What follows belongs to an exercise in optimizing a design on an open flow for small area and few clock cycles per item; a production flow would make more cautious choices. In this exercise RTL edits were held to simulation tests only and were not proved equivalent to the original. The series may have gaps, and a smaller design here may also do less where the tests do not look. Power figures rest on the tool's default switching activity, not on a simulated workload.

$ cat design.v
`default_nettype none
module skidbuffer(i_clk, i_reset,
		i_valid, o_ready, i_data,
		o_valid, i_ready, o_data);
	parameter	[0:0]	OPT_LOWPOWER = 0;
	parameter	[0:0]	OPT_OUTREG = 1;
	parameter	[0:0]	OPT_PASSTHROUGH = 0;
	parameter		DW = 8;
	input	wire			i_clk, i_reset;
	input	wire			i_valid;
	output	reg			o_ready;
	input	wire	[DW-1:0]	i_data;
	output	reg			o_valid;
	input	wire			i_ready;
	output	reg	[DW-1:0]	o_data;
	reg	[DW-1:0]	r_data;
	generate if (OPT_PASSTHROUGH)
	begin
		always @(*)
			o_ready = i_ready;
		always @(*)
			o_valid = i_valid;
		always @(*)
		if (!i_valid && OPT_LOWPOWER)
			o_data = 0;
		else
			o_data = i_data;
		always @(*)
			r_data = 0;
	end else begin
		reg			r_valid;
		always @(posedge i_clk)
		if (i_reset)
			r_valid <= 0;
		else if ((i_valid && o_ready) && (o_valid && !i_ready))
			r_valid <= 1;
		else if (i_ready)
			r_valid <= 0;
		always @(posedge i_clk)
		if (OPT_LOWPOWER && i_reset)
			r_data <= 0;
		else if (OPT_LOWPOWER && (!o_valid || i_ready))
			r_data <= 0;
		else if ((!OPT_LOWPOWER || !OPT_OUTREG || i_valid) && o_ready)
			r_data <= i_data;
		always @(*)
			o_ready = !r_valid;
		if (!OPT_OUTREG)
		begin
			always @(*)
				o_valid = !i_reset && (i_valid || r_valid);
			always @(*)
			if (r_valid)
				o_data = r_data;
			else if (!OPT_LOWPOWER || i_valid)
				o_data = i_data;
			else
				o_data = 0;
		end else begin
			always @(posedge i_clk)
			if (i_reset)
				o_valid <= 0;
			else if (!o_valid || i_ready)
				o_valid <= (i_valid || r_valid);
			always @(posedge i_clk)
			if (OPT_LOWPOWER && i_reset)
				o_data <= 0;
			else if (!o_valid || i_ready)
			begin
				if (r_valid)
					o_data <= r_data;
				else if (!OPT_LOWPOWER || i_valid)
					o_data <= i_data;
				else
					o_data <= 0;
			end
		end
	end endgenerate
endmodule
`default_nettype wire
`default_nettype none
module	axi_addr(i_last_addr,
		i_size,
		i_burst,
		i_len,
		o_next_addr);
	parameter	AW = 32,
			DW = 32;
	input	wire	[AW-1:0]	i_last_addr;
	input	wire	[2:0]		i_size;  
	input	wire	[1:0]		i_burst;  
	input	wire	[7:0]		i_len;
	output	reg	[AW-1:0]	o_next_addr;
	localparam		DSZ = $clog2(DW)-3;
	localparam [1:0]	FIXED     = 2'b00;
	localparam [1:0]	INCREMENT = 2'b01;
	localparam [1:0]	WRAP      = 2'b10;
	reg	[AW-1:0]	wrap_mask, increment;
	always @(*)
	begin
		increment = 0;
		if (i_burst != 0)
		begin
			if (DSZ == 0)
				increment = 1;
			else if (DSZ == 1)
				increment = (i_size[0]) ? 2 : 1;
			else if (DSZ == 2)
				increment = (i_size[1]) ? 4 : ((i_size[0]) ? 2 : 1);
			else if (DSZ == 3)
				case(i_size[1:0])
				2'b00: increment = 1;
				2'b01: increment = 2;
				2'b10: increment = 4;
				2'b11: increment = 8;
				endcase
			else
				increment = (1<<i_size);
		end
	end
	always @(*)
	begin
		wrap_mask = 1;
		if (DSZ < 2)
			wrap_mask = wrap_mask | ({{(AW-4){1'b0}},i_len[3:0]} << (i_size[0]));
		else if (DSZ < 4)
			wrap_mask = wrap_mask | ({{(AW-4){1'b0}},i_len[3:0]} << (i_size[1:0]));
		else
			wrap_mask = wrap_mask | ({{(AW-4){1'b0}},i_len[3:0]} << (i_size));
		if (AW > 12)
			wrap_mask[((AW>12)?(AW-1):(AW-1)):((AW>12)?12:(AW-1))] = 0;
	end
	always @(*)
	begin
		o_next_addr = i_last_addr + increment;
		if (i_burst != FIXED)
		begin
			if (DSZ < 2)
			begin
				if (i_size[0])
					o_next_addr[  0] = 0;
			end else if (DSZ < 4)
			begin
				case(i_size[1:0])
				2'b00:  o_next_addr = o_next_addr;
				2'b01:  o_next_addr[  0] = 0;
				2'b10:  o_next_addr[(AW-1>1) ? 1 : (AW-1):0]= 0;
				2'b11:  o_next_addr[(AW-1>2) ? 2 : (AW-1):0]= 0;
				endcase
			end else
			begin
				case(i_size)
				3'b001:  o_next_addr[  0] = 0;
				3'b010:  o_next_addr[(AW-1>1) ? 1 : (AW-1):0]=0;
				3'b011:  o_next_addr[(AW-1>2) ? 2 : (AW-1):0]=0;
				3'b100:  o_next_addr[(AW-1>3) ? 3 : (AW-1):0]=0;
				3'b101:  o_next_addr[(AW-1>4) ? 4 : (AW-1):0]=0;
				3'b110:  o_next_addr[(AW-1>5) ? 5 : (AW-1):0]=0;
				3'b111:  o_next_addr[(AW-1>6) ? 6 : (AW-1):0]=0;
				default: o_next_addr = o_next_addr;
				endcase
			end
		end
		if (i_burst[1])
		begin
			o_next_addr[AW-1:0] = (i_last_addr & ~wrap_mask)
					| (o_next_addr & wrap_mask);
		end
		if (AW > 12)
			o_next_addr[AW-1:((AW>12)?12:(AW-1))]
				= i_last_addr[AW-1:((AW>12) ? 12:(AW-1))];
	end
	/*verilator lint_off UNUSED*/
	wire	[4:0]	unused;
	assign	unused = { i_len[7:4], i_len[0] };
	/*verilator lint_on UNUSED*/
endmodule
`default_nettype wire
`default_nettype	none
module demofull #(
	parameter integer C_S_AXI_ID_WIDTH	= 12,
	parameter integer C_S_AXI_DATA_WIDTH	= 32,
	parameter integer C_S_AXI_ADDR_WIDTH	= 32,
	localparam	AW = C_S_AXI_ADDR_WIDTH,
	localparam	DW = C_S_AXI_DATA_WIDTH,
	localparam	IW = C_S_AXI_ID_WIDTH,
	localparam	LSB = $clog2(C_S_AXI_DATA_WIDTH)-3,
	parameter [0:0]	OPT_NARROW_BURST = 1
	) (
		output	reg					o_we,
		output	reg	[C_S_AXI_ADDR_WIDTH-LSB-1:0]	o_waddr,
		output	reg	[C_S_AXI_DATA_WIDTH-1:0]	o_wdata,
		output	reg	[C_S_AXI_DATA_WIDTH/8-1:0]	o_wstrb,
		output	reg					o_rd,
		output	reg	[C_S_AXI_ADDR_WIDTH-LSB-1:0]	o_raddr,
		input	wire	[C_S_AXI_DATA_WIDTH-1:0]	i_rdata,
		input wire  S_AXI_ACLK,
		input wire  S_AXI_ARESETN,
		input wire [C_S_AXI_ID_WIDTH-1 : 0] S_AXI_AWID,
		input wire [C_S_AXI_ADDR_WIDTH-1 : 0] S_AXI_AWADDR,
		input wire [7 : 0] S_AXI_AWLEN,
		input wire [2 : 0] S_AXI_AWSIZE,
		input wire [1 : 0] S_AXI_AWBURST,
		input wire  S_AXI_AWLOCK,
		input wire [3 : 0] S_AXI_AWCACHE,
		input wire [2 : 0] S_AXI_AWPROT,
		input wire [3 : 0] S_AXI_AWQOS,
		input wire  S_AXI_AWVALID,
		output wire  S_AXI_AWREADY,
		input wire [C_S_AXI_DATA_WIDTH-1 : 0] S_AXI_WDATA,
		input wire [(C_S_AXI_DATA_WIDTH/8)-1 : 0] S_AXI_WSTRB,
		input wire  S_AXI_WLAST,
		input wire  S_AXI_WVALID,
		output wire  S_AXI_WREADY,
		output wire [C_S_AXI_ID_WIDTH-1 : 0] S_AXI_BID,
		output wire [1 : 0] S_AXI_BRESP,
		output wire  S_AXI_BVALID,
		input wire  S_AXI_BREADY,
		input wire [C_S_AXI_ID_WIDTH-1 : 0] S_AXI_ARID,
		input wire [C_S_AXI_ADDR_WIDTH-1 : 0] S_AXI_ARADDR,
		input wire [7 : 0] S_AXI_ARLEN,
		input wire [2 : 0] S_AXI_ARSIZE,
		input wire [1 : 0] S_AXI_ARBURST,
		input wire  S_AXI_ARLOCK,
		input wire [3 : 0] S_AXI_ARCACHE,
		input wire [2 : 0] S_AXI_ARPROT,
		input wire [3 : 0] S_AXI_ARQOS,
		input wire  S_AXI_ARVALID,
		output wire  S_AXI_ARREADY,
		output wire [C_S_AXI_ID_WIDTH-1 : 0] S_AXI_RID,
		output wire [C_S_AXI_DATA_WIDTH-1 : 0] S_AXI_RDATA,
		output wire [1 : 0] S_AXI_RRESP,
		output wire  S_AXI_RLAST,
		output wire  S_AXI_RVALID,
		input wire  S_AXI_RREADY
	);
	reg	[IW-1 : 0]	r_bid;
	reg			r_bvalid;
	reg	[IW-1 : 0]	axi_bid;
	reg			axi_bvalid;
	reg			axi_awready, axi_wready;
	reg	[AW-1:0]	waddr;
	wire	[AW-1:0]	next_wr_addr;
	reg	[7:0]		wlen;
	reg	[2:0]		wsize;
	reg	[1:0]		wburst;
	wire			m_awvalid;
	reg			m_awready;
	wire	[AW-1:0]	m_awaddr;
	wire	[1:0]		m_awburst;
	wire	[2:0]		m_awsize;
	wire	[7:0]		m_awlen;
	wire	[IW-1:0]	m_awid;
	skidbuffer #(.DW(AW+2+3+8+IW), .OPT_OUTREG(1'b0))
		awbuf(S_AXI_ACLK, !S_AXI_ARESETN,
		S_AXI_AWVALID, S_AXI_AWREADY,
			{ S_AXI_AWADDR, S_AXI_AWBURST, S_AXI_AWSIZE,
					S_AXI_AWLEN, S_AXI_AWID },
		m_awvalid, m_awready,
			{ m_awaddr, m_awburst, m_awsize, m_awlen, m_awid });
	wire	[AW-1:0]	next_rd_addr;
	reg	[IW-1:0]	axi_rid;
	reg	[DW-1:0]	axi_rdata;
	always @(posedge S_AXI_ACLK)
	if (!S_AXI_ARESETN)
	begin
		axi_awready  <= 1;
		axi_wready   <= 0;
	end else if (m_awvalid && m_awready)
	begin
		axi_awready <= 0;
		axi_wready  <= 1;
	end else if (S_AXI_WVALID && S_AXI_WREADY)
	begin
		axi_awready <= (S_AXI_WLAST)&&(!S_AXI_BVALID || S_AXI_BREADY);
		axi_wready  <= (!S_AXI_WLAST);
	end else if (!axi_awready)
	begin
		if (S_AXI_WREADY)
			axi_awready <= 1'b0;
		else if (r_bvalid && !S_AXI_BREADY)
			axi_awready <= 1'b0;
		else
			axi_awready <= 1'b1;
	end
	always @(posedge S_AXI_ACLK)
	if (m_awready)
	begin
		waddr    <= m_awaddr;
		wburst   <= m_awburst;
		wsize    <= m_awsize;
		wlen     <= m_awlen;
	end else if (S_AXI_WVALID)
		waddr <= next_wr_addr;
	axi_addr #(.AW(AW), .DW(DW))
		get_next_wr_addr(waddr, wsize, wburst, wlen,
			next_wr_addr);
	always @(*)
	begin
		o_we = (S_AXI_WVALID && S_AXI_WREADY);
		o_waddr = waddr[AW-1:LSB];
		o_wdata = S_AXI_WDATA;
		o_wstrb = S_AXI_WSTRB;
	end
	always @(posedge S_AXI_ACLK)
	if (!S_AXI_ARESETN)
		r_bvalid <= 1'b0;
	else if (S_AXI_WVALID && S_AXI_WREADY && S_AXI_WLAST
			&&(S_AXI_BVALID && !S_AXI_BREADY))
		r_bvalid <= 1'b1;
	else if (S_AXI_BREADY)
		r_bvalid <= 1'b0;
	always @(posedge S_AXI_ACLK)
	begin
		if (m_awready)
			r_bid    <= m_awid;
		if (!S_AXI_BVALID || S_AXI_BREADY)
			axi_bid <= r_bid;
	end
	always @(posedge S_AXI_ACLK)
	if (!S_AXI_ARESETN)
		axi_bvalid <= 0;
	else if (S_AXI_WVALID && S_AXI_WREADY && S_AXI_WLAST)
		axi_bvalid <= 1;
	else if (S_AXI_BREADY)
		axi_bvalid <= r_bvalid;
	always @(*)
	begin
		m_awready = axi_awready;
		if (S_AXI_WVALID && S_AXI_WREADY && S_AXI_WLAST
			&& (!S_AXI_BVALID || S_AXI_BREADY))
			m_awready = 1;
	end
	assign	S_AXI_WREADY  = axi_wready;
	assign	S_AXI_BVALID  = axi_bvalid;
	assign	S_AXI_BID     = axi_bid;
	assign	S_AXI_BRESP = 0;
	reg	[7:0]		rlen;
	reg	[2:0]		rsize;
	reg	[1:0]		rburst;
	reg	[IW-1:0]	rid;
	reg			axi_arready, axi_rlast, axi_rvalid;
	reg	[8:0]		axi_rlen;
	reg	[AW-1:0]	raddr;
	always @(posedge S_AXI_ACLK)
	if (!S_AXI_ARESETN)
		axi_arready <= 1;
	else if (S_AXI_ARVALID && S_AXI_ARREADY)
		axi_arready <= (S_AXI_ARLEN==0)&&(o_rd);
	else if (!S_AXI_RVALID || S_AXI_RREADY)
	begin
		if ((!axi_arready)&&(S_AXI_RVALID))
			axi_arready <= (axi_rlen <= 2);
	end
	always @(posedge S_AXI_ACLK)
	if (!S_AXI_ARESETN)
		axi_rlen <= 0;
	else if (S_AXI_ARVALID && S_AXI_ARREADY)
		axi_rlen <= (S_AXI_ARLEN+1)
				+ ((S_AXI_RVALID && !S_AXI_RREADY) ? 1:0);
	else if (S_AXI_RREADY && S_AXI_RVALID)
		axi_rlen <= axi_rlen - 1;
	always @(posedge S_AXI_ACLK)
	if (o_rd)
		raddr <= next_rd_addr;
	else if (S_AXI_ARREADY)
		raddr <= S_AXI_ARADDR;
	always @(posedge S_AXI_ACLK)
	if (S_AXI_ARREADY)
	begin
		rburst   <= S_AXI_ARBURST;
		rsize    <= S_AXI_ARSIZE;
		rlen     <= S_AXI_ARLEN;
		rid      <= S_AXI_ARID;
	end
	axi_addr #(.AW(AW), .DW(DW))
		get_next_rd_addr((S_AXI_ARREADY ? S_AXI_ARADDR : raddr),
				(S_AXI_ARREADY  ? S_AXI_ARSIZE : rsize),
				(S_AXI_ARREADY  ? S_AXI_ARBURST: rburst),
				(S_AXI_ARREADY  ? S_AXI_ARLEN  : rlen),
				next_rd_addr);
	always @(*)
	begin
		o_rd = (S_AXI_ARVALID || !S_AXI_ARREADY);
		if (S_AXI_RVALID && !S_AXI_RREADY)
			o_rd = 0;
		o_raddr = (S_AXI_ARREADY ? S_AXI_ARADDR[AW-1:LSB] : raddr[AW-1:LSB]);
	end
	always @(posedge S_AXI_ACLK)
	if (!S_AXI_ARESETN)
		axi_rvalid <= 0;
	else if (o_rd)
		axi_rvalid <= 1;
	else if (S_AXI_RREADY)
		axi_rvalid <= 0;
	always @(posedge S_AXI_ACLK)
	if (!S_AXI_RVALID || S_AXI_RREADY)
	begin
		if (S_AXI_ARVALID && S_AXI_ARREADY)
			axi_rid <= S_AXI_ARID;
		else
			axi_rid <= rid;
	end
	always @(posedge S_AXI_ACLK)
	if (!S_AXI_RVALID || S_AXI_RREADY)
	begin
		if (S_AXI_ARVALID && S_AXI_ARREADY)
			axi_rlast <= (S_AXI_ARLEN == 0);
		else if (S_AXI_RVALID)
			axi_rlast <= (axi_rlen == 2);
		else
			axi_rlast <= (axi_rlen == 1);
	end
	always @(*)
		axi_rdata = i_rdata;
	assign	S_AXI_ARREADY = axi_arready;
	assign	S_AXI_RVALID  = axi_rvalid;
	assign	S_AXI_RID     = axi_rid;
	assign	S_AXI_RDATA   = axi_rdata;
	assign	S_AXI_RRESP   = 0;
	assign	S_AXI_RLAST   = axi_rlast;
	/*verilator lint_off UNUSED*/
	wire	[23:0]	unused;
	assign	unused = { S_AXI_AWLOCK, S_AXI_AWCACHE, S_AXI_AWPROT,
			S_AXI_AWQOS,
		S_AXI_ARLOCK, S_AXI_ARCACHE, S_AXI_ARPROT, S_AXI_ARQOS };
	/*verilator lint_on UNUSED*/
endmodule
`default_nettype wire
$ cat config.mk
export PLATFORM = sky130hd
export DESIGN_NAME = demofull
export DESIGN_NICKNAME = demofull
export VERILOG_FILES = /design/flow/design.v
export SDC_FILE = /design/flow/constraint.sdc
export NUM_CORES = 4
export LEC_CHECK = 0
export CAP_MARGIN = 20
export CORE_MARGIN = 2
export CORE_UTILIZATION = 40
export SLEW_MARGIN = 20
$ cat constraint.sdc
create_clock -name core_clock -period 4.0 [get_ports {S_AXI_ACLK}]
set_input_delay 0.8000 -clock core_clock [delete_from_list [all_inputs] [get_ports {S_AXI_ACLK}]]
set_output_delay 0.8000 -clock core_clock [all_outputs]
set_load 0.01 [all_outputs]
$ cat run.sh
#!/bin/bash
# synth_recipe.tcl (not shown) runs the flow's synth.tcl, then flattens the netlist and writes it again
# the make line also repeats each setting of config.mk as NAME=value (left out here)
make -C /OpenROAD-flow-scripts/flow DESIGN_CONFIG=/design/flow/config.mk WORK_HOME=/design/flow/orfs CLKGATE_MAP_FILE= SYNTH_SCRIPT=/design/flow/synth_recipe.tcl finish
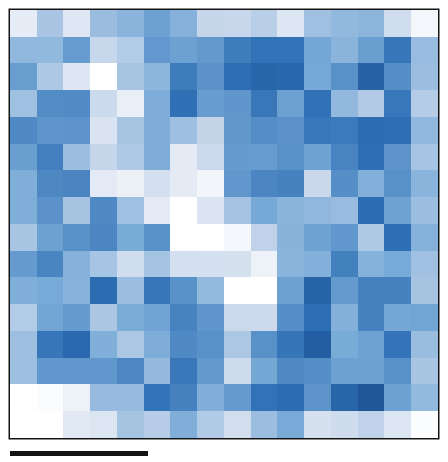
**Above:** run 1 (local utilization).
Bar = 50 um. The die is cut into 16 by 16 equal tiles; white is low, dark blue is high, 0 to 100% covered.
The fullest tile reaches 84%. The mean over all tiles is 46%. The emptiest ninth of the die: middle. 6.2% of the tiles are over 75% full.
Final Util: 50.6%
initial core utilization: 40.6%

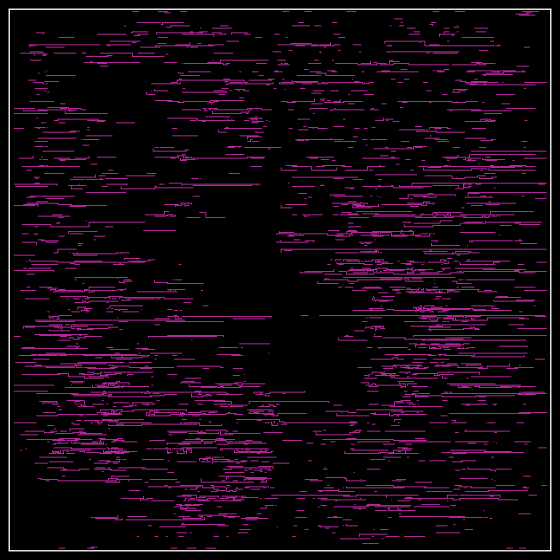
**Above:** run 1 (the metal 1 layer).
The longest straight run is 76.4 um. The layer holds 45% of the routed length. The wires run mostly horizontal. 902 nets have wire on it.
routed via count: 5797
global-route met1 utilization: 19.7%

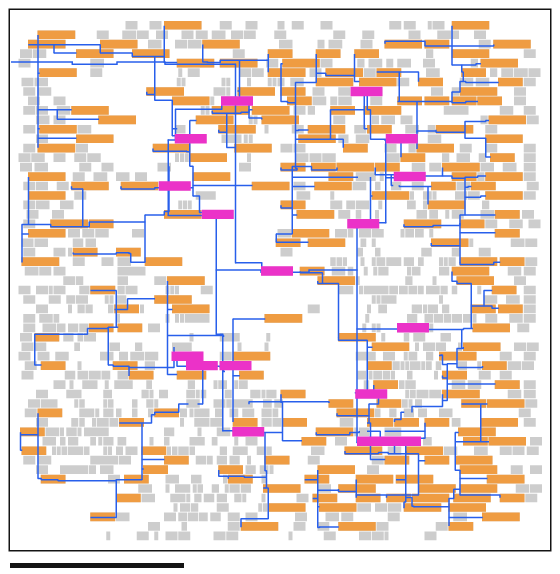
**Above:** run 1 (routed clock nets over the placement).
Bar = 50 um.
Key: clock wires = blue [length 2460 um]; clock-net drivers = magenta [count 17]; flip-flops = orange [count 197]
There are 18 routed clock nets. Position of the flops: all over the die.
clock skew: 0.0108 ns
clock power share: 32.0%
worst-skew pair later-pin latency: 0.43 ns
clk pwr: 1.75 mW

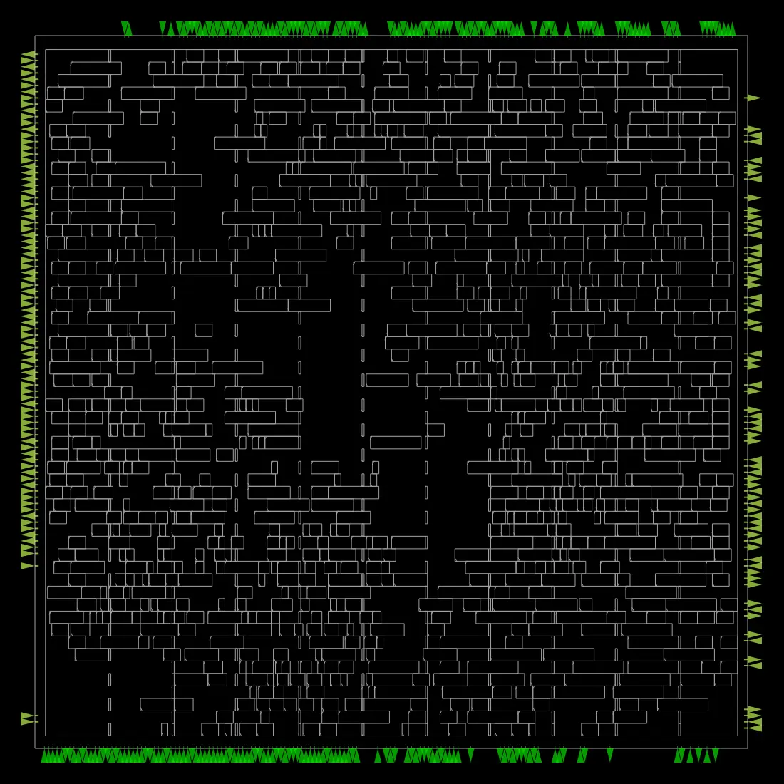
**Above:** run 1 (placed standard cells).
core area: 22600 um2
Post-Layout Cell Count: 1173
# fillers: 2032

==> results by group, run 1 <==
Logic synthesis
  • Asr flop ratio synth: 0%
  • Simple-gate share of the synthesized area: 10.3%
  • Post-synthesis mux area share: 12.8%
  • Post-synthesis cell type count: 67
  • Synth Cell Area: 9160 um2
  • Post-synth top area cell: edfxtp_1
  • Synth Area in Adders: 1.94%
  • Area fraction in compound gates after synthesis: 6.34%
  • Most frequent cell after synthesis: edfxtp_1
  • Post-synth EDFFs: roughly 110
  • Post-Syn Instances: 768
  • Synth Register Bits: 197
  • Largest cells by area after synthesis: edfxtp_1 36%, dfxtp_1 19%, mux2_2 11%
  • Sequential-to-total area share from yosys stat: 54.9%
  • Yosys top cell area share: approximately 36%
  • Syn_area_per_cell: 11.9 um2
  • Post-synth top flop: edfxtp_1

Clock network
  • CTS resizes: 0
  • Worst-path clk slew: 0.08 ns
  • CTS tree: done
  • Hold buffer count at cts: 0
  • CTS buffer count: 17
  • Root Driver: clkbuf_16

Detailed routing
  • Post-route ant nets: 0
  • DR WL met2: around 8500 um
  • Initial DRC Count: between 200 and 300
  • WL per Instance: 16.0 um
  • TritonRoute pass-1 iters: 4
  • Met3 routed WL: 1570 um
  • Top sig layer: met5
  • Wire length on met1: 8350 um

Timing
  • Min cycle time layout: 3.28 ns
  • Worst slew margin: 42.4%
  • Setup TNS Final: 0 ns
  • Post-route setup slack: 0.724 ns
  • Worst slew pin tran: approximately 0.86 ns
  • Slew Limit Fails: 0
  • RSZ-0062 raised after global routing: no
  • Max Fclk: ~0.31 GHz
  • Fraction of the cycle the final worst path needs: 81.9%
  • Final hold violation count: 0

Setup path
  • FF-to-FF path depth: 8
  • Crit path depth: 6
  • Critical Path Start Type: input pin
  • Slowest stage cell, crit path: clkdlybuf4s50_1
  • Crit path arrival time: 2.48 ns
  • Crit. Startpoint: S_AXI_RREADY
  • Reg2reg start: axi_arready$_SDFFE_PN1P_
  • Reg-to-Reg End: raddr[5]$_DFF_P_
  • CP required: around 3.2 ns
  • Critical path type: in -> out

Global routing
  • Busiest grt layer: met2
  • Met2 Use GR: 24.1%
  • GRT Overall Usage: 15.5%
  • Number of global-route vias before repair: 5670
  • Final global-route overflow total: 0

Pwr
  • Group drawing the most power: registers
  • Psw: 1.54 mW
  • P_seq: 2.55 mW
  • PnR Total Power: 5.47 mW
  • Share of power burned in registers: ~47%
  • Switch share: 28.2%
  • Pwr Density: 479 nW/um2
  • Combinational Power: 1.17 mW
  • Worst vdd ir: around 0.25 mV
  • Internal: 3.93 mW
  • Leak: 4.32 nW

Min path
  • Hold_sp: r_bid[4]$_DFFE_PP_
  • WHS Endpoint: axi_bid[4]$_DFFE_PN_

Layout
  • Total Nets Final: 1102
  • Clock network area share: 5.42%
  • Multi-input logic area: 3130 um2
  • Reg with most FFs: awbuf.r_data
  • Multi-input combinational area share: 27.4%
  • Final instance area: 11400 um2
  • N_diodes: 0
  • Commonest cells after routing, fill and taps aside: 207 x clkdlybuf4s50_1, 109 x edfxtp_1, 87 x mux2_2
  • Layout cells sized above 1: about 16%
  • Clkbuf count: 18
  • Number of flip-flops and latches: 197

Floorplanning
  • # Taps: 285
  • # rows: 55
  • Die height: 155 um

Placed design
  • Final HPWL DP: 13300 um
  • Placed Instances: 1141
  • DP Worst Slack: 0.627 ns

Outcome
  • Outcome: timing/DRC/antenna clean
Testbench counts for the RTL of run 1, summed over its fixed seeds: cycles 15,920, beats 22,951.
--- run 2 (changed files replaced; the others as in run 1) ---
==> design.v <==
`default_nettype	none
module	axi_addr(i_last_addr, i_size, i_fixed, i_wrap, i_wlen, o_next_addr);
	input	wire	[11:0]	i_last_addr;
	input	wire	[1:0]	i_size;
	input	wire		i_fixed, i_wrap;
	input	wire	[2:0]	i_wlen;
	output	reg	[11:0]	o_next_addr;
	reg	[11:0]	incr, wrap_mask;
	always @(*)
	begin
		incr = i_last_addr;
		case(i_size)
		2'b00: incr = i_last_addr + 12'h1;
		2'b01: incr = { i_last_addr[11:1] + 11'h1, 1'b0 };
		default: incr = { i_last_addr[11:2] + 10'h1, 2'b00 };
		endcase
		case(i_size)
		2'b00: wrap_mask = { 8'h0, i_wlen, 1'b1 };
		2'b01: wrap_mask = { 7'h0, i_wlen, 2'b11 };
		default: wrap_mask = { 6'h0, i_wlen, 3'b111 };
		endcase
		if (i_fixed)
			o_next_addr = i_last_addr;
		else if (i_wrap)
			o_next_addr = (i_last_addr & ~wrap_mask)
					| (incr & wrap_mask);
		else
			o_next_addr = incr;
	end
endmodule
`default_nettype	none
module demofull #(
	parameter integer C_S_AXI_ID_WIDTH	= 12,
	parameter integer C_S_AXI_DATA_WIDTH	= 32,
	parameter integer C_S_AXI_ADDR_WIDTH	= 32,
	localparam	AW = C_S_AXI_ADDR_WIDTH,
	localparam	DW = C_S_AXI_DATA_WIDTH,
	localparam	IW = C_S_AXI_ID_WIDTH,
	localparam	LSB = $clog2(C_S_AXI_DATA_WIDTH)-3,
	parameter [0:0]	OPT_NARROW_BURST = 1
	) (
		output	reg					o_we,
		output	reg	[C_S_AXI_ADDR_WIDTH-LSB-1:0]	o_waddr,
		output	reg	[C_S_AXI_DATA_WIDTH-1:0]	o_wdata,
		output	reg	[C_S_AXI_DATA_WIDTH/8-1:0]	o_wstrb,
		output	reg					o_rd,
		output	reg	[C_S_AXI_ADDR_WIDTH-LSB-1:0]	o_raddr,
		input	wire	[C_S_AXI_DATA_WIDTH-1:0]	i_rdata,
		input wire  S_AXI_ACLK,
		input wire  S_AXI_ARESETN,
		input wire [C_S_AXI_ID_WIDTH-1 : 0] S_AXI_AWID,
		input wire [C_S_AXI_ADDR_WIDTH-1 : 0] S_AXI_AWADDR,
		input wire [7 : 0] S_AXI_AWLEN,
		input wire [2 : 0] S_AXI_AWSIZE,
		input wire [1 : 0] S_AXI_AWBURST,
		input wire  S_AXI_AWLOCK,
		input wire [3 : 0] S_AXI_AWCACHE,
		input wire [2 : 0] S_AXI_AWPROT,
		input wire [3 : 0] S_AXI_AWQOS,
		input wire  S_AXI_AWVALID,
		output wire  S_AXI_AWREADY,
		input wire [C_S_AXI_DATA_WIDTH-1 : 0] S_AXI_WDATA,
		input wire [(C_S_AXI_DATA_WIDTH/8)-1 : 0] S_AXI_WSTRB,
		input wire  S_AXI_WLAST,
		input wire  S_AXI_WVALID,
		output wire  S_AXI_WREADY,
		output wire [C_S_AXI_ID_WIDTH-1 : 0] S_AXI_BID,
		output wire [1 : 0] S_AXI_BRESP,
		output wire  S_AXI_BVALID,
		input wire  S_AXI_BREADY,
		input wire [C_S_AXI_ID_WIDTH-1 : 0] S_AXI_ARID,
		input wire [C_S_AXI_ADDR_WIDTH-1 : 0] S_AXI_ARADDR,
		input wire [7 : 0] S_AXI_ARLEN,
		input wire [2 : 0] S_AXI_ARSIZE,
		input wire [1 : 0] S_AXI_ARBURST,
		input wire  S_AXI_ARLOCK,
		input wire [3 : 0] S_AXI_ARCACHE,
		input wire [2 : 0] S_AXI_ARPROT,
		input wire [3 : 0] S_AXI_ARQOS,
		input wire  S_AXI_ARVALID,
		output wire  S_AXI_ARREADY,
		output wire [C_S_AXI_ID_WIDTH-1 : 0] S_AXI_RID,
		output wire [C_S_AXI_DATA_WIDTH-1 : 0] S_AXI_RDATA,
		output wire [1 : 0] S_AXI_RRESP,
		output wire  S_AXI_RLAST,
		output wire  S_AXI_RVALID,
		input wire  S_AXI_RREADY
	);
	reg			wfirst;
	reg	[11:0]		wa;
	wire	[11:0]		wcur, wnext;
	reg			axi_bvalid;
	reg	[IW-1:0]	axi_bid;
	wire			wstall, wready, whs;
	assign	wstall = axi_bvalid && !S_AXI_BREADY;
	assign	wready = S_AXI_AWVALID && !wstall;
	assign	whs    = S_AXI_WVALID && wready;
	assign	wcur   = wfirst ? S_AXI_AWADDR[11:0] : wa;
	axi_addr get_next_wr_addr(wcur, S_AXI_AWSIZE[1:0],
			(S_AXI_AWBURST == 2'b00), S_AXI_AWBURST[1],
			S_AXI_AWLEN[3:1], wnext);
	always @(posedge S_AXI_ACLK)
	if (whs)
		wa <= wnext;
	always @(posedge S_AXI_ACLK)
	if (!S_AXI_ARESETN)
		wfirst <= 1'b1;
	else if (whs)
		wfirst <= S_AXI_WLAST;
	always @(posedge S_AXI_ACLK)
	if (!S_AXI_ARESETN)
		axi_bvalid <= 1'b0;
	else if (whs && S_AXI_WLAST)
		axi_bvalid <= 1'b1;
	else if (S_AXI_BREADY)
		axi_bvalid <= 1'b0;
	always @(posedge S_AXI_ACLK)
	if (whs && S_AXI_WLAST)
		axi_bid <= S_AXI_AWID;
	always @(*)
	begin
		o_we    = whs;
		o_waddr = { S_AXI_AWADDR[AW-1:12], wcur[11:LSB] };
		o_wdata = S_AXI_WDATA;
		o_wstrb = S_AXI_WSTRB;
	end
	assign	S_AXI_AWREADY = whs && S_AXI_WLAST;
	assign	S_AXI_WREADY  = wready;
	assign	S_AXI_BVALID  = axi_bvalid;
	assign	S_AXI_BID     = axi_bid;
	assign	S_AXI_BRESP   = 2'b00;
	reg	[AW-1:0]	raddr;
	reg	[7:0]		rcnt;
	reg	[1:0]		rsize;
	reg			rfixed, rwrap;
	reg	[2:0]		rwlen;
	reg	[IW-1:0]	axi_rid;
	reg			axi_rvalid, axi_rlast;
	wire			ractive, rstall, arready, arhs;
	wire	[11:0]		rcur, rnext;
	assign	ractive = (rcnt != 0);
	assign	rstall  = axi_rvalid && !S_AXI_RREADY;
	assign	arready = !ractive && !rstall;
	assign	arhs    = S_AXI_ARVALID && arready;
	assign	rcur    = ractive ? raddr[11:0] : S_AXI_ARADDR[11:0];
	axi_addr get_next_rd_addr(rcur,
			ractive ? rsize  : S_AXI_ARSIZE[1:0],
			ractive ? rfixed : (S_AXI_ARBURST == 2'b00),
			ractive ? rwrap  : S_AXI_ARBURST[1],
			ractive ? rwlen  : S_AXI_ARLEN[3:1],
			rnext);
	always @(*)
	begin
		o_rd    = (S_AXI_ARVALID || ractive) && !rstall;
		o_raddr = { (ractive ? raddr[AW-1:12] : S_AXI_ARADDR[AW-1:12]),
				rcur[11:LSB] };
	end
	always @(posedge S_AXI_ACLK)
	if (o_rd)
		raddr[11:0] <= rnext;
	always @(posedge S_AXI_ACLK)
	if (arhs)
	begin
		raddr[AW-1:12] <= S_AXI_ARADDR[AW-1:12];
		rsize   <= S_AXI_ARSIZE[1:0];
		rfixed  <= (S_AXI_ARBURST == 2'b00);
		rwrap   <= S_AXI_ARBURST[1];
		rwlen   <= S_AXI_ARLEN[3:1];
		axi_rid <= S_AXI_ARID;
	end
	always @(posedge S_AXI_ACLK)
	if (!S_AXI_ARESETN)
		rcnt <= 0;
	else if (arhs)
		rcnt <= S_AXI_ARLEN;
	else if (o_rd)
		rcnt <= rcnt - 1;
	always @(posedge S_AXI_ACLK)
	if (!S_AXI_ARESETN)
		axi_rvalid <= 1'b0;
	else if (o_rd)
		axi_rvalid <= 1'b1;
	else if (S_AXI_RREADY)
		axi_rvalid <= 1'b0;
	always @(posedge S_AXI_ACLK)
	if (o_rd)
		axi_rlast <= ractive ? (rcnt == 1) : (S_AXI_ARLEN == 0);
	assign	S_AXI_ARREADY = arready;
	assign	S_AXI_RVALID  = axi_rvalid;
	assign	S_AXI_RID     = axi_rid;
	assign	S_AXI_RDATA   = i_rdata;
	assign	S_AXI_RRESP   = 2'b00;
	assign	S_AXI_RLAST   = axi_rlast;
	/*verilator lint_off UNUSED*/
	wire	[23:0]	unused;
	assign	unused = { S_AXI_AWLOCK, S_AXI_AWCACHE, S_AXI_AWPROT,
			S_AXI_AWQOS,
		S_AXI_ARLOCK, S_AXI_ARCACHE, S_AXI_ARPROT, S_AXI_ARQOS };
	/*verilator lint_on UNUSED*/
endmodule
`default_nettype wire
==> config.mk <==
export PLATFORM = sky130hd
export DESIGN_NAME = demofull
export DESIGN_NICKNAME = demofull
export VERILOG_FILES = /design/flow/design.v
export SDC_FILE = /design/flow/constraint.sdc
export NUM_CORES = 4
export LEC_CHECK = 0
export ABC_AREA = 1
export CAP_MARGIN = 20
export CORE_MARGIN = 2
export CORE_UTILIZATION = 60
export CTS_BUF_LIST = sky130_fd_sc_hd__clkbuf_4
export CTS_CLUSTER_DIAMETER = 100
export CTS_CLUSTER_SIZE = 30
export SLEW_MARGIN = 20
==> run 2 against run 1 <==
Against the previous run:
- the flow now stops in I/O pin placement (3_2_place_iop)
- synthesized cell count fell by 11%
- synthesized area fell by 39%
==> results by group, run 2 <==
Outcome
  • Error: [ERROR PPL-0024] Number of IO pins (378) exceeds maximum number of available positions (356). Increase the die perimeter from 403.66um to 514.08um.
  • Outcome: aborted with a tool error (was timing/DRC/antenna clean)
  • Stage reached: I/O pin placement (3_2_place_iop)

Logic synthesis
  • XOR/XNOR Fraction of Synth Area: 1.09% (was 2.68%)
  • Largest family of logic cells by synthesized area: simple AND/OR/NAND/NOR gates (was multiplexers)
  • Synth Register Bits: 87 (was 197)
  • Post-synth top flop: edfxtp_1 (unchanged)
  • Yosys top cell area share: 40.5% (was 35.7%)
  • Synth Cell Area: 5640 um2 (was 9160 um2)
  • Synth warn: 2 (was 3)
  • Post-synth EDFFs: 76 (was 109)
  • Area fraction in compound gates after synthesis: 9.26% (was 6.34%)
  • Syn_area_per_cell: 8.26 um2 (was 11.9 um2)
  • Simple-gate share of the synthesized area: 24.4% (was 10.3%)
  • Post-synth top area cell: edfxtp_1 (unchanged)
  • Post-synthesis cell type count: 45 (was 67)
  • Sequential-to-total area share from yosys stat: 44.4% (was 54.9%)
  • Largest cells by area after synthesis: edfxtp_1 40%, nand2_1 13%, buf_4 13% (was edfxtp_1 36%, dfxtp_1 19%, mux2_2 11%)
  • Post-Syn Instances: 682 (was 768)
  • Top post-synthesis cells by count: 202 x nand2_1, 94 x buf_4, 76 x edfxtp_1, 75 x inv_1, 42 x nor2_1 (was 109 x edfxtp_1, 102 x buf_4, 88 x dfxtp_1, 87 x mux2_2, 69 x nand2_1)
  • Post-synthesis mux area share: 0.178% (was 12.8%)
  • Most frequent cell after synthesis: nand2_1 (was edfxtp_1)
  • Synth Area in Adders: 1.55% (was 1.94%)
  • Asr flop ratio synth: 0% (unchanged)

Floorplanning
  • Die height: 101 um (was 155 um)
  • # rows: 35 (was 55)
  • Initial core utilization: 61.3% (was 40.6%)
  • Die X-Extent: 101 um (was 155 um)
Testbench counts for the RTL of run 2, summed over its fixed seeds: cycles 15,874, beats 22,951.
==> run 3, diff against run 2 <==
--- a/config.mk
+++ b/config.mk
@@ -8,8 +8,5 @@
 export ABC_AREA = 1
 export CAP_MARGIN = 20
 export CORE_MARGIN = 2
-export CORE_UTILIZATION = 60
-export CTS_BUF_LIST = sky130_fd_sc_hd__clkbuf_4
-export CTS_CLUSTER_DIAMETER = 100
-export CTS_CLUSTER_SIZE = 30
+export CORE_UTILIZATION = 40
 export SLEW_MARGIN = 20
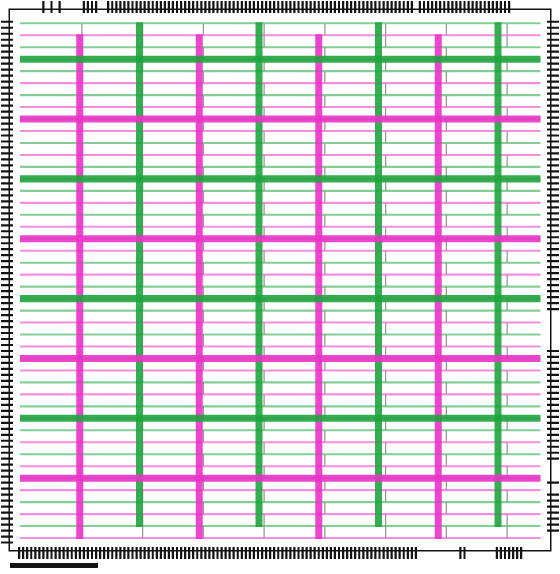
**Above:** run 3 (power grid).
Bar = 20 um. Pins as bars on the die edge. Tap cells in gray.
Key: VDD = green; VSS = magenta
378 signal pins sit on the boundary. 180 tap cells. 44 met1 rails follow the rows. The core has 43 rows. 8 straps on met4.
Die X-Extent: 123 um
die height: 123 um
worst vdd ir: 0.215 mV
core area: 13800 um2

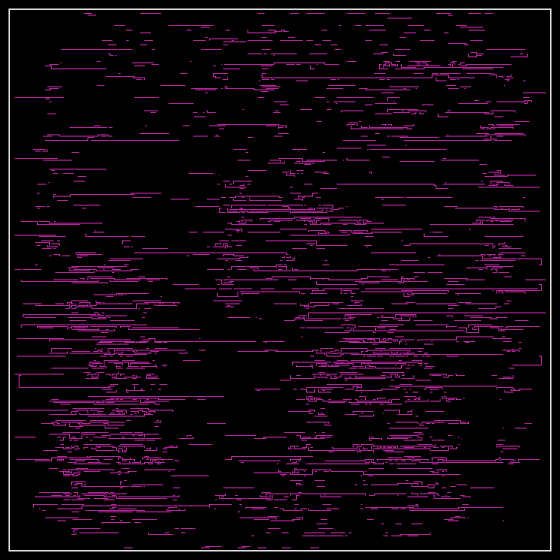
**Above:** run 3 (the metal 1 layer).
The longest straight run is 53.8 um. The layer carries 5750 um of wire. 784 nets have wire on it.

==> run 3 against run 2 <==
Against the previous run:
- now clean on timing, DRC and antenna
- synthesized cell count unchanged
- synthesized area is the same
==> results by group, run 3 <==
Setup path
  • FF-to-FF path depth: 16
  • Slowest stage cell, crit path: clkdlybuf4s50_1
  • Crit path depth: 8
  • Crit. Startpoint: rcnt[0]$_SDFFE_PN0P_
  • Crit path cell chain: inv_1 -> ha_1 -> nand2_4 -> nor2_8 -> buf_4 -> nand2_1 -> nand2_1 -> clkdlybuf4s50_1
  • Crit path largest cell delay: 0.54 ns
  • CP required: about 3.2 ns
  • Critical path type: reg -> out
  • Reg-to-Reg End: raddr[10]$_DFFE_PP_
  • Critical Path Start Type: flip-flop

Pwr
  • Group drawing the most power: combinational cells
  • Share of power burned in registers: 28.7%
  • Internal: around 2.8 mW
  • Psw: roughly 1.9 mW
  • Clock power share: 18.0%
  • Clk pwr: ~0.84 mW
  • P_seq: 1.33 mW
  • Switch share: between 40% and 50%
  • Combinational Power: 2.48 mW
  • Pwr Density: 653 nW/um2

Detailed routing
  • Post-route ant nets: 0
  • WL per Instance: 14.0 um
  • Routed via count: 4603
  • DR WL met2: 6230 um
  • Vias/cell: 4.85
  • Met3 routed WL: about 1000 um
  • TritonRoute pass-1 iters: 4
  • Wire length on met1: about 5800 um

Logic synthesis
  • Post-synth top area cell: edfxtp_1 (unchanged)
  • Post-Syn Instances: 682 (unchanged)
  • Post-synthesis cell type count: 45 (unchanged)
  • Most frequent cell after synthesis: nand2_1 (unchanged)
  • Top post-synthesis cells by count: 202 x nand2_1, 94 x buf_4, 76 x edfxtp_1, 75 x inv_1, 42 x nor2_1 (unchanged)
  • Sequential-to-total area share from yosys stat: 44.4% (unchanged)
  • Largest family of logic cells by synthesized area: simple AND/OR/NAND/NOR gates (unchanged)
  • Post-synthesis mux area share: 0.178% (unchanged)
  • Largest cells by area after synthesis: edfxtp_1 40%, nand2_1 13%, buf_4 13% (unchanged)
  • Synth Register Bits: 87 (unchanged)
  • Synth warn: 2 (unchanged)
  • Post-synth EDFFs: 76 (unchanged)
  • Yosys top cell area share: 40.5% (unchanged)
  • Synth Area in Adders: 1.55% (unchanged)
  • Asr flop ratio synth: 0% (unchanged)
  • Syn_area_per_cell: 8.26 um2 (unchanged)
  • Post-synth top flop: edfxtp_1 (unchanged)
  • Simple-gate share of the synthesized area: 24.4% (unchanged)
  • XOR/XNOR Fraction of Synth Area: 1.09% (unchanged)
  • Synth Cell Area: 5640 um2 (unchanged)

Layout
  • Final Util: roughly half
  • Multi-input logic area: 2070 um2
  • Commonest cells after routing, fill and taps aside: 202 x nand2_1, 166 x clkdlybuf4s50_1, 76 x edfxtp_1
  • Multi-input combinational area share: 29.1%
  • Total Nets Final: 987
  • # fillers: 1292
  • Clock network area share: 4.17%
  • Reg with most FFs: raddr
  • Clkbuf count: 9
  • Final instance area: 7120 um2
  • Number of flip-flops and latches: 87
  • Layout cells sized above 1: 8.18%
  • N_diodes: 0

Floorplanning
  • # Taps: 180
  • # rows: 43 (was 35)
  • Initial core utilization: 40.8% (was 61.3%)

Clock network
  • CTS tree: done
  • Worst-path clk slew: 0.06 ns
  • Worst-skew pair later-pin latency: 0.34 ns
  • CTS resizes: 0
  • Hold buffer count at cts: 0
  • Root Driver: clkbuf_16

Global routing
  • Global-route met1 utilization: around 21%
  • Busiest grt layer: met2
  • GRT Overall Usage: 17.1%
  • Number of global-route vias before repair: 4331
  • Final global-route overflow total: 0

Placed design
  • DP Worst Slack: 0.746 ns
  • Placed Instances: 935
  • Final HPWL DP: 10200 um

Timing
  • Setup TNS Final: 0 ns
  • Min cycle time layout: 3.43 ns
  • Worst slew margin: 60.5%
  • Max Fclk: 0.292 GHz
  • RSZ-0062 raised after global routing: no
  • Fraction of the cycle the final worst path needs: approximately 86%
  • Final hold violation count: 0
  • Worst slew pin tran: 0.592 ns
  • Post-route setup slack: 0.572 ns
  • Clock skew: 0.00769 ns
  • Slew Limit Fails: 0

Outcome
  • Outcome: timing/DRC/antenna clean (was aborted with a tool error)

Min path
  • Hold_sp: rcnt[7]$_SDFFE_PN0P_
  • WHS Endpoint: rcnt[7]$_SDFFE_PN0P_
**Run 3: routed clock nets over the placement**

Bar = 20 um.
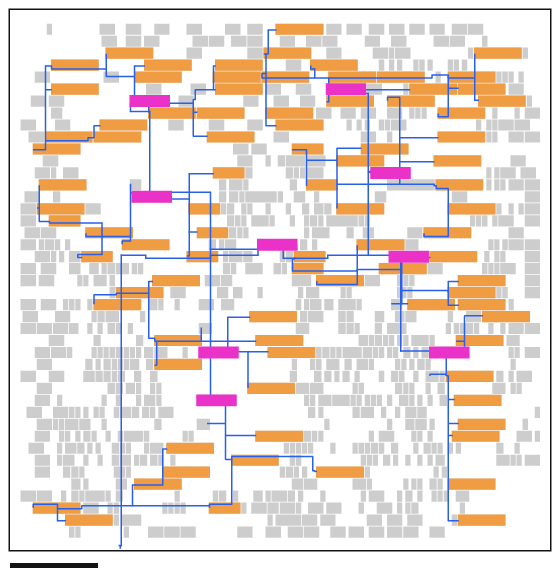

==> run 4, diff against run 3 <==
--- a/config.mk
+++ b/config.mk
@@ -5,7 +5,6 @@
 export SDC_FILE = /design/flow/constraint.sdc
 export NUM_CORES = 4
 export LEC_CHECK = 0
-export ABC_AREA = 1
 export CAP_MARGIN = 20
 export CORE_MARGIN = 2
 export CORE_UTILIZATION = 40
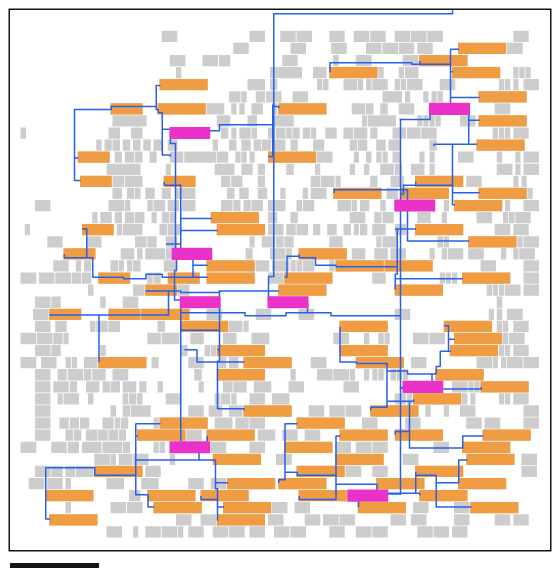
**Above:** run 4 (routed clock nets over the placement).
Bar = 20 um.
Key: clock-net drivers = magenta [count 9]; flip-flops = orange [count 87]; clock wires = blue [length 1230 um]
Position of the flops: all over the die.
clk pwr: 0.778 mW
worst-skew pair later-pin latency: 0.34 ns

==> run 4 against run 3 <==
Against the previous run:
- worst setup slack got worse by 0.26 ns
- final cell count is 13% lower
- core utilization is 0.65 points higher
- synthesized area down 2.0%
- sequential power rose by 8%
- synthesized cell count shrank 16%
- via count down 3.8%
- combinational power up 8.9%
- register-to-register slack worse by 0.57 ns
- fmax is 7.2% lower
- critical path type unchanged
- critical endpoint is now o_raddr[28]
- largest power group unchanged
==> results by group, run 4 <==
Timing
  • Min cycle time layout: 3.69 ns (was 3.43 ns)
  • Setup-failing EPs final: 0 (unchanged)
  • Clock skew: 0.00451 ns (was 0.00769 ns)
  • Final hold violation count: 0 (unchanged)
  • Max Fclk: 0.271 GHz (was 0.292 GHz)
  • Slew Limit Fails: 0 (unchanged)
  • Worst slew pin tran: 0.677 ns (was 0.592 ns)
  • Worst slew margin: 54.8% (was 60.5%)
  • Fraction of the cycle the final worst path needs: 92.3% (was 85.7%)
  • RSZ-0062 raised after global routing: no (unchanged)
  • Post-route setup slack: 0.308 ns (was 0.572 ns)
  • Setup TNS Final: 0 ns (unchanged)

Logic synthesis
  • Area fraction in compound gates after synthesis: 9.67% (was 9.26%)
  • Post-synth EDFFs: 76 (unchanged)
  • XOR/XNOR Fraction of Synth Area: 2.69% (was 1.09%)
  • Largest cells by area after synthesis: edfxtp_1 41%, buf_4 13%, nand2_1 8.3% (was edfxtp_1 40%, nand2_1 13%, buf_4 13%)
  • Post-Syn Instances: 570 (was 682)
  • Synth Cell Area: 5530 um2 (was 5640 um2)
  • Synth Register Bits: 87 (unchanged)
  • Post-synth top flop: edfxtp_1 (unchanged)
  • Simple-gate share of the synthesized area: 19.7% (was 24.4%)
  • Synth Area in Adders: 1.59% (was 1.55%)
  • Post-synthesis mux area share: 5.19% (was 0.178%)
  • Largest family of logic cells by synthesized area: simple AND/OR/NAND/NOR gates (unchanged)
  • Post-synth top area cell: edfxtp_1 (unchanged)
  • Sequential-to-total area share from yosys stat: 45.3% (was 44.4%)
  • Asr flop ratio synth: 0% (unchanged)
  • Most frequent cell after synthesis: nand2_1 (unchanged)
  • Syn_area_per_cell: 9.69 um2 (was 8.26 um2)
  • Post-synthesis cell type count: 66 (was 45)
  • Top post-synthesis cells by count: 122 x nand2_1, 93 x buf_4, 76 x edfxtp_1, 20 x nor2_1 (was 202 x nand2_1, 94 x buf_4, 76 x edfxtp_1, 75 x inv_1, 42 x nor2_1)
  • Synth warn: 2 (unchanged)
  • Yosys top cell area share: 41.3% (was 40.5%)

Layout
  • Multi-input combinational area share: 31.0% (was 29.1%)
  • Layout cells sized above 1: 7.06% (was 8.18%)
  • # fillers: 1247 (was 1292)
  • Multi-input logic area: 2160 um2 (was 2070 um2)
  • Total Nets Final: 868 (was 987)
  • Number of flip-flops and latches: 87 (unchanged)
  • Post-Layout Cell Count: 828 (was 950)
  • Clock network area share: 3.83% (was 4.17%)
  • Reg with most FFs: raddr (unchanged)
  • Final instance area: 6960 um2 (was 7120 um2)
  • N_diodes: 0 (unchanged)
  • Commonest non-fill, non-tap cell in the layout: clkdlybuf4s50_1 (was nand2_1)
  • Clkbuf count: 11 (was 9)

Setup path
  • Critical path type: reg -> out (unchanged)
  • Slowest stage cell, crit path: clkdlybuf4s50_1 (unchanged)
  • FF-to-FF path depth: 12 (was 16)
  • Reg2reg start: rcnt[0]$_SDFFE_PN0P_ (unchanged)
  • Crit. End Element: output pin (unchanged)
  • Crit path cell chain: inv_1 -> ha_1 -> or3b_1 -> nor2_8 -> buf_12 -> nand2_1 -> nand2_1 -> clkdlybuf4s50_1 (was inv_1 -> ha_1 -> nand2_4 -> nor2_8 -> buf_4 -> nand2_1 -> nand2_1 -> clkdlybuf4s50_1)
  • CP required: 3.20 ns (about the same)
  • Reg-to-Reg End: raddr[5]$_DFFE_PP_ (was raddr[10]$_DFFE_PP_)
  • Crit path largest cell delay: 0.60 ns (was 0.54 ns)
  • Crit. Startpoint: rcnt[0]$_SDFFE_PN0P_ (unchanged)
  • Crit path arrival time: 2.89 ns (was 2.63 ns)
  • Critical Path Start Type: flip-flop (unchanged)

Global routing
  • Number of global-route vias before repair: 4224 (was 4331)
  • Met2 Use GR: 40.1% (was 28.0%)
  • Final global-route overflow total: 0 (unchanged)
  • First-pass GRT wire length: 26100 um (was 20300 um)
  • Busiest grt layer: met2 (unchanged)
  • GRT Overall Usage: 24.5% (was 17.1%)
  • Global-route met1 utilization: 27.7% (was 20.7%)
  • Met3 Use GR: 11.4% (was 5.11%)

Pwr
  • Internal: 2.94 mW (was 2.77 mW)
  • Psw: 1.97 mW (was 1.88 mW)
  • PnR Total Power: 4.91 mW (was 4.64 mW)
  • Share of power burned in registers: 29.1% (was 28.7%)
  • Combinational Power: 2.70 mW (was 2.48 mW)
  • Group drawing the most power: combinational cells (unchanged)
  • P_seq: 1.43 mW (was 1.33 mW)
  • Clock power share: 15.9% (was 18.0%)
  • Worst vdd ir: 0.232 mV (was 0.215 mV)
  • Switch share: 40.0% (was 40.4%)
  • Leak: 2.63 nW (was 2.99 nW)
  • Pwr Density: 705 nW/um2 (was 653 nW/um2)

Clock network
  • CTS tree: done (unchanged)
  • CTS buffer count: 9 (unchanged)
  • CTS resizes: 0 (unchanged)
  • Root Driver: clkbuf_16 (unchanged)
  • Hold buffer count at cts: 0 (unchanged)
  • Worst-path clk slew: 0.06 ns (about the same)

Floorplanning
  • # rows: 42 (was 43)
  • # Taps: 176 (was 180)
  • Die X-Extent: 122 um (was 123 um)
  • Die height: 122 um (was 123 um)

Detailed routing
  • Post-route ant nets: 0 (unchanged)
  • Met3 routed WL: 2420 um (was 1000 um)
  • Wire length on met1: 6910 um (was 5750 um)
  • Vias/cell: 5.35 (was 4.85)
  • Initial DRC Count: 264 (was 214)
  • TritonRoute pass-1 iters: 4 (unchanged)
  • DR WL met2: 8530 um (was 6230 um)
  • Post-Route WL: 18300 um (was 13300 um)
  • Top sig layer: met5 (was met4)
  • WL per Instance: 22.1 um (was 14.0 um)
  • Routed via count: 4430 (was 4603)

Placed design
  • Routability cong.: 0.873 (was 0.925)
  • Placed Instances: 812 (was 935)
  • DP Worst Slack: 0.635 ns (was 0.746 ns)

Outcome
  • Outcome: timing/DRC/antenna clean (unchanged)

Min path
  • WHS Endpoint: rcnt[0]$_SDFFE_PN0P_ (was rcnt[7]$_SDFFE_PN0P_)
  • Hold_sp: rcnt[0]$_SDFFE_PN0P_ (was rcnt[7]$_SDFFE_PN0P_)
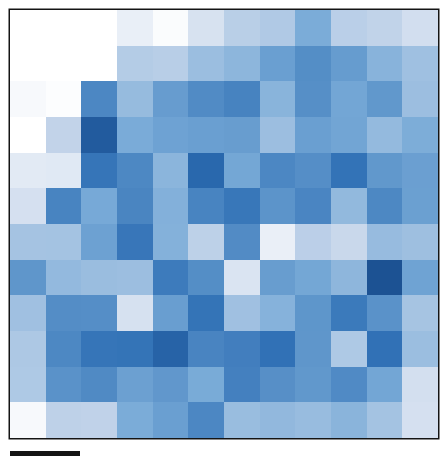
**Above:** run 4 (local utilization).
Bar = 20 um. The die is cut into 12 by 12 equal tiles; white is low, dark blue is high, 0 to 100% covered.
2.8% of the tiles are over 75% full. The fullest tile reaches 86%. 5.6% of the tiles are nearly empty. The emptiest ninth of the die: top left. The mean over all tiles is 46%. The densest ninth of the die: bottom middle.
Final Util: 52.1%
core area: 13300 um2
initial core utilization: 41.4%

**Run 4: the metal 1 layer**

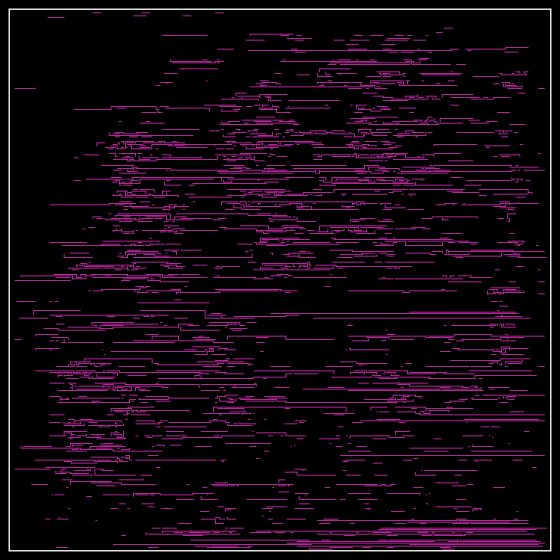

==> run 5, diff against run 4 <==
--- a/design.v
+++ b/design.v
@@ -134,40 +134,43 @@
 	reg	[1:0]		rsize;
 	reg			rfixed, rwrap;
 	reg	[2:0]		rwlen;
+	reg			rpend;
 	reg	[IW-1:0]	axi_rid;
 	reg			axi_rvalid, axi_rlast;
-	wire			ractive, rstall, arready, arhs;
-	wire	[11:0]		rcur, rnext;
+	wire			ractive, rstall, rfree, rload, arhs;
+	wire	[11:0]		rnext;
 	assign	ractive = (rcnt != 0);
 	assign	rstall  = axi_rvalid && !S_AXI_RREADY;
-	assign	arready = !ractive && !rstall;
-	assign	arhs    = S_AXI_ARVALID && arready;
-	assign	rcur    = ractive ? raddr[11:0] : S_AXI_ARADDR[11:0];
-	axi_addr get_next_rd_addr(rcur,
-			ractive ? rsize  : S_AXI_ARSIZE[1:0],
-			ractive ? rfixed : (S_AXI_ARBURST == 2'b00),
-			ractive ? rwrap  : S_AXI_ARBURST[1],
-			ractive ? rwlen  : S_AXI_ARLEN[3:1],
+	assign	rfree   = ractive ? ((rcnt == 1) && !rstall) : !rpend;
+	assign	rload   = S_AXI_ARVALID && rfree;
+	assign	arhs    = rpend && !rstall;
+	axi_addr get_next_rd_addr(raddr[11:0], rsize, rfixed, rwrap, rwlen,
 			rnext);
 	always @(*)
 	begin
-		o_rd    = (S_AXI_ARVALID || ractive) && !rstall;
-		o_raddr = { (ractive ? raddr[AW-1:12] : S_AXI_ARADDR[AW-1:12]),
-				rcur[11:LSB] };
+		o_rd    = (rpend || ractive) && !rstall;
+		o_raddr = raddr[AW-1:LSB];
 	end
 	always @(posedge S_AXI_ACLK)
-	if (o_rd)
-		raddr[11:0] <= rnext;
-	always @(posedge S_AXI_ACLK)
-	if (arhs)
-	begin
-		raddr[AW-1:12] <= S_AXI_ARADDR[AW-1:12];
+	if (rload)
+	begin
+		raddr   <= S_AXI_ARADDR;
 		rsize   <= S_AXI_ARSIZE[1:0];
 		rfixed  <= (S_AXI_ARBURST == 2'b00);
 		rwrap   <= S_AXI_ARBURST[1];
 		rwlen   <= S_AXI_ARLEN[3:1];
+	end else if (o_rd)
+		raddr[11:0] <= rnext;
+	always @(posedge S_AXI_ACLK)
+	if (!S_AXI_ARESETN)
+		rpend <= 1'b0;
+	else if (rload)
+		rpend <= 1'b1;
+	else if (arhs)
+		rpend <= 1'b0;
+	always @(posedge S_AXI_ACLK)
+	if (arhs)
 		axi_rid <= S_AXI_ARID;
-	end
 	always @(posedge S_AXI_ACLK)
 	if (!S_AXI_ARESETN)
 		rcnt <= 0;
@@ -185,7 +188,7 @@
 	always @(posedge S_AXI_ACLK)
 	if (o_rd)
 		axi_rlast <= ractive ? (rcnt == 1) : (S_AXI_ARLEN == 0);
-	assign	S_AXI_ARREADY = arready;
+	assign	S_AXI_ARREADY = arhs;
 	assign	S_AXI_RVALID  = axi_rvalid;
 	assign	S_AXI_RID     = axi_rid;
 	assign	S_AXI_RDATA   = i_rdata;
--- a/config.mk
+++ b/config.mk
@@ -8,4 +8,5 @@
 export CAP_MARGIN = 20
 export CORE_MARGIN = 2
 export CORE_UTILIZATION = 40
+export CTS_BUF_LIST = sky130_fd_sc_hd__clkbuf_8
 export SLEW_MARGIN = 20
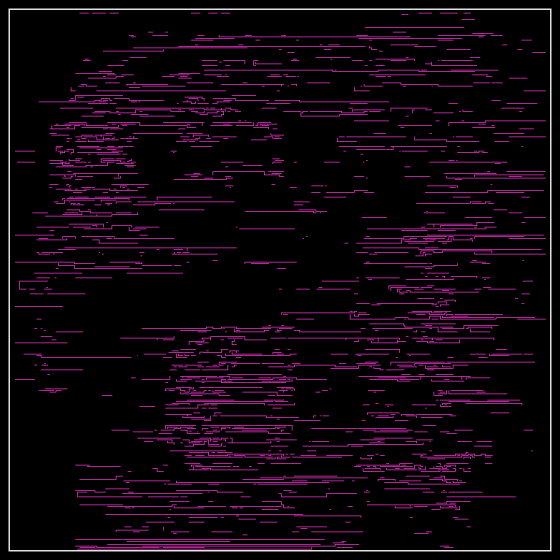
**Above:** run 5 (the metal 1 layer).
The layer holds 39% of the routed length. The layer carries 5230 um of wire. The wires run mostly horizontal. The longest straight run is 53.4 um. 569 nets have wire on it.

==> run 5 against run 4 <==
Against the previous run:
- largest cell class unchanged
- global-route usage down 4.5 points
- final cell count down 16%
- clock skew up 0.0048 ns
==> results by group, run 5 <==
Clock network
  • CTS tree: done (unchanged)
  • Hold buffer count at cts: 0 (unchanged)
  • Root Driver: clkbuf_8 (was clkbuf_16)
  • CTS resizes: 0 (unchanged)
  • Worst-skew pair later-pin latency: 0.37 ns (was 0.34 ns)
  • CTS buffer count: 9 (unchanged)
  • Worst-path clk slew: 0.09 ns (was 0.06 ns)

Floorplanning
  • Die height: 116 um (was 122 um)
  • # rows: 40 (was 42)
  • Die X-Extent: 116 um (was 122 um)
  • # Taps: 168 (was 176)
  • Initial core utilization: 41.2% (was 41.4%)

Detailed routing
  • Top sig layer: met5 (unchanged)
  • Initial DRC Count: 317 (was 264)
  • TritonRoute pass-1 iters: 4 (unchanged)
  • Routed via count: 3579 (was 4430)
  • DR WL met2: 5950 um (was 8530 um)
  • Post-route ant nets: 0 (unchanged)
  • Met3 routed WL: 2030 um (was 2420 um)
  • Post-Route WL: 13600 um (was 18300 um)
  • Vias/cell: 5.12 (was 5.35)
  • WL per Instance: 19.4 um (was 22.1 um)

Timing
  • Fraction of the cycle the final worst path needs: 81.7% (was 92.3%)
  • Post-route setup slack: 0.732 ns (was 0.308 ns)
  • Max Fclk: 0.306 GHz (was 0.271 GHz)
  • Setup TNS Final: 0 ns (unchanged)
  • Clock skew: 0.00931 ns (was 0.00451 ns)
  • Worst slew margin: 46.1% (was 54.8%)
  • Worst slew pin tran: 0.807 ns (was 0.677 ns)
  • Min cycle time layout: 3.27 ns (was 3.69 ns)
  • RSZ-0062 raised after global routing: no (unchanged)
  • Setup-failing EPs final: 0 (unchanged)

Layout
  • Total Nets Final: 749 (was 868)
  • Reg with most FFs: raddr (unchanged)
  • # fillers: 1135 (was 1247)
  • Final Util: 51.7% (was 52.1%)
  • Commonest non-fill, non-tap cell in the layout: clkdlybuf4s50_1 (unchanged)
  • Area growth, synth to finish: 25.4% (was 25.9%)
  • N_diodes: 0 (unchanged)
  • Clkbuf count: 9 (was 11)
  • Number of flip-flops and latches: 88 (was 87)
  • Layout cells sized above 1: 6.97% (was 7.06%)
  • Multi-input logic area: 1590 um2 (was 2160 um2)
  • Multi-input combinational area share: 25.3% (was 31.0%)
  • Post-Layout Cell Count: 699 (was 828)
  • Commonest cells after routing, fill and taps aside: 166 x clkdlybuf4s50_1, 76 x edfxtp_1, 34 x nand2_1 (was 166 x clkdlybuf4s50_1, 122 x nand2_1, 76 x edfxtp_1)
  • Clock network area share: 2.98% (was 3.83%)
  • Final instance area: 6260 um2 (was 6960 um2)

Setup path
  • Crit path depth: 6 (was 8)
  • Crit path arrival time: 2.47 ns (was 2.89 ns)
  • Slowest stage cell, crit path: clkdlybuf4s50_1 (unchanged)
  • Reg2reg start: wfirst$_SDFFE_PN1P_ (was rcnt[0]$_SDFFE_PN0P_)
  • Critical Path Start Type: input pin (was flip-flop)
  • Most used cell, CP: clkdlybuf4s50_1 (was nand2_1)
  • Reg-to-Reg End: wa[8]$_DFFE_PP_ (was raddr[5]$_DFFE_PP_)
  • Critical path type: in -> out (was reg -> out)
  • Crit path cell chain: clkdlybuf4s50_1 -> nand2b_1 -> and3_1 -> nand2_1 -> inv_1 -> clkdlybuf4s50_1 (was inv_1 -> ha_1 -> or3b_1 -> nor2_8 -> buf_12 -> nand2_1 -> nand2_1 -> clkdlybuf4s50_1)
  • CP required: 3.20 ns (about the same)
  • Crit path largest cell delay: 0.57 ns (was 0.60 ns)
  • Crit. End Element: output pin (unchanged)

Logic synthesis
  • Synth Cell Area: 4990 um2 (was 5530 um2)
  • Most frequent cell after synthesis: buf_4 (was nand2_1)
  • Post-synthesis cell type count: 57 (was 66)
  • Syn_area_per_cell: 11.0 um2 (was 9.69 um2)
  • Asr flop ratio synth: 0% (unchanged)
  • Largest cells by area after synthesis: edfxtp_1 46%, buf_4 16%, dfxtp_1 4.8% (was edfxtp_1 41%, buf_4 13%, nand2_1 8.3%)
  • Post-Syn Instances: 454 (was 570)
  • Post-synth top area cell: edfxtp_1 (unchanged)
  • Post-synthesis mux area share: 3.76% (was 5.19%)
  • Largest family of logic cells by synthesized area: buffers and inverters (was simple AND/OR/NAND/NOR gates)
  • Post-synth EDFFs: 76 (unchanged)
  • Area fraction in compound gates after synthesis: 10.6% (was 9.67%)
  • XOR/XNOR Fraction of Synth Area: 2.98% (was 2.69%)
  • Synth Register Bits: 88 (was 87)
  • Yosys top cell area share: 45.7% (was 41.3%)
  • Sequential-to-total area share from yosys stat: 50.5% (was 45.3%)
  • Post-synth top flop: edfxtp_1 (unchanged)
  • Synth Area in Adders: 2.25% (was 1.59%)
  • Simple-gate share of the synthesized area: 11.9% (was 19.7%)
  • Synth warn: 2 (unchanged)

Global routing
  • GRT Overall Usage: 20.0% (was 24.5%)
  • Busiest grt layer: met2 (unchanged)
  • Global-route met1 utilization: 23.5% (was 27.7%)
  • Met2 Use GR: 28.8% (was 40.1%)
  • Final global-route overflow total: 0 (unchanged)
  • Number of global-route vias before repair: 3520 (was 4224)
  • Met3 Use GR: 12.9% (was 11.4%)

Min path
  • WHS Endpoint: rcnt[5]$_SDFFE_PN0P_ (was rcnt[0]$_SDFFE_PN0P_)
  • Hold_sp: rcnt[5]$_SDFFE_PN0P_ (was rcnt[0]$_SDFFE_PN0P_)

Placed design
  • Final HPWL DP: 10800 um (was 14800 um)
  • Placed Instances: 683 (was 812)
  • DP Worst Slack: 0.714 ns (was 0.635 ns)
  • Routability cong.: 0.897 (was 0.873)

Pwr
  • Internal: 2.17 mW (was 2.94 mW)
  • Pwr Density: 541 nW/um2 (was 705 nW/um2)
  • Clk pwr: 0.595 mW (was 0.778 mW)
  • Switch share: 36.1% (was 40.0%)
  • PnR Total Power: 3.39 mW (was 4.91 mW)
  • Clock power share: 17.5% (was 15.9%)
  • Group drawing the most power: registers (was combinational cells)
  • Combinational Power: 1.35 mW (was 2.70 mW)
  • Worst vdd ir: 0.227 mV (was 0.232 mV)
  • P_seq: 1.45 mW (was 1.43 mW)

Outcome
  • Outcome: timing/DRC/antenna clean (unchanged)
Testbench counts for the RTL of run 5, summed over its fixed seeds: cycles 15,969, beats 22,951.
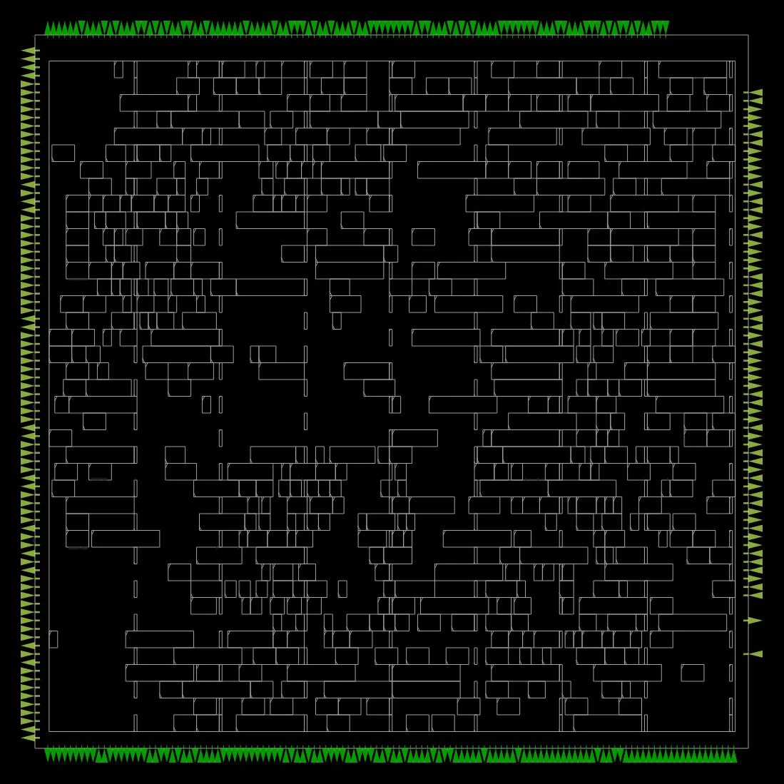
**Above:** run 5 (placed standard cells).
Seq/total area: 40.3%
core area: 12100 um2

**Run 5: local utilization**

Bar = 20 um. The die is cut into 12 by 12 equal tiles; white is low, dark blue is high, 0 to 100% covered.
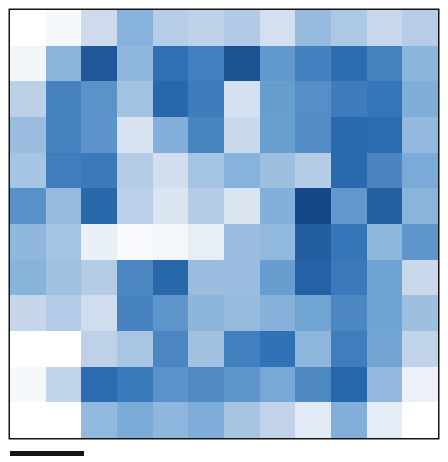

==> run 6, diff against run 5 <==
--- a/config.mk
+++ b/config.mk
@@ -8,5 +8,4 @@
 export CAP_MARGIN = 20
 export CORE_MARGIN = 2
 export CORE_UTILIZATION = 40
-export CTS_BUF_LIST = sky130_fd_sc_hd__clkbuf_8
 export SLEW_MARGIN = 20
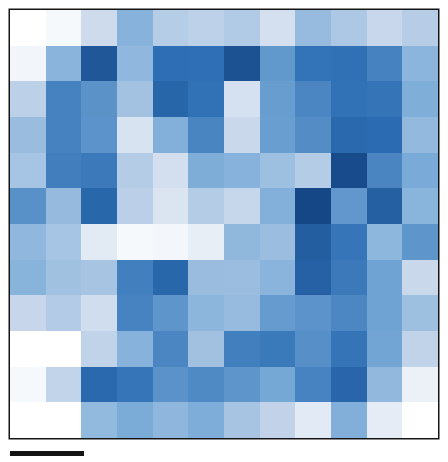
**Above:** run 6 (local utilization).
Bar = 20 um. The die is cut into 12 by 12 equal tiles; white is low, dark blue is high, 0 to 100% covered.
The emptiest ninth of the die: bottom left. 9.7% of the tiles are over 75% full. The fullest tile reaches 91%. The mean over all tiles is 46%. The densest ninth of the die: right middle.
initial core utilization: 41.2%
Final Util: 52.6%

==> run 6 against run 5 <==
Against the previous run:
- final area is 1.6% higher
- global-route usage grew 0.067 points
- worst hold slack lost 0.0028 ns
- worst setup slack improved by 0.0024 ns
- final cell count unchanged
- sequential cell count unchanged
- critical path depth is the same
- sequential power hardly changed
- highest routed layer unchanged
==> results by group, run 6 <==
Timing
  • Worst slew margin: 44.7% (was 46.1%)
  • Final hold violation count: 0 (unchanged)
  • Setup-failing EPs final: 0 (unchanged)
  • Post-route setup slack: 0.735 ns (was 0.732 ns)
  • Max Fclk: 0.306 GHz (about the same)
  • Final hold slack: 0.530 ns (was 0.533 ns)
  • Fraction of the cycle the final worst path needs: 81.6% (was 81.7%)
  • Clock skew: 0.00647 ns (was 0.00931 ns)
  • Min cycle time layout: 3.27 ns (about the same)
  • RSZ-0062 raised after global routing: no (unchanged)
  • Slew Limit Fails: 0 (unchanged)
  • Worst slew pin tran: 0.828 ns (was 0.807 ns)
  • Setup TNS Final: 0 ns (unchanged)

Pwr
  • Internal: 2.36 mW (was 2.17 mW)
  • Share of power burned in registers: 40.0% (was 42.6%)
  • Clk pwr: 0.820 mW (was 0.595 mW)
  • Combinational Power: 1.35 mW (about the same)
  • Pwr Density: 569 nW/um2 (was 541 nW/um2)
  • Worst vdd ir: 0.224 mV (was 0.227 mV)
  • Logic pwr share: 37.3% (was 39.8%)
  • Switch share: 34.7% (was 36.1%)
  • PnR Total Power: 3.62 mW (was 3.39 mW)
  • P_seq: 1.45 mW (about the same)
  • Group drawing the most power: registers (unchanged)
  • Clock power share: 22.7% (was 17.5%)
  • Psw: 1.26 mW (was 1.23 mW)
  • Leak: 2.24 nW (was 2.19 nW)

Setup path
  • Crit path cell chain: clkdlybuf4s50_1 -> nand2b_1 -> and3_1 -> nand2_1 -> inv_1 -> clkdlybuf4s50_1 (unchanged)
  • Critical Path Start Type: input pin (unchanged)
  • Reg2reg start: wfirst$_SDFFE_PN1P_ (unchanged)
  • Crit-path max FO: 3 (unchanged)
  • CP required: 3.20 ns (about the same)
  • Crit path largest cell delay: 0.57 ns (about the same)
  • Crit. End Element: output pin (unchanged)
  • Crit. Startpoint: S_AXI_BREADY (unchanged)
  • Most used cell, CP: clkdlybuf4s50_1 (unchanged)
  • Crit path arrival time: 2.47 ns (about the same)
  • Slowest stage cell, crit path: clkdlybuf4s50_1 (unchanged)
  • Critical path type: in -> out (unchanged)
  • R2r setup slk: 1.32 ns (about the same)
  • Crit path buf inv count: 3 (unchanged)
  • FF-to-FF path depth: 7 (unchanged)
  • Crit path to: S_AXI_AWREADY (unchanged)
  • Reg-to-Reg End: wa[8]$_DFFE_PP_ (unchanged)
  • Crit path depth: 6 (unchanged)
  • Cell family with most CP delay: buffers and inverters (unchanged)

Global routing
  • Global-route met1 utilization: 23.4% (was 23.5%)
  • Final global-route overflow total: 0 (unchanged)
  • Largest net degree at the start of global routing: 46 (unchanged)
  • Met3 Use GR: 13.0% (was 12.9%)
  • First-pass GRT wire length: 19800 um (about the same)
  • GRT Overall Usage: 20.0% (about the same)
  • Met2 Use GR: 28.8% (unchanged)
  • Antenna violations before repair: 0 (unchanged)
  • Number of global-route vias before repair: 3520 (unchanged)
  • Busiest grt layer: met2 (unchanged)

Logic synthesis
  • Syn_area_per_cell: 11.0 um2 (unchanged)
  • XOR/XNOR Fraction of Synth Area: 2.98% (unchanged)
  • Post-synth top area cell: edfxtp_1 (unchanged)
  • Post-synth top flop: edfxtp_1 (unchanged)
  • Synth Area in Adders: 2.25% (unchanged)
  • Post-synthesis mux area share: 3.76% (unchanged)
  • Largest family of logic cells by synthesized area: buffers and inverters (unchanged)
  • Sequential-to-total area share from yosys stat: 50.5% (unchanged)
  • Area fraction in compound gates after synthesis: 10.6% (unchanged)
  • Synth Register Bits: 88 (unchanged)
  • Largest cells by area after synthesis: edfxtp_1 46%, buf_4 16%, dfxtp_1 4.8% (unchanged)
  • Top post-synthesis cells by count: 104 x buf_4, 76 x edfxtp_1, 34 x nand2_1, 19 x o21ai_0, 18 x a21oi_1 (unchanged)
  • Asr flop ratio synth: 0% (unchanged)
  • Post-Syn Instances: 454 (unchanged)
  • Synth Cell Area: 4990 um2 (unchanged)
  • Synth warn: 2 (unchanged)
  • Simple-gate share of the synthesized area: 11.9% (unchanged)
  • Most frequent cell after synthesis: buf_4 (unchanged)
  • Yosys top cell area share: 45.7% (unchanged)
  • Post-synth EDFFs: 76 (unchanged)
  • Post-synthesis cell type count: 57 (unchanged)

Outcome
  • Outcome: timing/DRC/antenna clean (unchanged)

Clock network
  • H-tree levels: 3 (unchanged)
  • Clock sinks: 88 (unchanged)
  • CTS resizes: 0 (unchanged)
  • Hold buffer count at cts: 0 (unchanged)
  • Worst-path clk slew: 0.06 ns (was 0.09 ns)
  • CTS max path bufs: 2 (unchanged)
  • Number of post-CTS setup repair buffers: 0 (unchanged)
  • Worst-skew pair later-pin latency: 0.35 ns (was 0.37 ns)
  • CTS buffer count: 9 (unchanged)
  • CTS tree: done (unchanged)
  • Root Driver: clkbuf_16 (was clkbuf_8)

Layout
  • Multi-input logic area: 1590 um2 (unchanged)
  • Layout cells sized above 1: 6.97% (unchanged)
  • Biggest Area Class: flip-flops and latches (unchanged)
  • Final instance area: 6360 um2 (was 6260 um2)
  • Non-Clock Buffer Count: 169 (unchanged)
  • Clock network area share: 4.52% (was 2.98%)
  • Clkbuf count: 9 (unchanged)
  • Reg with most FFs: raddr (unchanged)
  • N_diodes: 0 (unchanged)
  • Multi-input combinational area share: 24.9% (was 25.3%)
  • Number of flip-flops and latches: 88 (unchanged)
  • Reg area: 2520 um2 (unchanged)
  • Commonest cells after routing, fill and taps aside: 166 x clkdlybuf4s50_1, 76 x edfxtp_1, 34 x nand2_1 (unchanged)
  • Max reg flops: 27 (unchanged)
  • #MultiIn Comb: 240 (unchanged)
  • Total Nets Final: 749 (unchanged)
  • Area growth, synth to finish: 27.4% (was 25.4%)
  • Signal buf overhead: 26.5% (was 26.9%)
  • Commonest non-fill, non-tap cell in the layout: clkdlybuf4s50_1 (unchanged)
  • Logic inverters: 18 (unchanged)
  • Post-Layout Cell Count: 699 (unchanged)

Detailed routing
  • Post-Route WL: 13600 um (about the same)
  • Vias/cell: 5.14 (was 5.12)
  • Routed via count: 3592 (was 3579)
  • Initial DRC Count: 300 (was 317)
  • WL per Instance: 19.5 um (was 19.4 um)
  • TritonRoute pass-1 iters: 4 (unchanged)
  • Met3 routed WL: 2040 um (was 2030 um)
  • DR WL met2: 5910 um (was 5950 um)
  • DRC viols: 0 (unchanged)
  • Wire length on met1: 5300 um (was 5230 um)
  • Top sig layer: met5 (unchanged)
  • Post-route ant nets: 0 (unchanged)

Min path
  • Hold Path Stages: 2 (unchanged)
  • Hold_sp: axi_bvalid$_SDFFE_PN0P_ (was rcnt[5]$_SDFFE_PN0P_)
  • HP Class: reg -> reg (unchanged)
  • WHS Endpoint: axi_bvalid$_SDFFE_PN0P_ (was rcnt[5]$_SDFFE_PN0P_)

Placed design
  • DP Worst Slack: 0.714 ns (unchanged)
  • Routability cong.: 0.897 (unchanged)
  • Placed instance area: 6080 um2 (unchanged)
  • Port Buf Inserts: 166 (unchanged)
  • Final HPWL DP: 10800 um (unchanged)
  • Placed Instances: 683 (unchanged)

Floorplanning
  • Die ar.: 13400 um2 (unchanged)
  • I/O pin count: 378 (unchanged)
  • Die X-Extent: 116 um (unchanged)
  • Core area: 12100 um2 (unchanged)
  • Die height: 116 um (unchanged)
  • # rows: 40 (unchanged)

Job
  • Number of max-cap violations: 0 (unchanged)
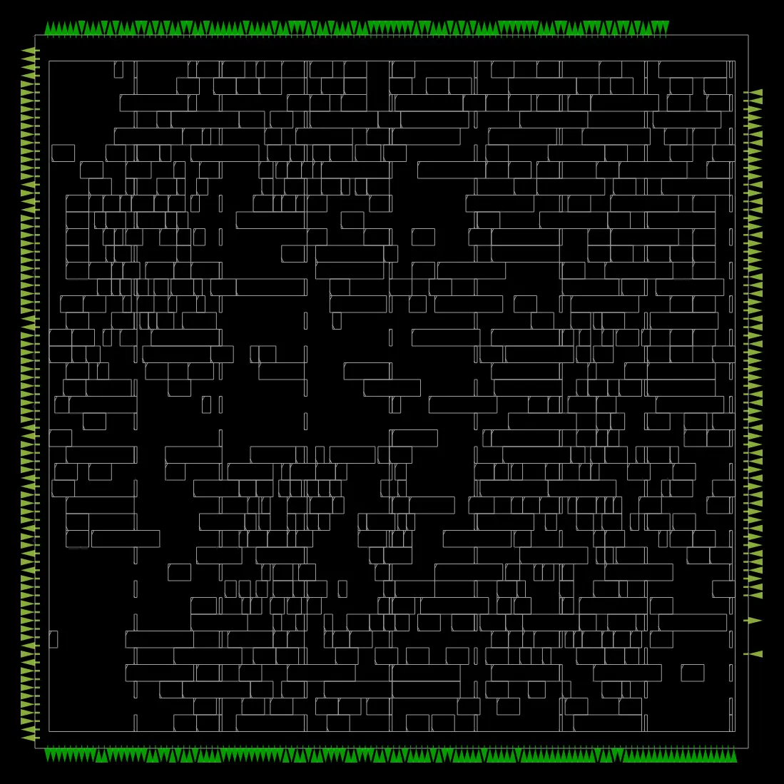
**Above:** run 6 (placed standard cells).
# Taps: 168
Seq/total area: 39.6%
# fillers: 1127

**Run 6: the metal 1 layer**

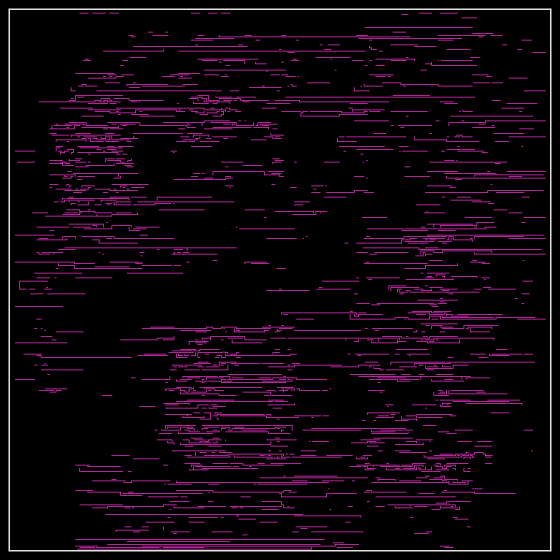

==> run 7, diff against run 6 <==
==> flow/run.sh (new file) <==
#!/bin/bash
# Layout: the standard flow (standard.sh), with the smallest buffer cell
# (buf_1) as the port buffer of every input and output port, in place of the
# cell buffer_ports picks by itself.
set -euo pipefail
export BUFFER_PORTS_ARGS="-buffer_cell sky130_fd_sc_hd__buf_1"
bash standard.sh > standard.log 2>&1
==> standard.sh (new file) <==
#!/bin/bash
# synth_recipe.tcl (not shown) runs the flow's synth.tcl, then flattens the netlist and writes it again
# the make line also repeats each setting of config.mk as NAME=value (left out here)
make -C /OpenROAD-flow-scripts/flow DESIGN_CONFIG=/design/flow/config.mk WORK_HOME=/design/flow/orfs CLKGATE_MAP_FILE= SYNTH_SCRIPT=/design/flow/synth_recipe.tcl "${@:-finish}"
removed: run.sh
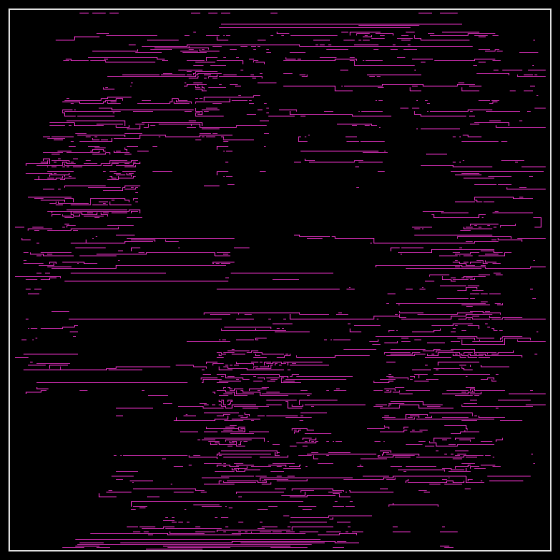
**Above:** run 7 (the metal 1 layer).
The layer holds 38% of the routed length. The layer carries 4990 um of wire.
global-route met1 utilization: 21.1%
routed via count: 3573
Post-Route WL: 13000 um

==> run 7 against run 6 <==
Against the previous run:
- non-clock buffer count did not move
- clock power rose by 2%
- fmax rose by 20%
- die area did not move
- clock-buffer cell count did not move
- sequential cell count did not move
- worst hold slack got worse by 0.0014 ns
- total power fell by 6.1%
- worst setup slack improved by 0.54 ns
- final area fell by 16%
- synthesized area did not move
==> results by group, run 7 <==
Outcome
  • Outcome: timing/DRC/antenna clean (unchanged)

Logic synthesis
  • Sequential-to-total area share from yosys stat: 50.5% (unchanged)
  • Synth Area in Adders: 2.25% (unchanged)
  • Post-Syn Instances: 454 (unchanged)
  • Synth Cell Area: 4990 um2 (unchanged)
  • Post-synthesis mux area share: 3.76% (unchanged)
  • Top post-synthesis cells by count: 104 x buf_4, 76 x edfxtp_1, 34 x nand2_1, 19 x o21ai_0, 18 x a21oi_1 (unchanged)
  • Syn_area_per_cell: 11.0 um2 (unchanged)
  • XOR/XNOR Fraction of Synth Area: 2.98% (unchanged)

Clock network
  • Hold buffer count at cts: 0 (unchanged)
  • Root Driver: clkbuf_16 (unchanged)
  • Clock sinks: 88 (unchanged)
  • Worst-path clk slew: 0.07 ns (was 0.06 ns)
  • CTS max path bufs: 2 (unchanged)
  • CTS buffer count: 9 (unchanged)
  • CTS tree: done (unchanged)
  • Number of post-CTS setup repair buffers: 0 (unchanged)

Global routing
  • Number of global-route vias before repair: 3443 (was 3520)
  • Met3 Use GR: 12.6% (was 13.0%)
  • GRT Overall Usage: 18.8% (was 20.0%)

Setup path
  • Crit path largest cell delay: 0.44 ns (was 0.57 ns)
  • R2r setup slk: 1.51 ns (was 1.32 ns)
  • CP required: 3.20 ns (about the same)
  • Crit. End Element: output pin (unchanged)
  • Crit path arrival time: 1.93 ns (was 2.47 ns)
  • Slowest stage cell, crit path: inv_1 (was clkdlybuf4s50_1)
  • Cell family with most CP delay: buffers and inverters (unchanged)
  • Crit-path max FO: 13 (was 3)
  • Crit path depth: 6 (unchanged)
  • FF-to-FF path depth: 8 (was 7)

Pwr
  • P_seq: 1.45 mW (about the same)
  • Clock power share: 24.6% (was 22.7%)
  • Share of power burned in registers: 42.6% (was 40.0%)
  • Psw: 1.25 mW (was 1.26 mW)
  • Leak: 1.79 nW (was 2.24 nW)
  • Internal: 2.15 mW (was 2.36 mW)
  • Combinational Power: 1.11 mW (was 1.35 mW)
  • PnR Total Power: 3.40 mW (was 3.62 mW)
  • Pwr Density: 637 nW/um2 (was 569 nW/um2)
  • Group drawing the most power: registers (unchanged)

Min path
  • WHS Endpoint: axi_bvalid$_SDFFE_PN0P_ (unchanged)
  • Hold Path Stages: 2 (unchanged)
  • HP Class: reg -> reg (unchanged)
  • Hold_sp: axi_bvalid$_SDFFE_PN0P_ (unchanged)

Layout
  • Seq/total area: 47.3% (was 39.6%)
  • Final Util: 44.0% (was 52.6%)
  • Post-Layout Cell Count: 699 (unchanged)
  • Multi-input combinational area share: 29.8% (was 24.9%)
  • Reg area: 2520 um2 (unchanged)
  • Layout cells sized above 1: 6.97% (unchanged)
  • Clkbuf count: 9 (unchanged)
  • Commonest cells after routing, fill and taps aside: 166 x buf_1, 76 x edfxtp_1, 34 x nand2_1 (was 166 x clkdlybuf4s50_1, 76 x edfxtp_1, 34 x nand2_1)
  • Clock network area share: 5.56% (was 4.52%)
  • #MultiIn Comb: 240 (unchanged)
  • Non-Clock Buffer Count: 169 (unchanged)
  • Reg with most FFs: raddr (unchanged)
  • # fillers: 1193 (was 1127)
  • Area growth, synth to finish: 6.81% (was 27.4%)

Timing
  • Worst slew margin: 46.0% (was 44.7%)
  • Setup TNS Final: 0 ns (unchanged)
  • Slew Limit Fails: 0 (unchanged)
  • Final hold slack: 0.528 ns (was 0.530 ns)
  • Max Fclk: 0.367 GHz (was 0.306 GHz)
  • Clock skew: 0.00739 ns (was 0.00647 ns)

Detailed routing
  • Initial DRC Count: 247 (was 300)
  • Top sig layer: met5 (unchanged)
  • Vias/cell: 5.11 (was 5.14)
  • Met3 routed WL: 1930 um (was 2040 um)
  • TritonRoute pass-1 iters: 4 (unchanged)
  • WL per Instance: 18.6 um (was 19.5 um)
  • DR WL met2: 5840 um (was 5910 um)

Placed design
  • DP Worst Slack: 1.23 ns (was 0.714 ns)

Job
  • Number of max-cap violations: 0 (unchanged)

Floorplanning
  • # Taps: 168 (unchanged)
  • Core area: 12100 um2 (unchanged)
  • Initial core utilization: 41.2% (unchanged)
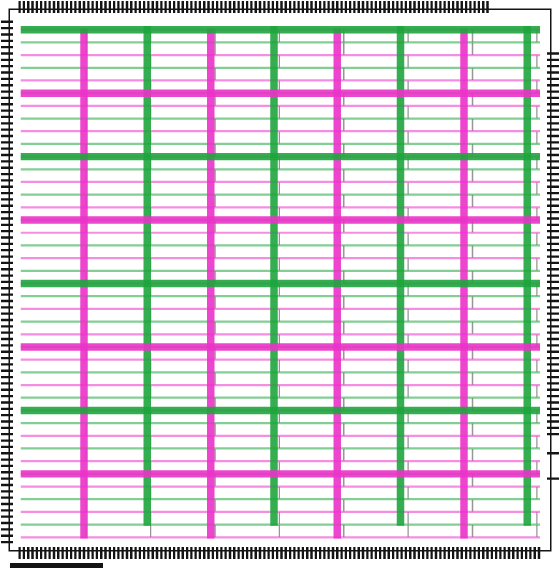
**Above:** run 7 (power grid).
Bar = 20 um. Pins as bars on the die edge. Tap cells in gray.
Key: VDD = green; VSS = magenta
8 straps on met4. 378 signal pins sit on the boundary.
die height: 116 um
worst vdd ir: 0.238 mV
Die X-Extent: 116 um

**Run 7: placed standard cells**

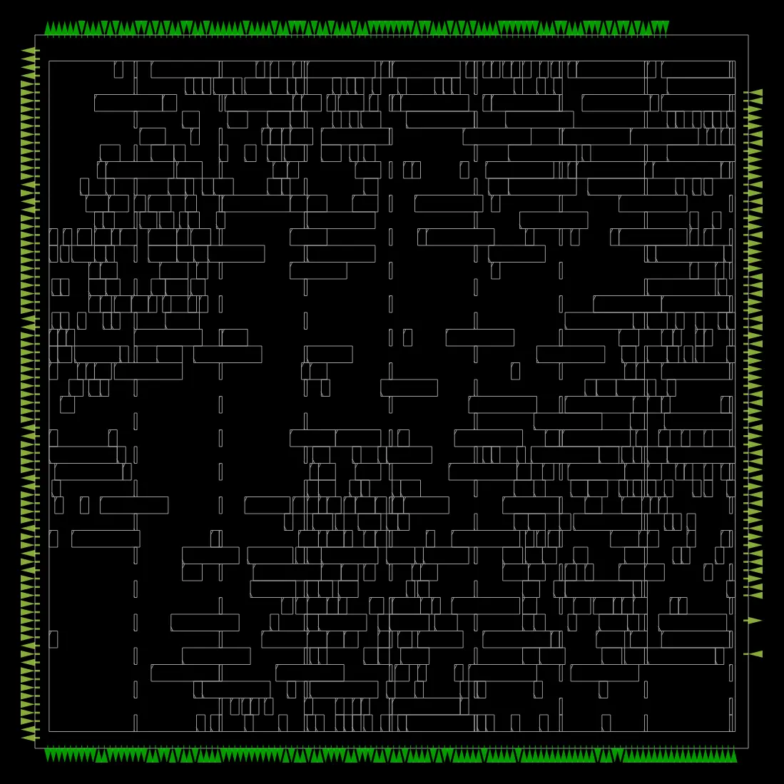

==> run 8, diff against run 7 <==
--- a/config.mk
+++ b/config.mk
@@ -8,4 +8,5 @@
 export CAP_MARGIN = 20
 export CORE_MARGIN = 2
 export CORE_UTILIZATION = 40
+export CTS_BUF_LIST = sky130_fd_sc_hd__clkbuf_8
 export SLEW_MARGIN = 20
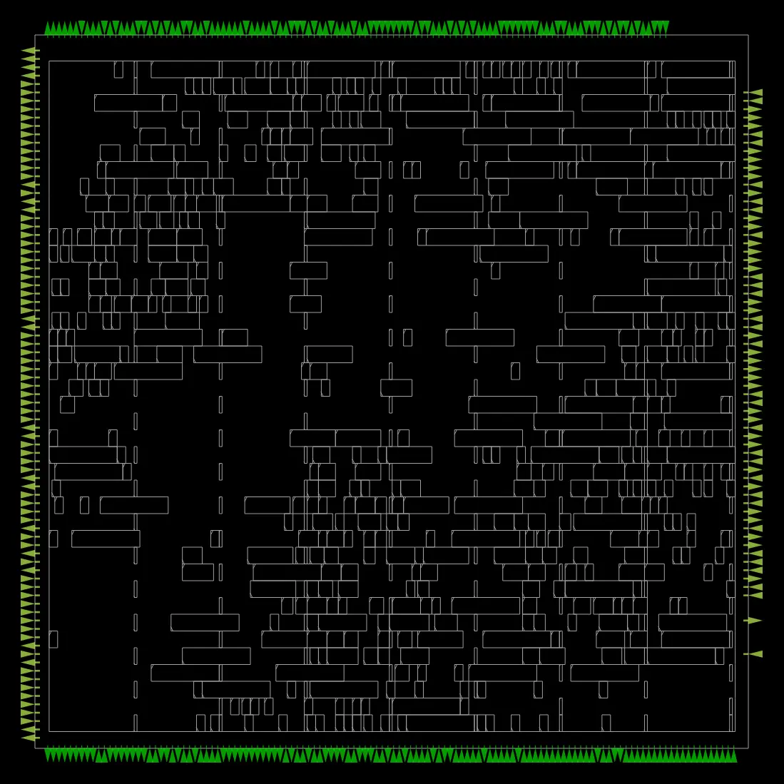
**Above:** run 8 (placed standard cells).
Final Util: 43.2%
number of flip-flops and latches: 88
# rows: 40
Post-Layout Cell Count: 699

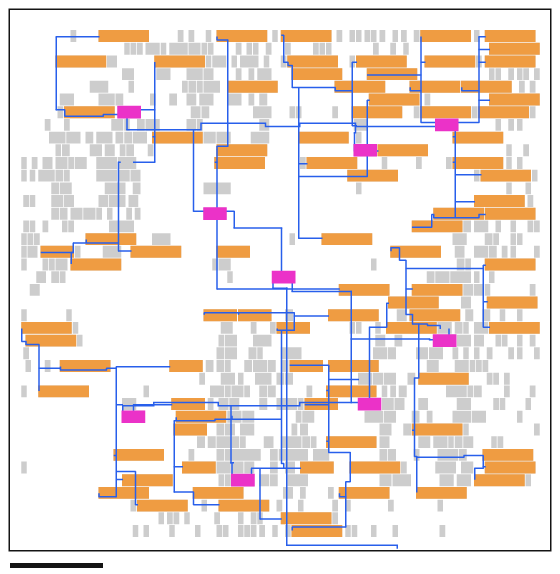
**Above:** run 8 (routed clock nets over the placement).
Bar = 20 um.
Key: clock-net drivers = magenta [count 9]; clock wires = blue [length 1270 um]; flip-flops = orange [count 88]
Position of the flops: all over the die. There are 10 routed clock nets.
clk pwr: 0.621 mW
clock skew: 0.0160 ns
clock power share: 19.5%
worst-skew pair later-pin latency: 0.39 ns

==> run 8 against run 7 <==
Against the previous run:
- register-to-register slack about the same
- sequential share of layout area increased by 0.92 points
- total power decreased by 6.4%
- worst hold slack improved by 0.0052 ns
- sequential cell count unchanged
- clock power decreased by 26%
- die area unchanged
- synthesized cell count unchanged
- worst setup slack improved by 0.0044 ns
- first-iteration DRC count increased by 13%
- critical endpoint unchanged
- largest cell class unchanged
==> results by group, run 8 <==
Detailed routing
  • Routed via count: 3557 (was 3573)
  • WL per Instance: 18.7 um (was 18.6 um)
  • DRC viols: 0 (unchanged)
  • Initial DRC Count: 278 (was 247)
  • TritonRoute pass-1 iters: 4 (unchanged)
  • Top sig layer: met5 (unchanged)
  • Wire length on met1: 4850 um (was 4990 um)
  • Post-Route WL: 13000 um (about the same)
  • Vias/cell: 5.09 (was 5.11)
  • Met3 routed WL: 2110 um (was 1930 um)
  • DR WL met2: 5890 um (was 5840 um)
  • Post-route ant nets: 0 (unchanged)

Layout
  • Seq/total area: 48.2% (was 47.3%)
  • # fillers: 1199 (was 1193)
  • Layout cells sized above 1: 6.97% (unchanged)
  • Commonest cells after routing, fill and taps aside: 166 x buf_1, 76 x edfxtp_1, 34 x nand2_1 (unchanged)
  • Clkbuf count: 9 (unchanged)
  • Non-Clock Buffer Count: 169 (unchanged)
  • Area growth, synth to finish: 4.78% (was 6.81%)
  • Multi-input logic area: 1590 um2 (unchanged)
  • Commonest non-fill, non-tap cell in the layout: buf_1 (unchanged)
  • Biggest Area Class: flip-flops and latches (unchanged)
  • Final instance area: 5230 um2 (was 5340 um2)
  • Logic inverters: 18 (unchanged)
  • Multi-input combinational area share: 30.3% (was 29.8%)
  • Max reg flops: 27 (unchanged)
  • Reg with most FFs: raddr (unchanged)
  • Total Nets Final: 749 (unchanged)
  • N_diodes: 0 (unchanged)
  • Signal buf overhead: 12.3% (was 12.1%)
  • #MultiIn Comb: 240 (unchanged)
  • Clock network area share: 3.73% (was 5.56%)
  • Reg area: 2520 um2 (unchanged)

Timing
  • Min cycle time layout: 2.72 ns (was 2.73 ns)
  • Worst slew margin: 45.9% (was 46.0%)
  • Setup TNS Final: 0 ns (unchanged)
  • Final hold slack: 0.533 ns (was 0.528 ns)
  • Slew Limit Fails: 0 (unchanged)
  • Post-route setup slack: 1.28 ns (was 1.27 ns)
  • Max Fclk: 0.367 GHz (about the same)
  • Setup-failing EPs final: 0 (unchanged)
  • RSZ-0062 raised after global routing: no (unchanged)
  • Fraction of the cycle the final worst path needs: 68.1% (was 68.2%)
  • Worst slew pin tran: 0.804 ns (was 0.801 ns)
  • Final hold violation count: 0 (unchanged)

Global routing
  • First-pass GRT wire length: 18900 um (was 18700 um)
  • Largest net degree at the start of global routing: 46 (unchanged)
  • Final global-route overflow total: 0 (unchanged)
  • Global-route met1 utilization: 20.7% (was 21.1%)
  • Met2 Use GR: 29.1% (was 29.2%)
  • GRT Overall Usage: 19.1% (was 18.8%)
  • Met3 Use GR: 14.9% (was 12.6%)
  • Antenna violations before repair: 0 (unchanged)
  • Number of global-route vias before repair: 3419 (was 3443)
  • Busiest grt layer: met2 (unchanged)

Logic synthesis
  • Post-Syn Instances: 454 (unchanged)
  • Post-synth top flop: edfxtp_1 (unchanged)
  • Sequential-to-total area share from yosys stat: 50.5% (unchanged)
  • Simple-gate share of the synthesized area: 11.9% (unchanged)
  • Most frequent cell after synthesis: buf_4 (unchanged)
  • Area fraction in compound gates after synthesis: 10.6% (unchanged)
  • Post-synthesis mux area share: 3.76% (unchanged)
  • Asr flop ratio synth: 0% (unchanged)
  • Largest family of logic cells by synthesized area: buffers and inverters (unchanged)
  • Post-synth top area cell: edfxtp_1 (unchanged)
  • Synth Register Bits: 88 (unchanged)
  • Post-synth EDFFs: 76 (unchanged)
  • Synth Area in Adders: 2.25% (unchanged)
  • Post-synthesis cell type count: 57 (unchanged)
  • Syn_area_per_cell: 11.0 um2 (unchanged)
  • Yosys top cell area share: 45.7% (unchanged)
  • Synth Cell Area: 4990 um2 (unchanged)
  • Largest cells by area after synthesis: edfxtp_1 46%, buf_4 16%, dfxtp_1 4.8% (unchanged)
  • XOR/XNOR Fraction of Synth Area: 2.98% (unchanged)
  • Synth warn: 2 (unchanged)
  • Top post-synthesis cells by count: 104 x buf_4, 76 x edfxtp_1, 34 x nand2_1, 19 x o21ai_0, 18 x a21oi_1 (unchanged)

Pwr
  • Combinational Power: 1.11 mW (about the same)
  • P_seq: 1.45 mW (about the same)
  • Leak: 1.74 nW (was 1.79 nW)
  • Psw: 1.23 mW (was 1.25 mW)
  • Group drawing the most power: registers (unchanged)
  • PnR Total Power: 3.18 mW (was 3.40 mW)
  • Internal: 1.95 mW (was 2.15 mW)
  • Share of power burned in registers: 45.5% (was 42.6%)
  • Pwr Density: 608 nW/um2 (was 637 nW/um2)
  • Switch share: 38.7% (was 36.8%)
  • Logic pwr share: 35.0% (was 32.8%)
  • Worst vdd ir: 0.199 mV (was 0.238 mV)

Clock network
  • Hold buffer count at cts: 0 (unchanged)
  • CTS buffer count: 9 (unchanged)
  • Number of post-CTS setup repair buffers: 0 (unchanged)
  • CTS max path bufs: 2 (unchanged)
  • Worst-path clk slew: 0.10 ns (was 0.07 ns)
  • Root Driver: clkbuf_8 (was clkbuf_16)
  • H-tree levels: 3 (unchanged)
  • CTS tree: done (unchanged)
  • Clock sinks: 88 (unchanged)
  • CTS resizes: 0 (unchanged)

Setup path
  • Reg2reg start: wfirst$_SDFFE_PN1P_ (unchanged)
  • Crit. End Element: output pin (unchanged)
  • FF-to-FF path depth: 8 (unchanged)
  • Reg-to-Reg End: wa[8]$_DFFE_PP_ (unchanged)
  • Critical path type: in -> out (unchanged)
  • Crit. Startpoint: S_AXI_BREADY (unchanged)
  • Critical Path Start Type: input pin (unchanged)
  • Slowest stage cell, crit path: inv_1 (unchanged)
  • Crit path largest cell delay: 0.44 ns (about the same)
  • Crit path cell chain: buf_1 -> nand2b_1 -> and3_1 -> nand2_1 -> inv_1 -> buf_1 (unchanged)
  • Crit path depth: 6 (unchanged)
  • CP required: 3.20 ns (about the same)
  • Crit-path max FO: 13 (unchanged)
  • Crit path to: S_AXI_AWREADY (unchanged)
  • Crit path arrival time: 1.92 ns (was 1.93 ns)
  • Most used cell, CP: buf_1 (unchanged)
  • R2r setup slk: 1.51 ns (about the same)
  • Cell family with most CP delay: buffers and inverters (unchanged)
  • Crit path buf inv count: 3 (unchanged)

Floorplanning
  • I/O pin count: 378 (unchanged)
  • Core area: 12100 um2 (unchanged)
  • Die X-Extent: 116 um (unchanged)
  • Die ar.: 13400 um2 (unchanged)
  • Die height: 116 um (unchanged)
  • Initial core utilization: 41.2% (unchanged)
  • # Taps: 168 (unchanged)

Min path
  • Hold_sp: axi_bvalid$_SDFFE_PN0P_ (unchanged)
  • HP Class: reg -> reg (unchanged)
  • WHS Endpoint: axi_bvalid$_SDFFE_PN0P_ (unchanged)
  • Hold Path Stages: 2 (unchanged)

Placed design
  • DP Worst Slack: 1.23 ns (unchanged)
  • Final HPWL DP: 10100 um (unchanged)
  • Placed Instances: 683 (unchanged)
  • Port Buf Inserts: 166 (unchanged)
  • Placed instance area: 5040 um2 (unchanged)
  • Routability cong.: 0.872 (unchanged)

Outcome
  • Outcome: timing/DRC/antenna clean (unchanged)

Job
  • Number of max-cap violations: 0 (unchanged)
==> run 9, diff against run 8 <==
--- a/config.mk
+++ b/config.mk
@@ -8,5 +8,5 @@
 export CAP_MARGIN = 20
 export CORE_MARGIN = 2
 export CORE_UTILIZATION = 40
-export CTS_BUF_LIST = sky130_fd_sc_hd__clkbuf_8
+export CTS_BUF_LIST = sky130_fd_sc_hd__clkbuf_2 sky130_fd_sc_hd__clkbuf_4 sky130_fd_sc_hd__clkbuf_8
 export SLEW_MARGIN = 20
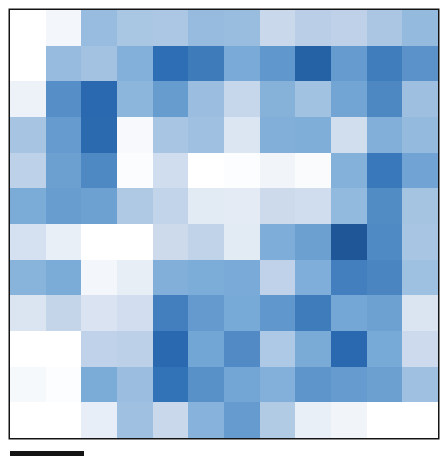
**Above:** run 9 (local utilization).
Bar = 20 um. The die is cut into 12 by 12 equal tiles; white is low, dark blue is high, 0 to 100% covered.
The emptiest ninth of the die: bottom left. The mean over all tiles is 38%. 9.0% of the tiles are nearly empty. The fullest tile reaches 85%.

==> run 9 against run 8 <==
Against the previous run:
- still clean on timing, DRC and antenna
- fmax stayed put
- critical path depth stayed put
- worst hold slack stayed put
- synthesized area stayed put
- global-route usage stayed put
- final area stayed put
- total power stayed put
- first-iteration DRC count stayed put
- worst setup slack stayed put
- clock skew stayed put
- critical endpoint unchanged
==> results by group, run 9 <==
Layout
  • #MultiIn Comb: 240 (unchanged)
  • Number of flip-flops and latches: 88 (unchanged)
  • Max reg flops: 27 (unchanged)
  • Multi-input logic area: 1590 um2 (unchanged)
  • Reg with most FFs: raddr (unchanged)
  • Commonest non-fill, non-tap cell in the layout: buf_1 (unchanged)
  • Final Util: 43.2% (unchanged)
  • Final instance area: 5230 um2 (unchanged)
  • Clkbuf count: 9 (unchanged)
  • Multi-input combinational area share: 30.3% (unchanged)
  • Clock network area share: 3.73% (unchanged)
  • N_diodes: 0 (unchanged)
  • Commonest cells after routing, fill and taps aside: 166 x buf_1, 76 x edfxtp_1, 34 x nand2_1 (unchanged)
  • Layout cells sized above 1: 6.97% (unchanged)
  • Non-Clock Buffer Count: 169 (unchanged)
  • Total Nets Final: 749 (unchanged)
  • Logic inverters: 18 (unchanged)
  • Seq/total area: 48.2% (unchanged)
  • # fillers: 1199 (unchanged)
  • Area growth, synth to finish: 4.78% (unchanged)
  • Reg area: 2520 um2 (unchanged)
  • Post-Layout Cell Count: 699 (unchanged)
  • Biggest Area Class: flip-flops and latches (unchanged)
  • Signal buf overhead: 12.3% (unchanged)

Logic synthesis
  • Post-synth EDFFs: 76 (unchanged)
  • XOR/XNOR Fraction of Synth Area: 2.98% (unchanged)
  • Post-synth top area cell: edfxtp_1 (unchanged)
  • Top post-synthesis cells by count: 104 x buf_4, 76 x edfxtp_1, 34 x nand2_1, 19 x o21ai_0, 18 x a21oi_1 (unchanged)
  • Post-synth top flop: edfxtp_1 (unchanged)
  • Area fraction in compound gates after synthesis: 10.6% (unchanged)
  • Asr flop ratio synth: 0% (unchanged)
  • Sequential-to-total area share from yosys stat: 50.5% (unchanged)
  • Synth Cell Area: 4990 um2 (unchanged)
  • Yosys top cell area share: 45.7% (unchanged)
  • Simple-gate share of the synthesized area: 11.9% (unchanged)
  • Post-synthesis mux area share: 3.76% (unchanged)
  • Most frequent cell after synthesis: buf_4 (unchanged)
  • Syn_area_per_cell: 11.0 um2 (unchanged)
  • Synth warn: 2 (unchanged)
  • Synth Register Bits: 88 (unchanged)
  • Synth Area in Adders: 2.25% (unchanged)
  • Largest family of logic cells by synthesized area: buffers and inverters (unchanged)
  • Post-synthesis cell type count: 57 (unchanged)
  • Post-Syn Instances: 454 (unchanged)
  • Largest cells by area after synthesis: edfxtp_1 46%, buf_4 16%, dfxtp_1 4.8% (unchanged)

Setup path
  • Reg2reg start: wfirst$_SDFFE_PN1P_ (unchanged)
  • Crit. End Element: output pin (unchanged)
  • Reg-to-Reg End: wa[8]$_DFFE_PP_ (unchanged)
  • Crit path cell chain: buf_1 -> nand2b_1 -> and3_1 -> nand2_1 -> inv_1 -> buf_1 (unchanged)
  • FF-to-FF path depth: 8 (unchanged)
  • Crit path arrival time: 1.92 ns (about the same)
  • Slowest stage cell, crit path: inv_1 (unchanged)
  • Crit path to: S_AXI_AWREADY (unchanged)
  • CP required: 3.20 ns (about the same)
  • Crit-path max FO: 13 (unchanged)
  • Critical Path Start Type: input pin (unchanged)
  • Most used cell, CP: buf_1 (unchanged)
  • Crit path buf inv count: 3 (unchanged)
  • Crit. Startpoint: S_AXI_BREADY (unchanged)
  • Crit path depth: 6 (unchanged)
  • Crit path largest cell delay: 0.44 ns (about the same)
  • Cell family with most CP delay: buffers and inverters (unchanged)
  • Critical path type: in -> out (unchanged)
  • R2r setup slk: 1.51 ns (about the same)

Placed design
  • DP Worst Slack: 1.23 ns (unchanged)
  • Port Buf Inserts: 166 (unchanged)
  • Placed instance area: 5040 um2 (unchanged)
  • Routability cong.: 0.872 (unchanged)
  • Final HPWL DP: 10100 um (unchanged)
  • Placed Instances: 683 (unchanged)

Job
  • Number of max-cap violations: 0 (unchanged)

Min path
  • HP Class: reg -> reg (unchanged)
  • Hold_sp: axi_bvalid$_SDFFE_PN0P_ (unchanged)
  • WHS Endpoint: axi_bvalid$_SDFFE_PN0P_ (unchanged)
  • Hold Path Stages: 2 (unchanged)

Timing
  • Slew Limit Fails: 0 (unchanged)
  • Worst slew pin tran: 0.804 ns (unchanged)
  • RSZ-0062 raised after global routing: no (unchanged)
  • Max Fclk: 0.367 GHz (unchanged)
  • Post-route setup slack: 1.28 ns (unchanged)
  • Min cycle time layout: 2.72 ns (unchanged)
  • Final hold violation count: 0 (unchanged)
  • Fraction of the cycle the final worst path needs: 68.1% (unchanged)
  • Final hold slack: 0.533 ns (unchanged)
  • Clock skew: 0.0160 ns (unchanged)
  • Setup TNS Final: 0 ns (unchanged)
  • Worst slew margin: 45.9% (unchanged)
  • Setup-failing EPs final: 0 (unchanged)

Floorplanning
  • I/O pin count: 378 (unchanged)
  • # rows: 40 (unchanged)
  • Die ar.: 13400 um2 (unchanged)
  • Core area: 12100 um2 (unchanged)
  • Die X-Extent: 116 um (unchanged)
  • Initial core utilization: 41.2% (unchanged)
  • Die height: 116 um (unchanged)
  • # Taps: 168 (unchanged)

Clock network
  • Hold buffer count at cts: 0 (unchanged)
  • Root Driver: clkbuf_8 (unchanged)
  • Worst-skew pair later-pin latency: 0.39 ns (about the same)
  • Number of post-CTS setup repair buffers: 0 (unchanged)
  • Clock sinks: 88 (unchanged)
  • CTS tree: done (unchanged)
  • H-tree levels: 3 (unchanged)
  • CTS resizes: 0 (unchanged)
  • Worst-path clk slew: 0.10 ns (about the same)
  • CTS max path bufs: 2 (unchanged)
  • CTS buffer count: 9 (unchanged)

Pwr
  • Logic pwr share: 35.0% (about the same)
  • Clk pwr: 0.621 mW (about the same)
  • Switch share: 38.7% (unchanged)
  • Share of power burned in registers: 45.5% (about the same)
  • Worst vdd ir: 0.199 mV (unchanged)
  • Combinational Power: 1.11 mW (about the same)
  • Group drawing the most power: registers (unchanged)
  • Pwr Density: 608 nW/um2 (unchanged)
  • Clock power share: 19.5% (about the same)
  • Psw: 1.23 mW (unchanged)
  • Leak: 1.74 nW (unchanged)
  • Internal: 1.95 mW (unchanged)
  • P_seq: 1.45 mW (about the same)
  • PnR Total Power: 3.18 mW (unchanged)

Detailed routing
  • DRC viols: 0 (unchanged)
  • Vias/cell: 5.09 (unchanged)
  • Post-route ant nets: 0 (unchanged)
  • Initial DRC Count: 278 (unchanged)
  • Met3 routed WL: 2110 um (unchanged)
  • DR WL met2: 5890 um (unchanged)
  • WL per Instance: 18.7 um (unchanged)
  • Wire length on met1: 4850 um (unchanged)
  • Top sig layer: met5 (unchanged)
  • TritonRoute pass-1 iters: 4 (unchanged)

Global routing
  • Met3 Use GR: 14.9% (unchanged)
  • Largest net degree at the start of global routing: 46 (unchanged)
  • Final global-route overflow total: 0 (unchanged)
  • Met2 Use GR: 29.1% (unchanged)
  • First-pass GRT wire length: 18900 um (unchanged)
  • Antenna violations before repair: 0 (unchanged)
  • Busiest grt layer: met2 (unchanged)
  • GRT Overall Usage: 19.1% (unchanged)
  • Number of global-route vias before repair: 3419 (unchanged)

Outcome
  • Outcome: timing/DRC/antenna clean (unchanged)
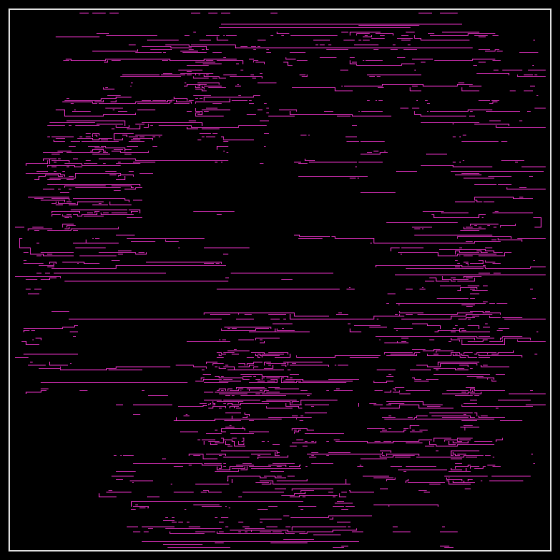
**Above:** run 9 (the metal 1 layer).
The layer carries 4850 um of wire. The wires run mostly horizontal.
global-route met1 utilization: 20.7%
routed via count: 3557
Post-Route WL: 13000 um

==> run 10, diff against run 9 <==
--- a/design.v
+++ b/design.v
@@ -5,28 +5,37 @@
 	input	wire		i_fixed, i_wrap;
 	input	wire	[2:0]	i_wlen;
 	output	reg	[11:0]	o_next_addr;
-	reg	[11:0]	incr, wrap_mask;
+	reg	[11:0]	m;
+	reg	[12:0]	c;
+	integer		k;
 	always @(*)
 	begin
-		incr = i_last_addr;
 		case(i_size)
-		2'b00: incr = i_last_addr + 12'h1;
-		2'b01: incr = { i_last_addr[11:1] + 11'h1, 1'b0 };
-		default: incr = { i_last_addr[11:2] + 10'h1, 2'b00 };
+		2'b00: m[5:0] = { 2'b00, i_wlen, 1'b1 };
+		2'b01: m[5:0] = { 1'b0, i_wlen, 2'b11 };
+		default: m[5:0] = { i_wlen, 3'b111 };
 		endcase
-		case(i_size)
-		2'b00: wrap_mask = { 8'h0, i_wlen, 1'b1 };
-		2'b01: wrap_mask = { 7'h0, i_wlen, 2'b11 };
-		default: wrap_mask = { 6'h0, i_wlen, 3'b111 };
-		endcase
+		m[11:6] = 6'h0;
+		if (!i_wrap)
+			m = 12'hfff;
 		if (i_fixed)
-			o_next_addr = i_last_addr;
-		else if (i_wrap)
-			o_next_addr = (i_last_addr & ~wrap_mask)
-					| (incr & wrap_mask);
-		else
-			o_next_addr = incr;
+			m = 12'h0;
+		c[0] = (i_size == 2'b00);
+		c[1] = (i_size == 2'b01) || (c[0] && i_last_addr[0]);
+		c[2] = (i_size[1]) || (c[1] && i_last_addr[1]);
+		for(k=2; k<12; k=k+1)
+			c[k+1] = c[k] && i_last_addr[k];
+		for(k=0; k<12; k=k+1)
+			o_next_addr[k] = i_last_addr[k] ^ (m[k] && c[k]);
+		if (!i_fixed && i_size != 2'b00)
+			o_next_addr[0] = 1'b0;
+		if (!i_fixed && i_size[1])
+			o_next_addr[1] = 1'b0;
 	end
+	/*verilator lint_off UNUSED*/
+	wire	unused;
+	assign	unused = c[12];
+	/*verilator lint_on UNUSED*/
 endmodule
 `default_nettype	none
 module demofull #(
@@ -132,11 +141,10 @@
 	reg	[AW-1:0]	raddr;
 	reg	[7:0]		rcnt;
 	reg	[1:0]		rsize;
-	reg			rfixed, rwrap;
 	reg	[2:0]		rwlen;
 	reg			rpend;
 	reg	[IW-1:0]	axi_rid;
-	reg			axi_rvalid, axi_rlast;
+	reg			axi_rvalid;
 	wire			ractive, rstall, rfree, rload, arhs;
 	wire	[11:0]		rnext;
 	assign	ractive = (rcnt != 0);
@@ -144,8 +152,8 @@
 	assign	rfree   = ractive ? ((rcnt == 1) && !rstall) : !rpend;
 	assign	rload   = S_AXI_ARVALID && rfree;
 	assign	arhs    = rpend && !rstall;
-	axi_addr get_next_rd_addr(raddr[11:0], rsize, rfixed, rwrap, rwlen,
-			rnext);
+	axi_addr get_next_rd_addr(raddr[11:0], rsize, (rsize == 2'b11),
+			!(rwlen == 3'b010), rwlen, rnext);
 	always @(*)
 	begin
 		o_rd    = (rpend || ractive) && !rstall;
@@ -155,10 +163,8 @@
 	if (rload)
 	begin
 		raddr   <= S_AXI_ARADDR;
-		rsize   <= S_AXI_ARSIZE[1:0];
-		rfixed  <= (S_AXI_ARBURST == 2'b00);
-		rwrap   <= S_AXI_ARBURST[1];
-		rwlen   <= S_AXI_ARLEN[3:1];
+		rsize   <= (S_AXI_ARBURST == 2'b00) ? 2'b11 : S_AXI_ARSIZE[1:0];
+		rwlen   <= S_AXI_ARBURST[1] ? S_AXI_ARLEN[3:1] : 3'b010;
 	end else if (o_rd)
 		raddr[11:0] <= rnext;
 	always @(posedge S_AXI_ACLK)
@@ -185,15 +191,12 @@
 		axi_rvalid <= 1'b1;
 	else if (S_AXI_RREADY)
 		axi_rvalid <= 1'b0;
-	always @(posedge S_AXI_ACLK)
-	if (o_rd)
-		axi_rlast <= ractive ? (rcnt == 1) : (S_AXI_ARLEN == 0);
 	assign	S_AXI_ARREADY = arhs;
 	assign	S_AXI_RVALID  = axi_rvalid;
 	assign	S_AXI_RID     = axi_rid;
 	assign	S_AXI_RDATA   = i_rdata;
 	assign	S_AXI_RRESP   = 2'b00;
-	assign	S_AXI_RLAST   = axi_rlast;
+	assign	S_AXI_RLAST   = !ractive;
 	/*verilator lint_off UNUSED*/
 	wire	[23:0]	unused;
 	assign	unused = { S_AXI_AWLOCK, S_AXI_AWCACHE, S_AXI_AWPROT,
==> flow/run.sh (replaced) <==
#!/bin/bash
# Layout: the standard flow (standard.sh), with the smallest buffer cell
# (buf_1) as the port buffer of every input and output port, in place of the
# cell buffer_ports picks by itself, and a clock tree of clkbuf_8 buffers
# without dummy loads.
set -euo pipefail
export BUFFER_PORTS_ARGS="-buffer_cell sky130_fd_sc_hd__buf_1"
export CTS_ARGS="-sink_clustering_enable -repair_clock_nets -buf_list sky130_fd_sc_hd__clkbuf_16 -sink_clustering_size 30 -sink_clustering_max_diameter 200 -dont_use_dummy_load"
bash standard.sh > standard.log 2>&1
--- a/config.mk
+++ b/config.mk
@@ -8,5 +8,5 @@
 export CAP_MARGIN = 20
 export CORE_MARGIN = 2
 export CORE_UTILIZATION = 40
-export CTS_BUF_LIST = sky130_fd_sc_hd__clkbuf_2 sky130_fd_sc_hd__clkbuf_4 sky130_fd_sc_hd__clkbuf_8
+export CTS_BUF_LIST = sky130_fd_sc_hd__clkbuf_8
 export SLEW_MARGIN = 20
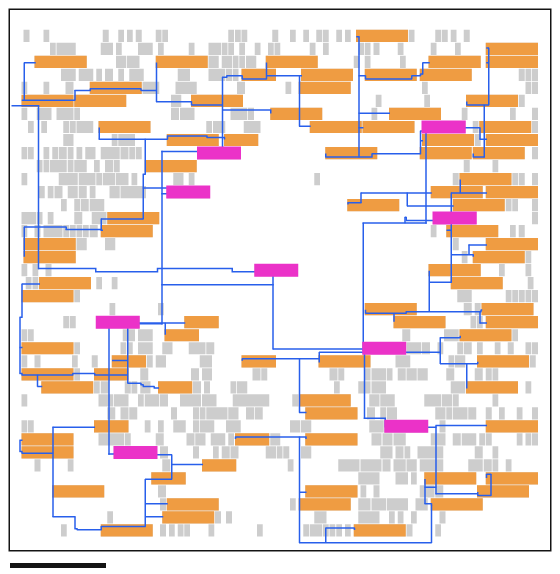
**Above:** run 10 (routed clock nets over the placement).
Bar = 20 um.
Key: clock wires = blue [length 1190 um]; clock-net drivers = magenta [count 9]; flip-flops = orange [count 85]
There are 10 routed clock nets. Position of the flops: all over the die.

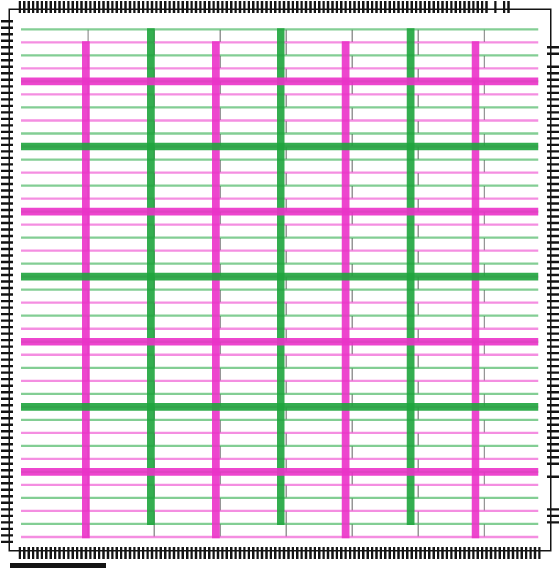
**Above:** run 10 (power grid).
Bar = 20 um. Pins as bars on the die edge. Tap cells in gray.
Key: VSS = magenta; VDD = green
378 signal pins sit on the boundary. 40 met1 rails follow the rows. 7 straps on met5.
Die X-Extent: 113 um
core area: 11500 um2
die height: 113 um
worst vdd ir: 0.344 mV

==> run 10 against run 9 <==
Against the previous run:
- still clean on timing, DRC and antenna
- worst hold slack lost 0.038 ns
- final area shrank 4.7%
- clock-buffer cell count is the same
==> results by group, run 10 <==
Outcome
  • Outcome: timing/DRC/antenna clean (unchanged)

Floorplanning
  • # Taps: 143 (was 168)
  • Die ar.: 12700 um2 (was 13400 um2)
  • # rows: 39 (was 40)

Setup path
  • Crit path cell chain: buf_1 -> nand2b_1 -> and3_1 -> buf_4 -> nand2_1 -> inv_1 -> buf_1 (was buf_1 -> nand2b_1 -> and3_1 -> nand2_1 -> inv_1 -> buf_1)
  • Crit path to: S_AXI_AWREADY (unchanged)
  • Crit-path max FO: 15 (was 13)
  • Reg2reg start: rcnt[0]$_SDFFE_PN0P_ (was wfirst$_SDFFE_PN1P_)
  • Crit path depth: 7 (was 6)
  • CP required: 3.20 ns (about the same)
  • Crit path buf inv count: 4 (was 3)
  • Critical path type: in -> out (unchanged)
  • Crit. Startpoint: S_AXI_BREADY (unchanged)
  • Critical Path Start Type: input pin (unchanged)
  • Crit path largest cell delay: 0.38 ns (was 0.44 ns)
  • Crit. End Element: output pin (unchanged)
  • Reg-to-Reg End: raddr[4]$_DFFE_PP_ (was wa[8]$_DFFE_PP_)
  • Slowest stage cell, crit path: inv_1 (unchanged)

Clock network
  • Clock sinks: 85 (was 88)
  • Worst-skew pair later-pin latency: 0.34 ns (was 0.39 ns)
  • CTS max path bufs: 2 (unchanged)
  • Root Driver: clkbuf_16 (was clkbuf_8)
  • CTS resizes: 0 (unchanged)
  • Hold buffer count at cts: 0 (unchanged)
  • CTS buffer count: 9 (unchanged)
  • Number of post-CTS setup repair buffers: 0 (unchanged)

Global routing
  • Busiest grt layer: met2 (unchanged)
  • Global-route met1 utilization: 19.7% (was 20.7%)
  • GRT Overall Usage: 16.4% (was 19.1%)
  • Largest net degree at the start of global routing: 48 (was 46)
  • Final global-route overflow total: 0 (unchanged)
  • Met3 Use GR: 10.6% (was 14.9%)

Detailed routing
  • Top sig layer: met5 (unchanged)
  • WL per Instance: 16.5 um (was 18.7 um)
  • TritonRoute pass-1 iters: 6 (was 4)
  • Wire length on met1: 4370 um (was 4850 um)
  • Routed via count: 3292 (was 3557)
  • Met3 routed WL: 1600 um (was 2110 um)
  • DRC viols: 0 (unchanged)
  • DR WL met2: 4410 um (was 5890 um)
  • Post-route ant nets: 0 (unchanged)

Layout
  • Signal buf overhead: 12.8% (was 12.3%)
  • Max reg flops: 32 (was 27)
  • Final instance area: 4990 um2 (was 5230 um2)
  • Biggest Area Class: flip-flops and latches (unchanged)
  • Clkbuf count: 9 (unchanged)
  • Layout cells sized above 1: 5.37% (was 6.97%)
  • Seq/total area: 48.8% (was 48.2%)
  • Multi-input combinational area share: 28.6% (was 30.3%)
  • Non-Clock Buffer Count: 168 (was 169)
  • Reg area: 2430 um2 (was 2520 um2)
  • Logic inverters: 23 (was 18)
  • Post-Layout Cell Count: 646 (was 699)

Pwr
  • Group drawing the most power: registers (unchanged)
  • P_seq: 1.38 mW (was 1.45 mW)
  • Logic pwr share: 30.5% (was 35.0%)
  • Clk pwr: 0.699 mW (was 0.621 mW)
  • Switch share: 34.0% (was 38.7%)
  • Pwr Density: 601 nW/um2 (was 608 nW/um2)
  • PnR Total Power: 3.00 mW (was 3.18 mW)
  • Combinational Power: 0.915 mW (was 1.11 mW)
  • Leak: 1.73 nW (was 1.74 nW)

Logic synthesis
  • Post-Syn Instances: 433 (was 454)
  • Top post-synthesis cells by count: 104 x buf_4, 73 x edfxtp_1, 35 x nand2_1, 20 x inv_1, 19 x nor2_1 (was 104 x buf_4, 76 x edfxtp_1, 34 x nand2_1, 19 x o21ai_0, 18 x a21oi_1)
  • Most frequent cell after synthesis: buf_4 (unchanged)
  • Post-synthesis cell type count: 59 (was 57)
  • Post-synth top area cell: edfxtp_1 (unchanged)
  • Post-synthesis mux area share: 2.64% (was 3.76%)
  • Largest family of logic cells by synthesized area: buffers and inverters (unchanged)
  • Yosys top cell area share: 46.3% (was 45.7%)
  • Post-synth EDFFs: 73 (was 76)
  • Post-synth top flop: edfxtp_1 (unchanged)
  • Syn_area_per_cell: 10.9 um2 (was 11.0 um2)
  • Synth warn: 2 (unchanged)
  • Asr flop ratio synth: 0% (unchanged)
  • Sequential-to-total area share from yosys stat: 51.3% (was 50.5%)
  • Synth Area in Adders: 1.85% (was 2.25%)

Placed design
  • Port Buf Inserts: 166 (unchanged)
  • Final HPWL DP: 8190 um (was 10100 um)

Min path
  • Hold Path Stages: 2 (unchanged)
  • Hold_sp: rcnt[6]$_SDFFE_PN0P_ (was axi_bvalid$_SDFFE_PN0P_)

Timing
  • Min cycle time layout: 2.89 ns (was 2.72 ns)
  • Slew Limit Fails: 0 (unchanged)
  • Worst slew pin tran: 0.815 ns (was 0.804 ns)
  • Fraction of the cycle the final worst path needs: 72.3% (was 68.1%)
  • Post-route setup slack: 1.11 ns (was 1.28 ns)
  • Setup-failing EPs final: 0 (unchanged)
  • Final hold slack: 0.496 ns (was 0.533 ns)

Job
  • Number of max-cap violations: 0 (unchanged)
Testbench counts for the RTL of run 10, summed over its fixed seeds: cycles 15,969, beats 22,951.

==> screenshots <==
Placed standard cells.
panel A
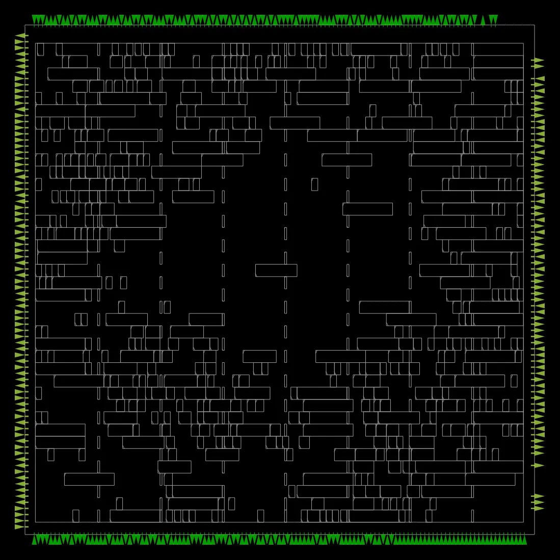
panel B
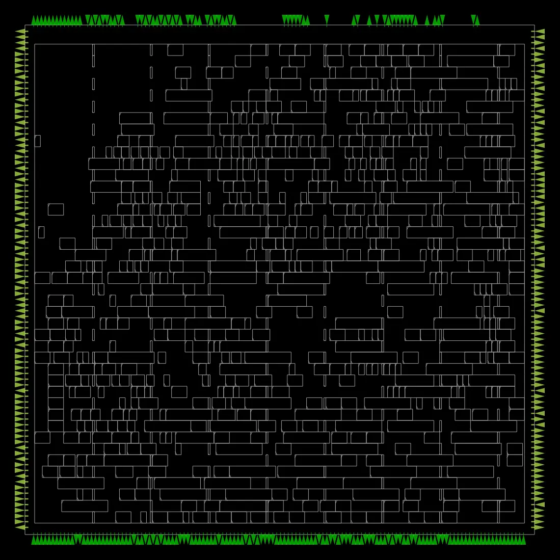
panel C
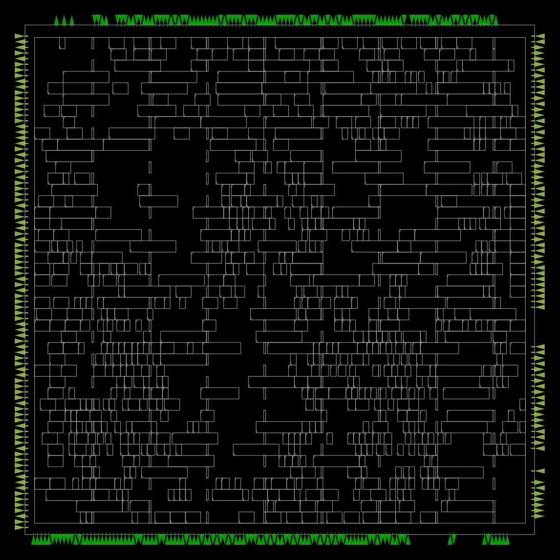
- run 3 = panel C
- run 4 = panel B
- run 10 = panel A

[separate check: timing with driven ports]
Ports are ideal in the flow. The routed layouts listed here were re-timed in OpenROAD. Step 1 assumes that a clkbuf_16 drives the clock port and a buf_2 every other input. Step 2 times the ports against the registers' clock, not the clock port: input delays grow and output delays shrink by t, the midpoint of the rising clock arrivals with the driver on. Three values: ideal, step 1, step 2; two values: the first two.
| run | t (ns) | setup slack, ns | worst setup path after step 2 | slew at the worst register clock pin (ns) | cell pins on the clock port's net |
|---|---|---|---|---|---|
| run 1 | 0.473 | 0.724 / 0.700 / 0.650 | input to register | 0.08 / 0.08 | 1 |
| run 3 | 0.379 | 0.572 / 0.531 / 0.697 | input to output | 0.07 / 0.07 | 1 |
| run 4 | 0.383 | 0.308 / 0.268 / 0.614 | input to output | 0.07 / 0.07 | 1 |
| run 5 | 0.400 | 0.732 / 0.707 / 0.707 | input to output | 0.10 / 0.10 | 1 |
| run 6 | 0.387 | 0.735 / 0.710 / 0.710 | input to output | 0.07 / 0.07 | 1 |
| run 7 | 0.377 | 1.272 / 1.250 / 1.250 | input to output | 0.07 / 0.07 | 1 |
| run 8 | 0.412 | 1.276 / 1.254 / 1.254 | input to output | 0.11 / 0.11 | 1 |
| run 9 | 0.412 | 1.276 / 1.254 / 1.254 | input to output | 0.11 / 0.11 | 1 |
| run 10 | 0.369 | 1.106 / 1.081 / 1.081 | input to output | 0.07 / 0.07 | 1 |
After both steps every run listed still meets setup and hold. The setup slack of run 1, which loses most, moves by -0.024 ns with the drivers and by -0.074 ns with both steps.
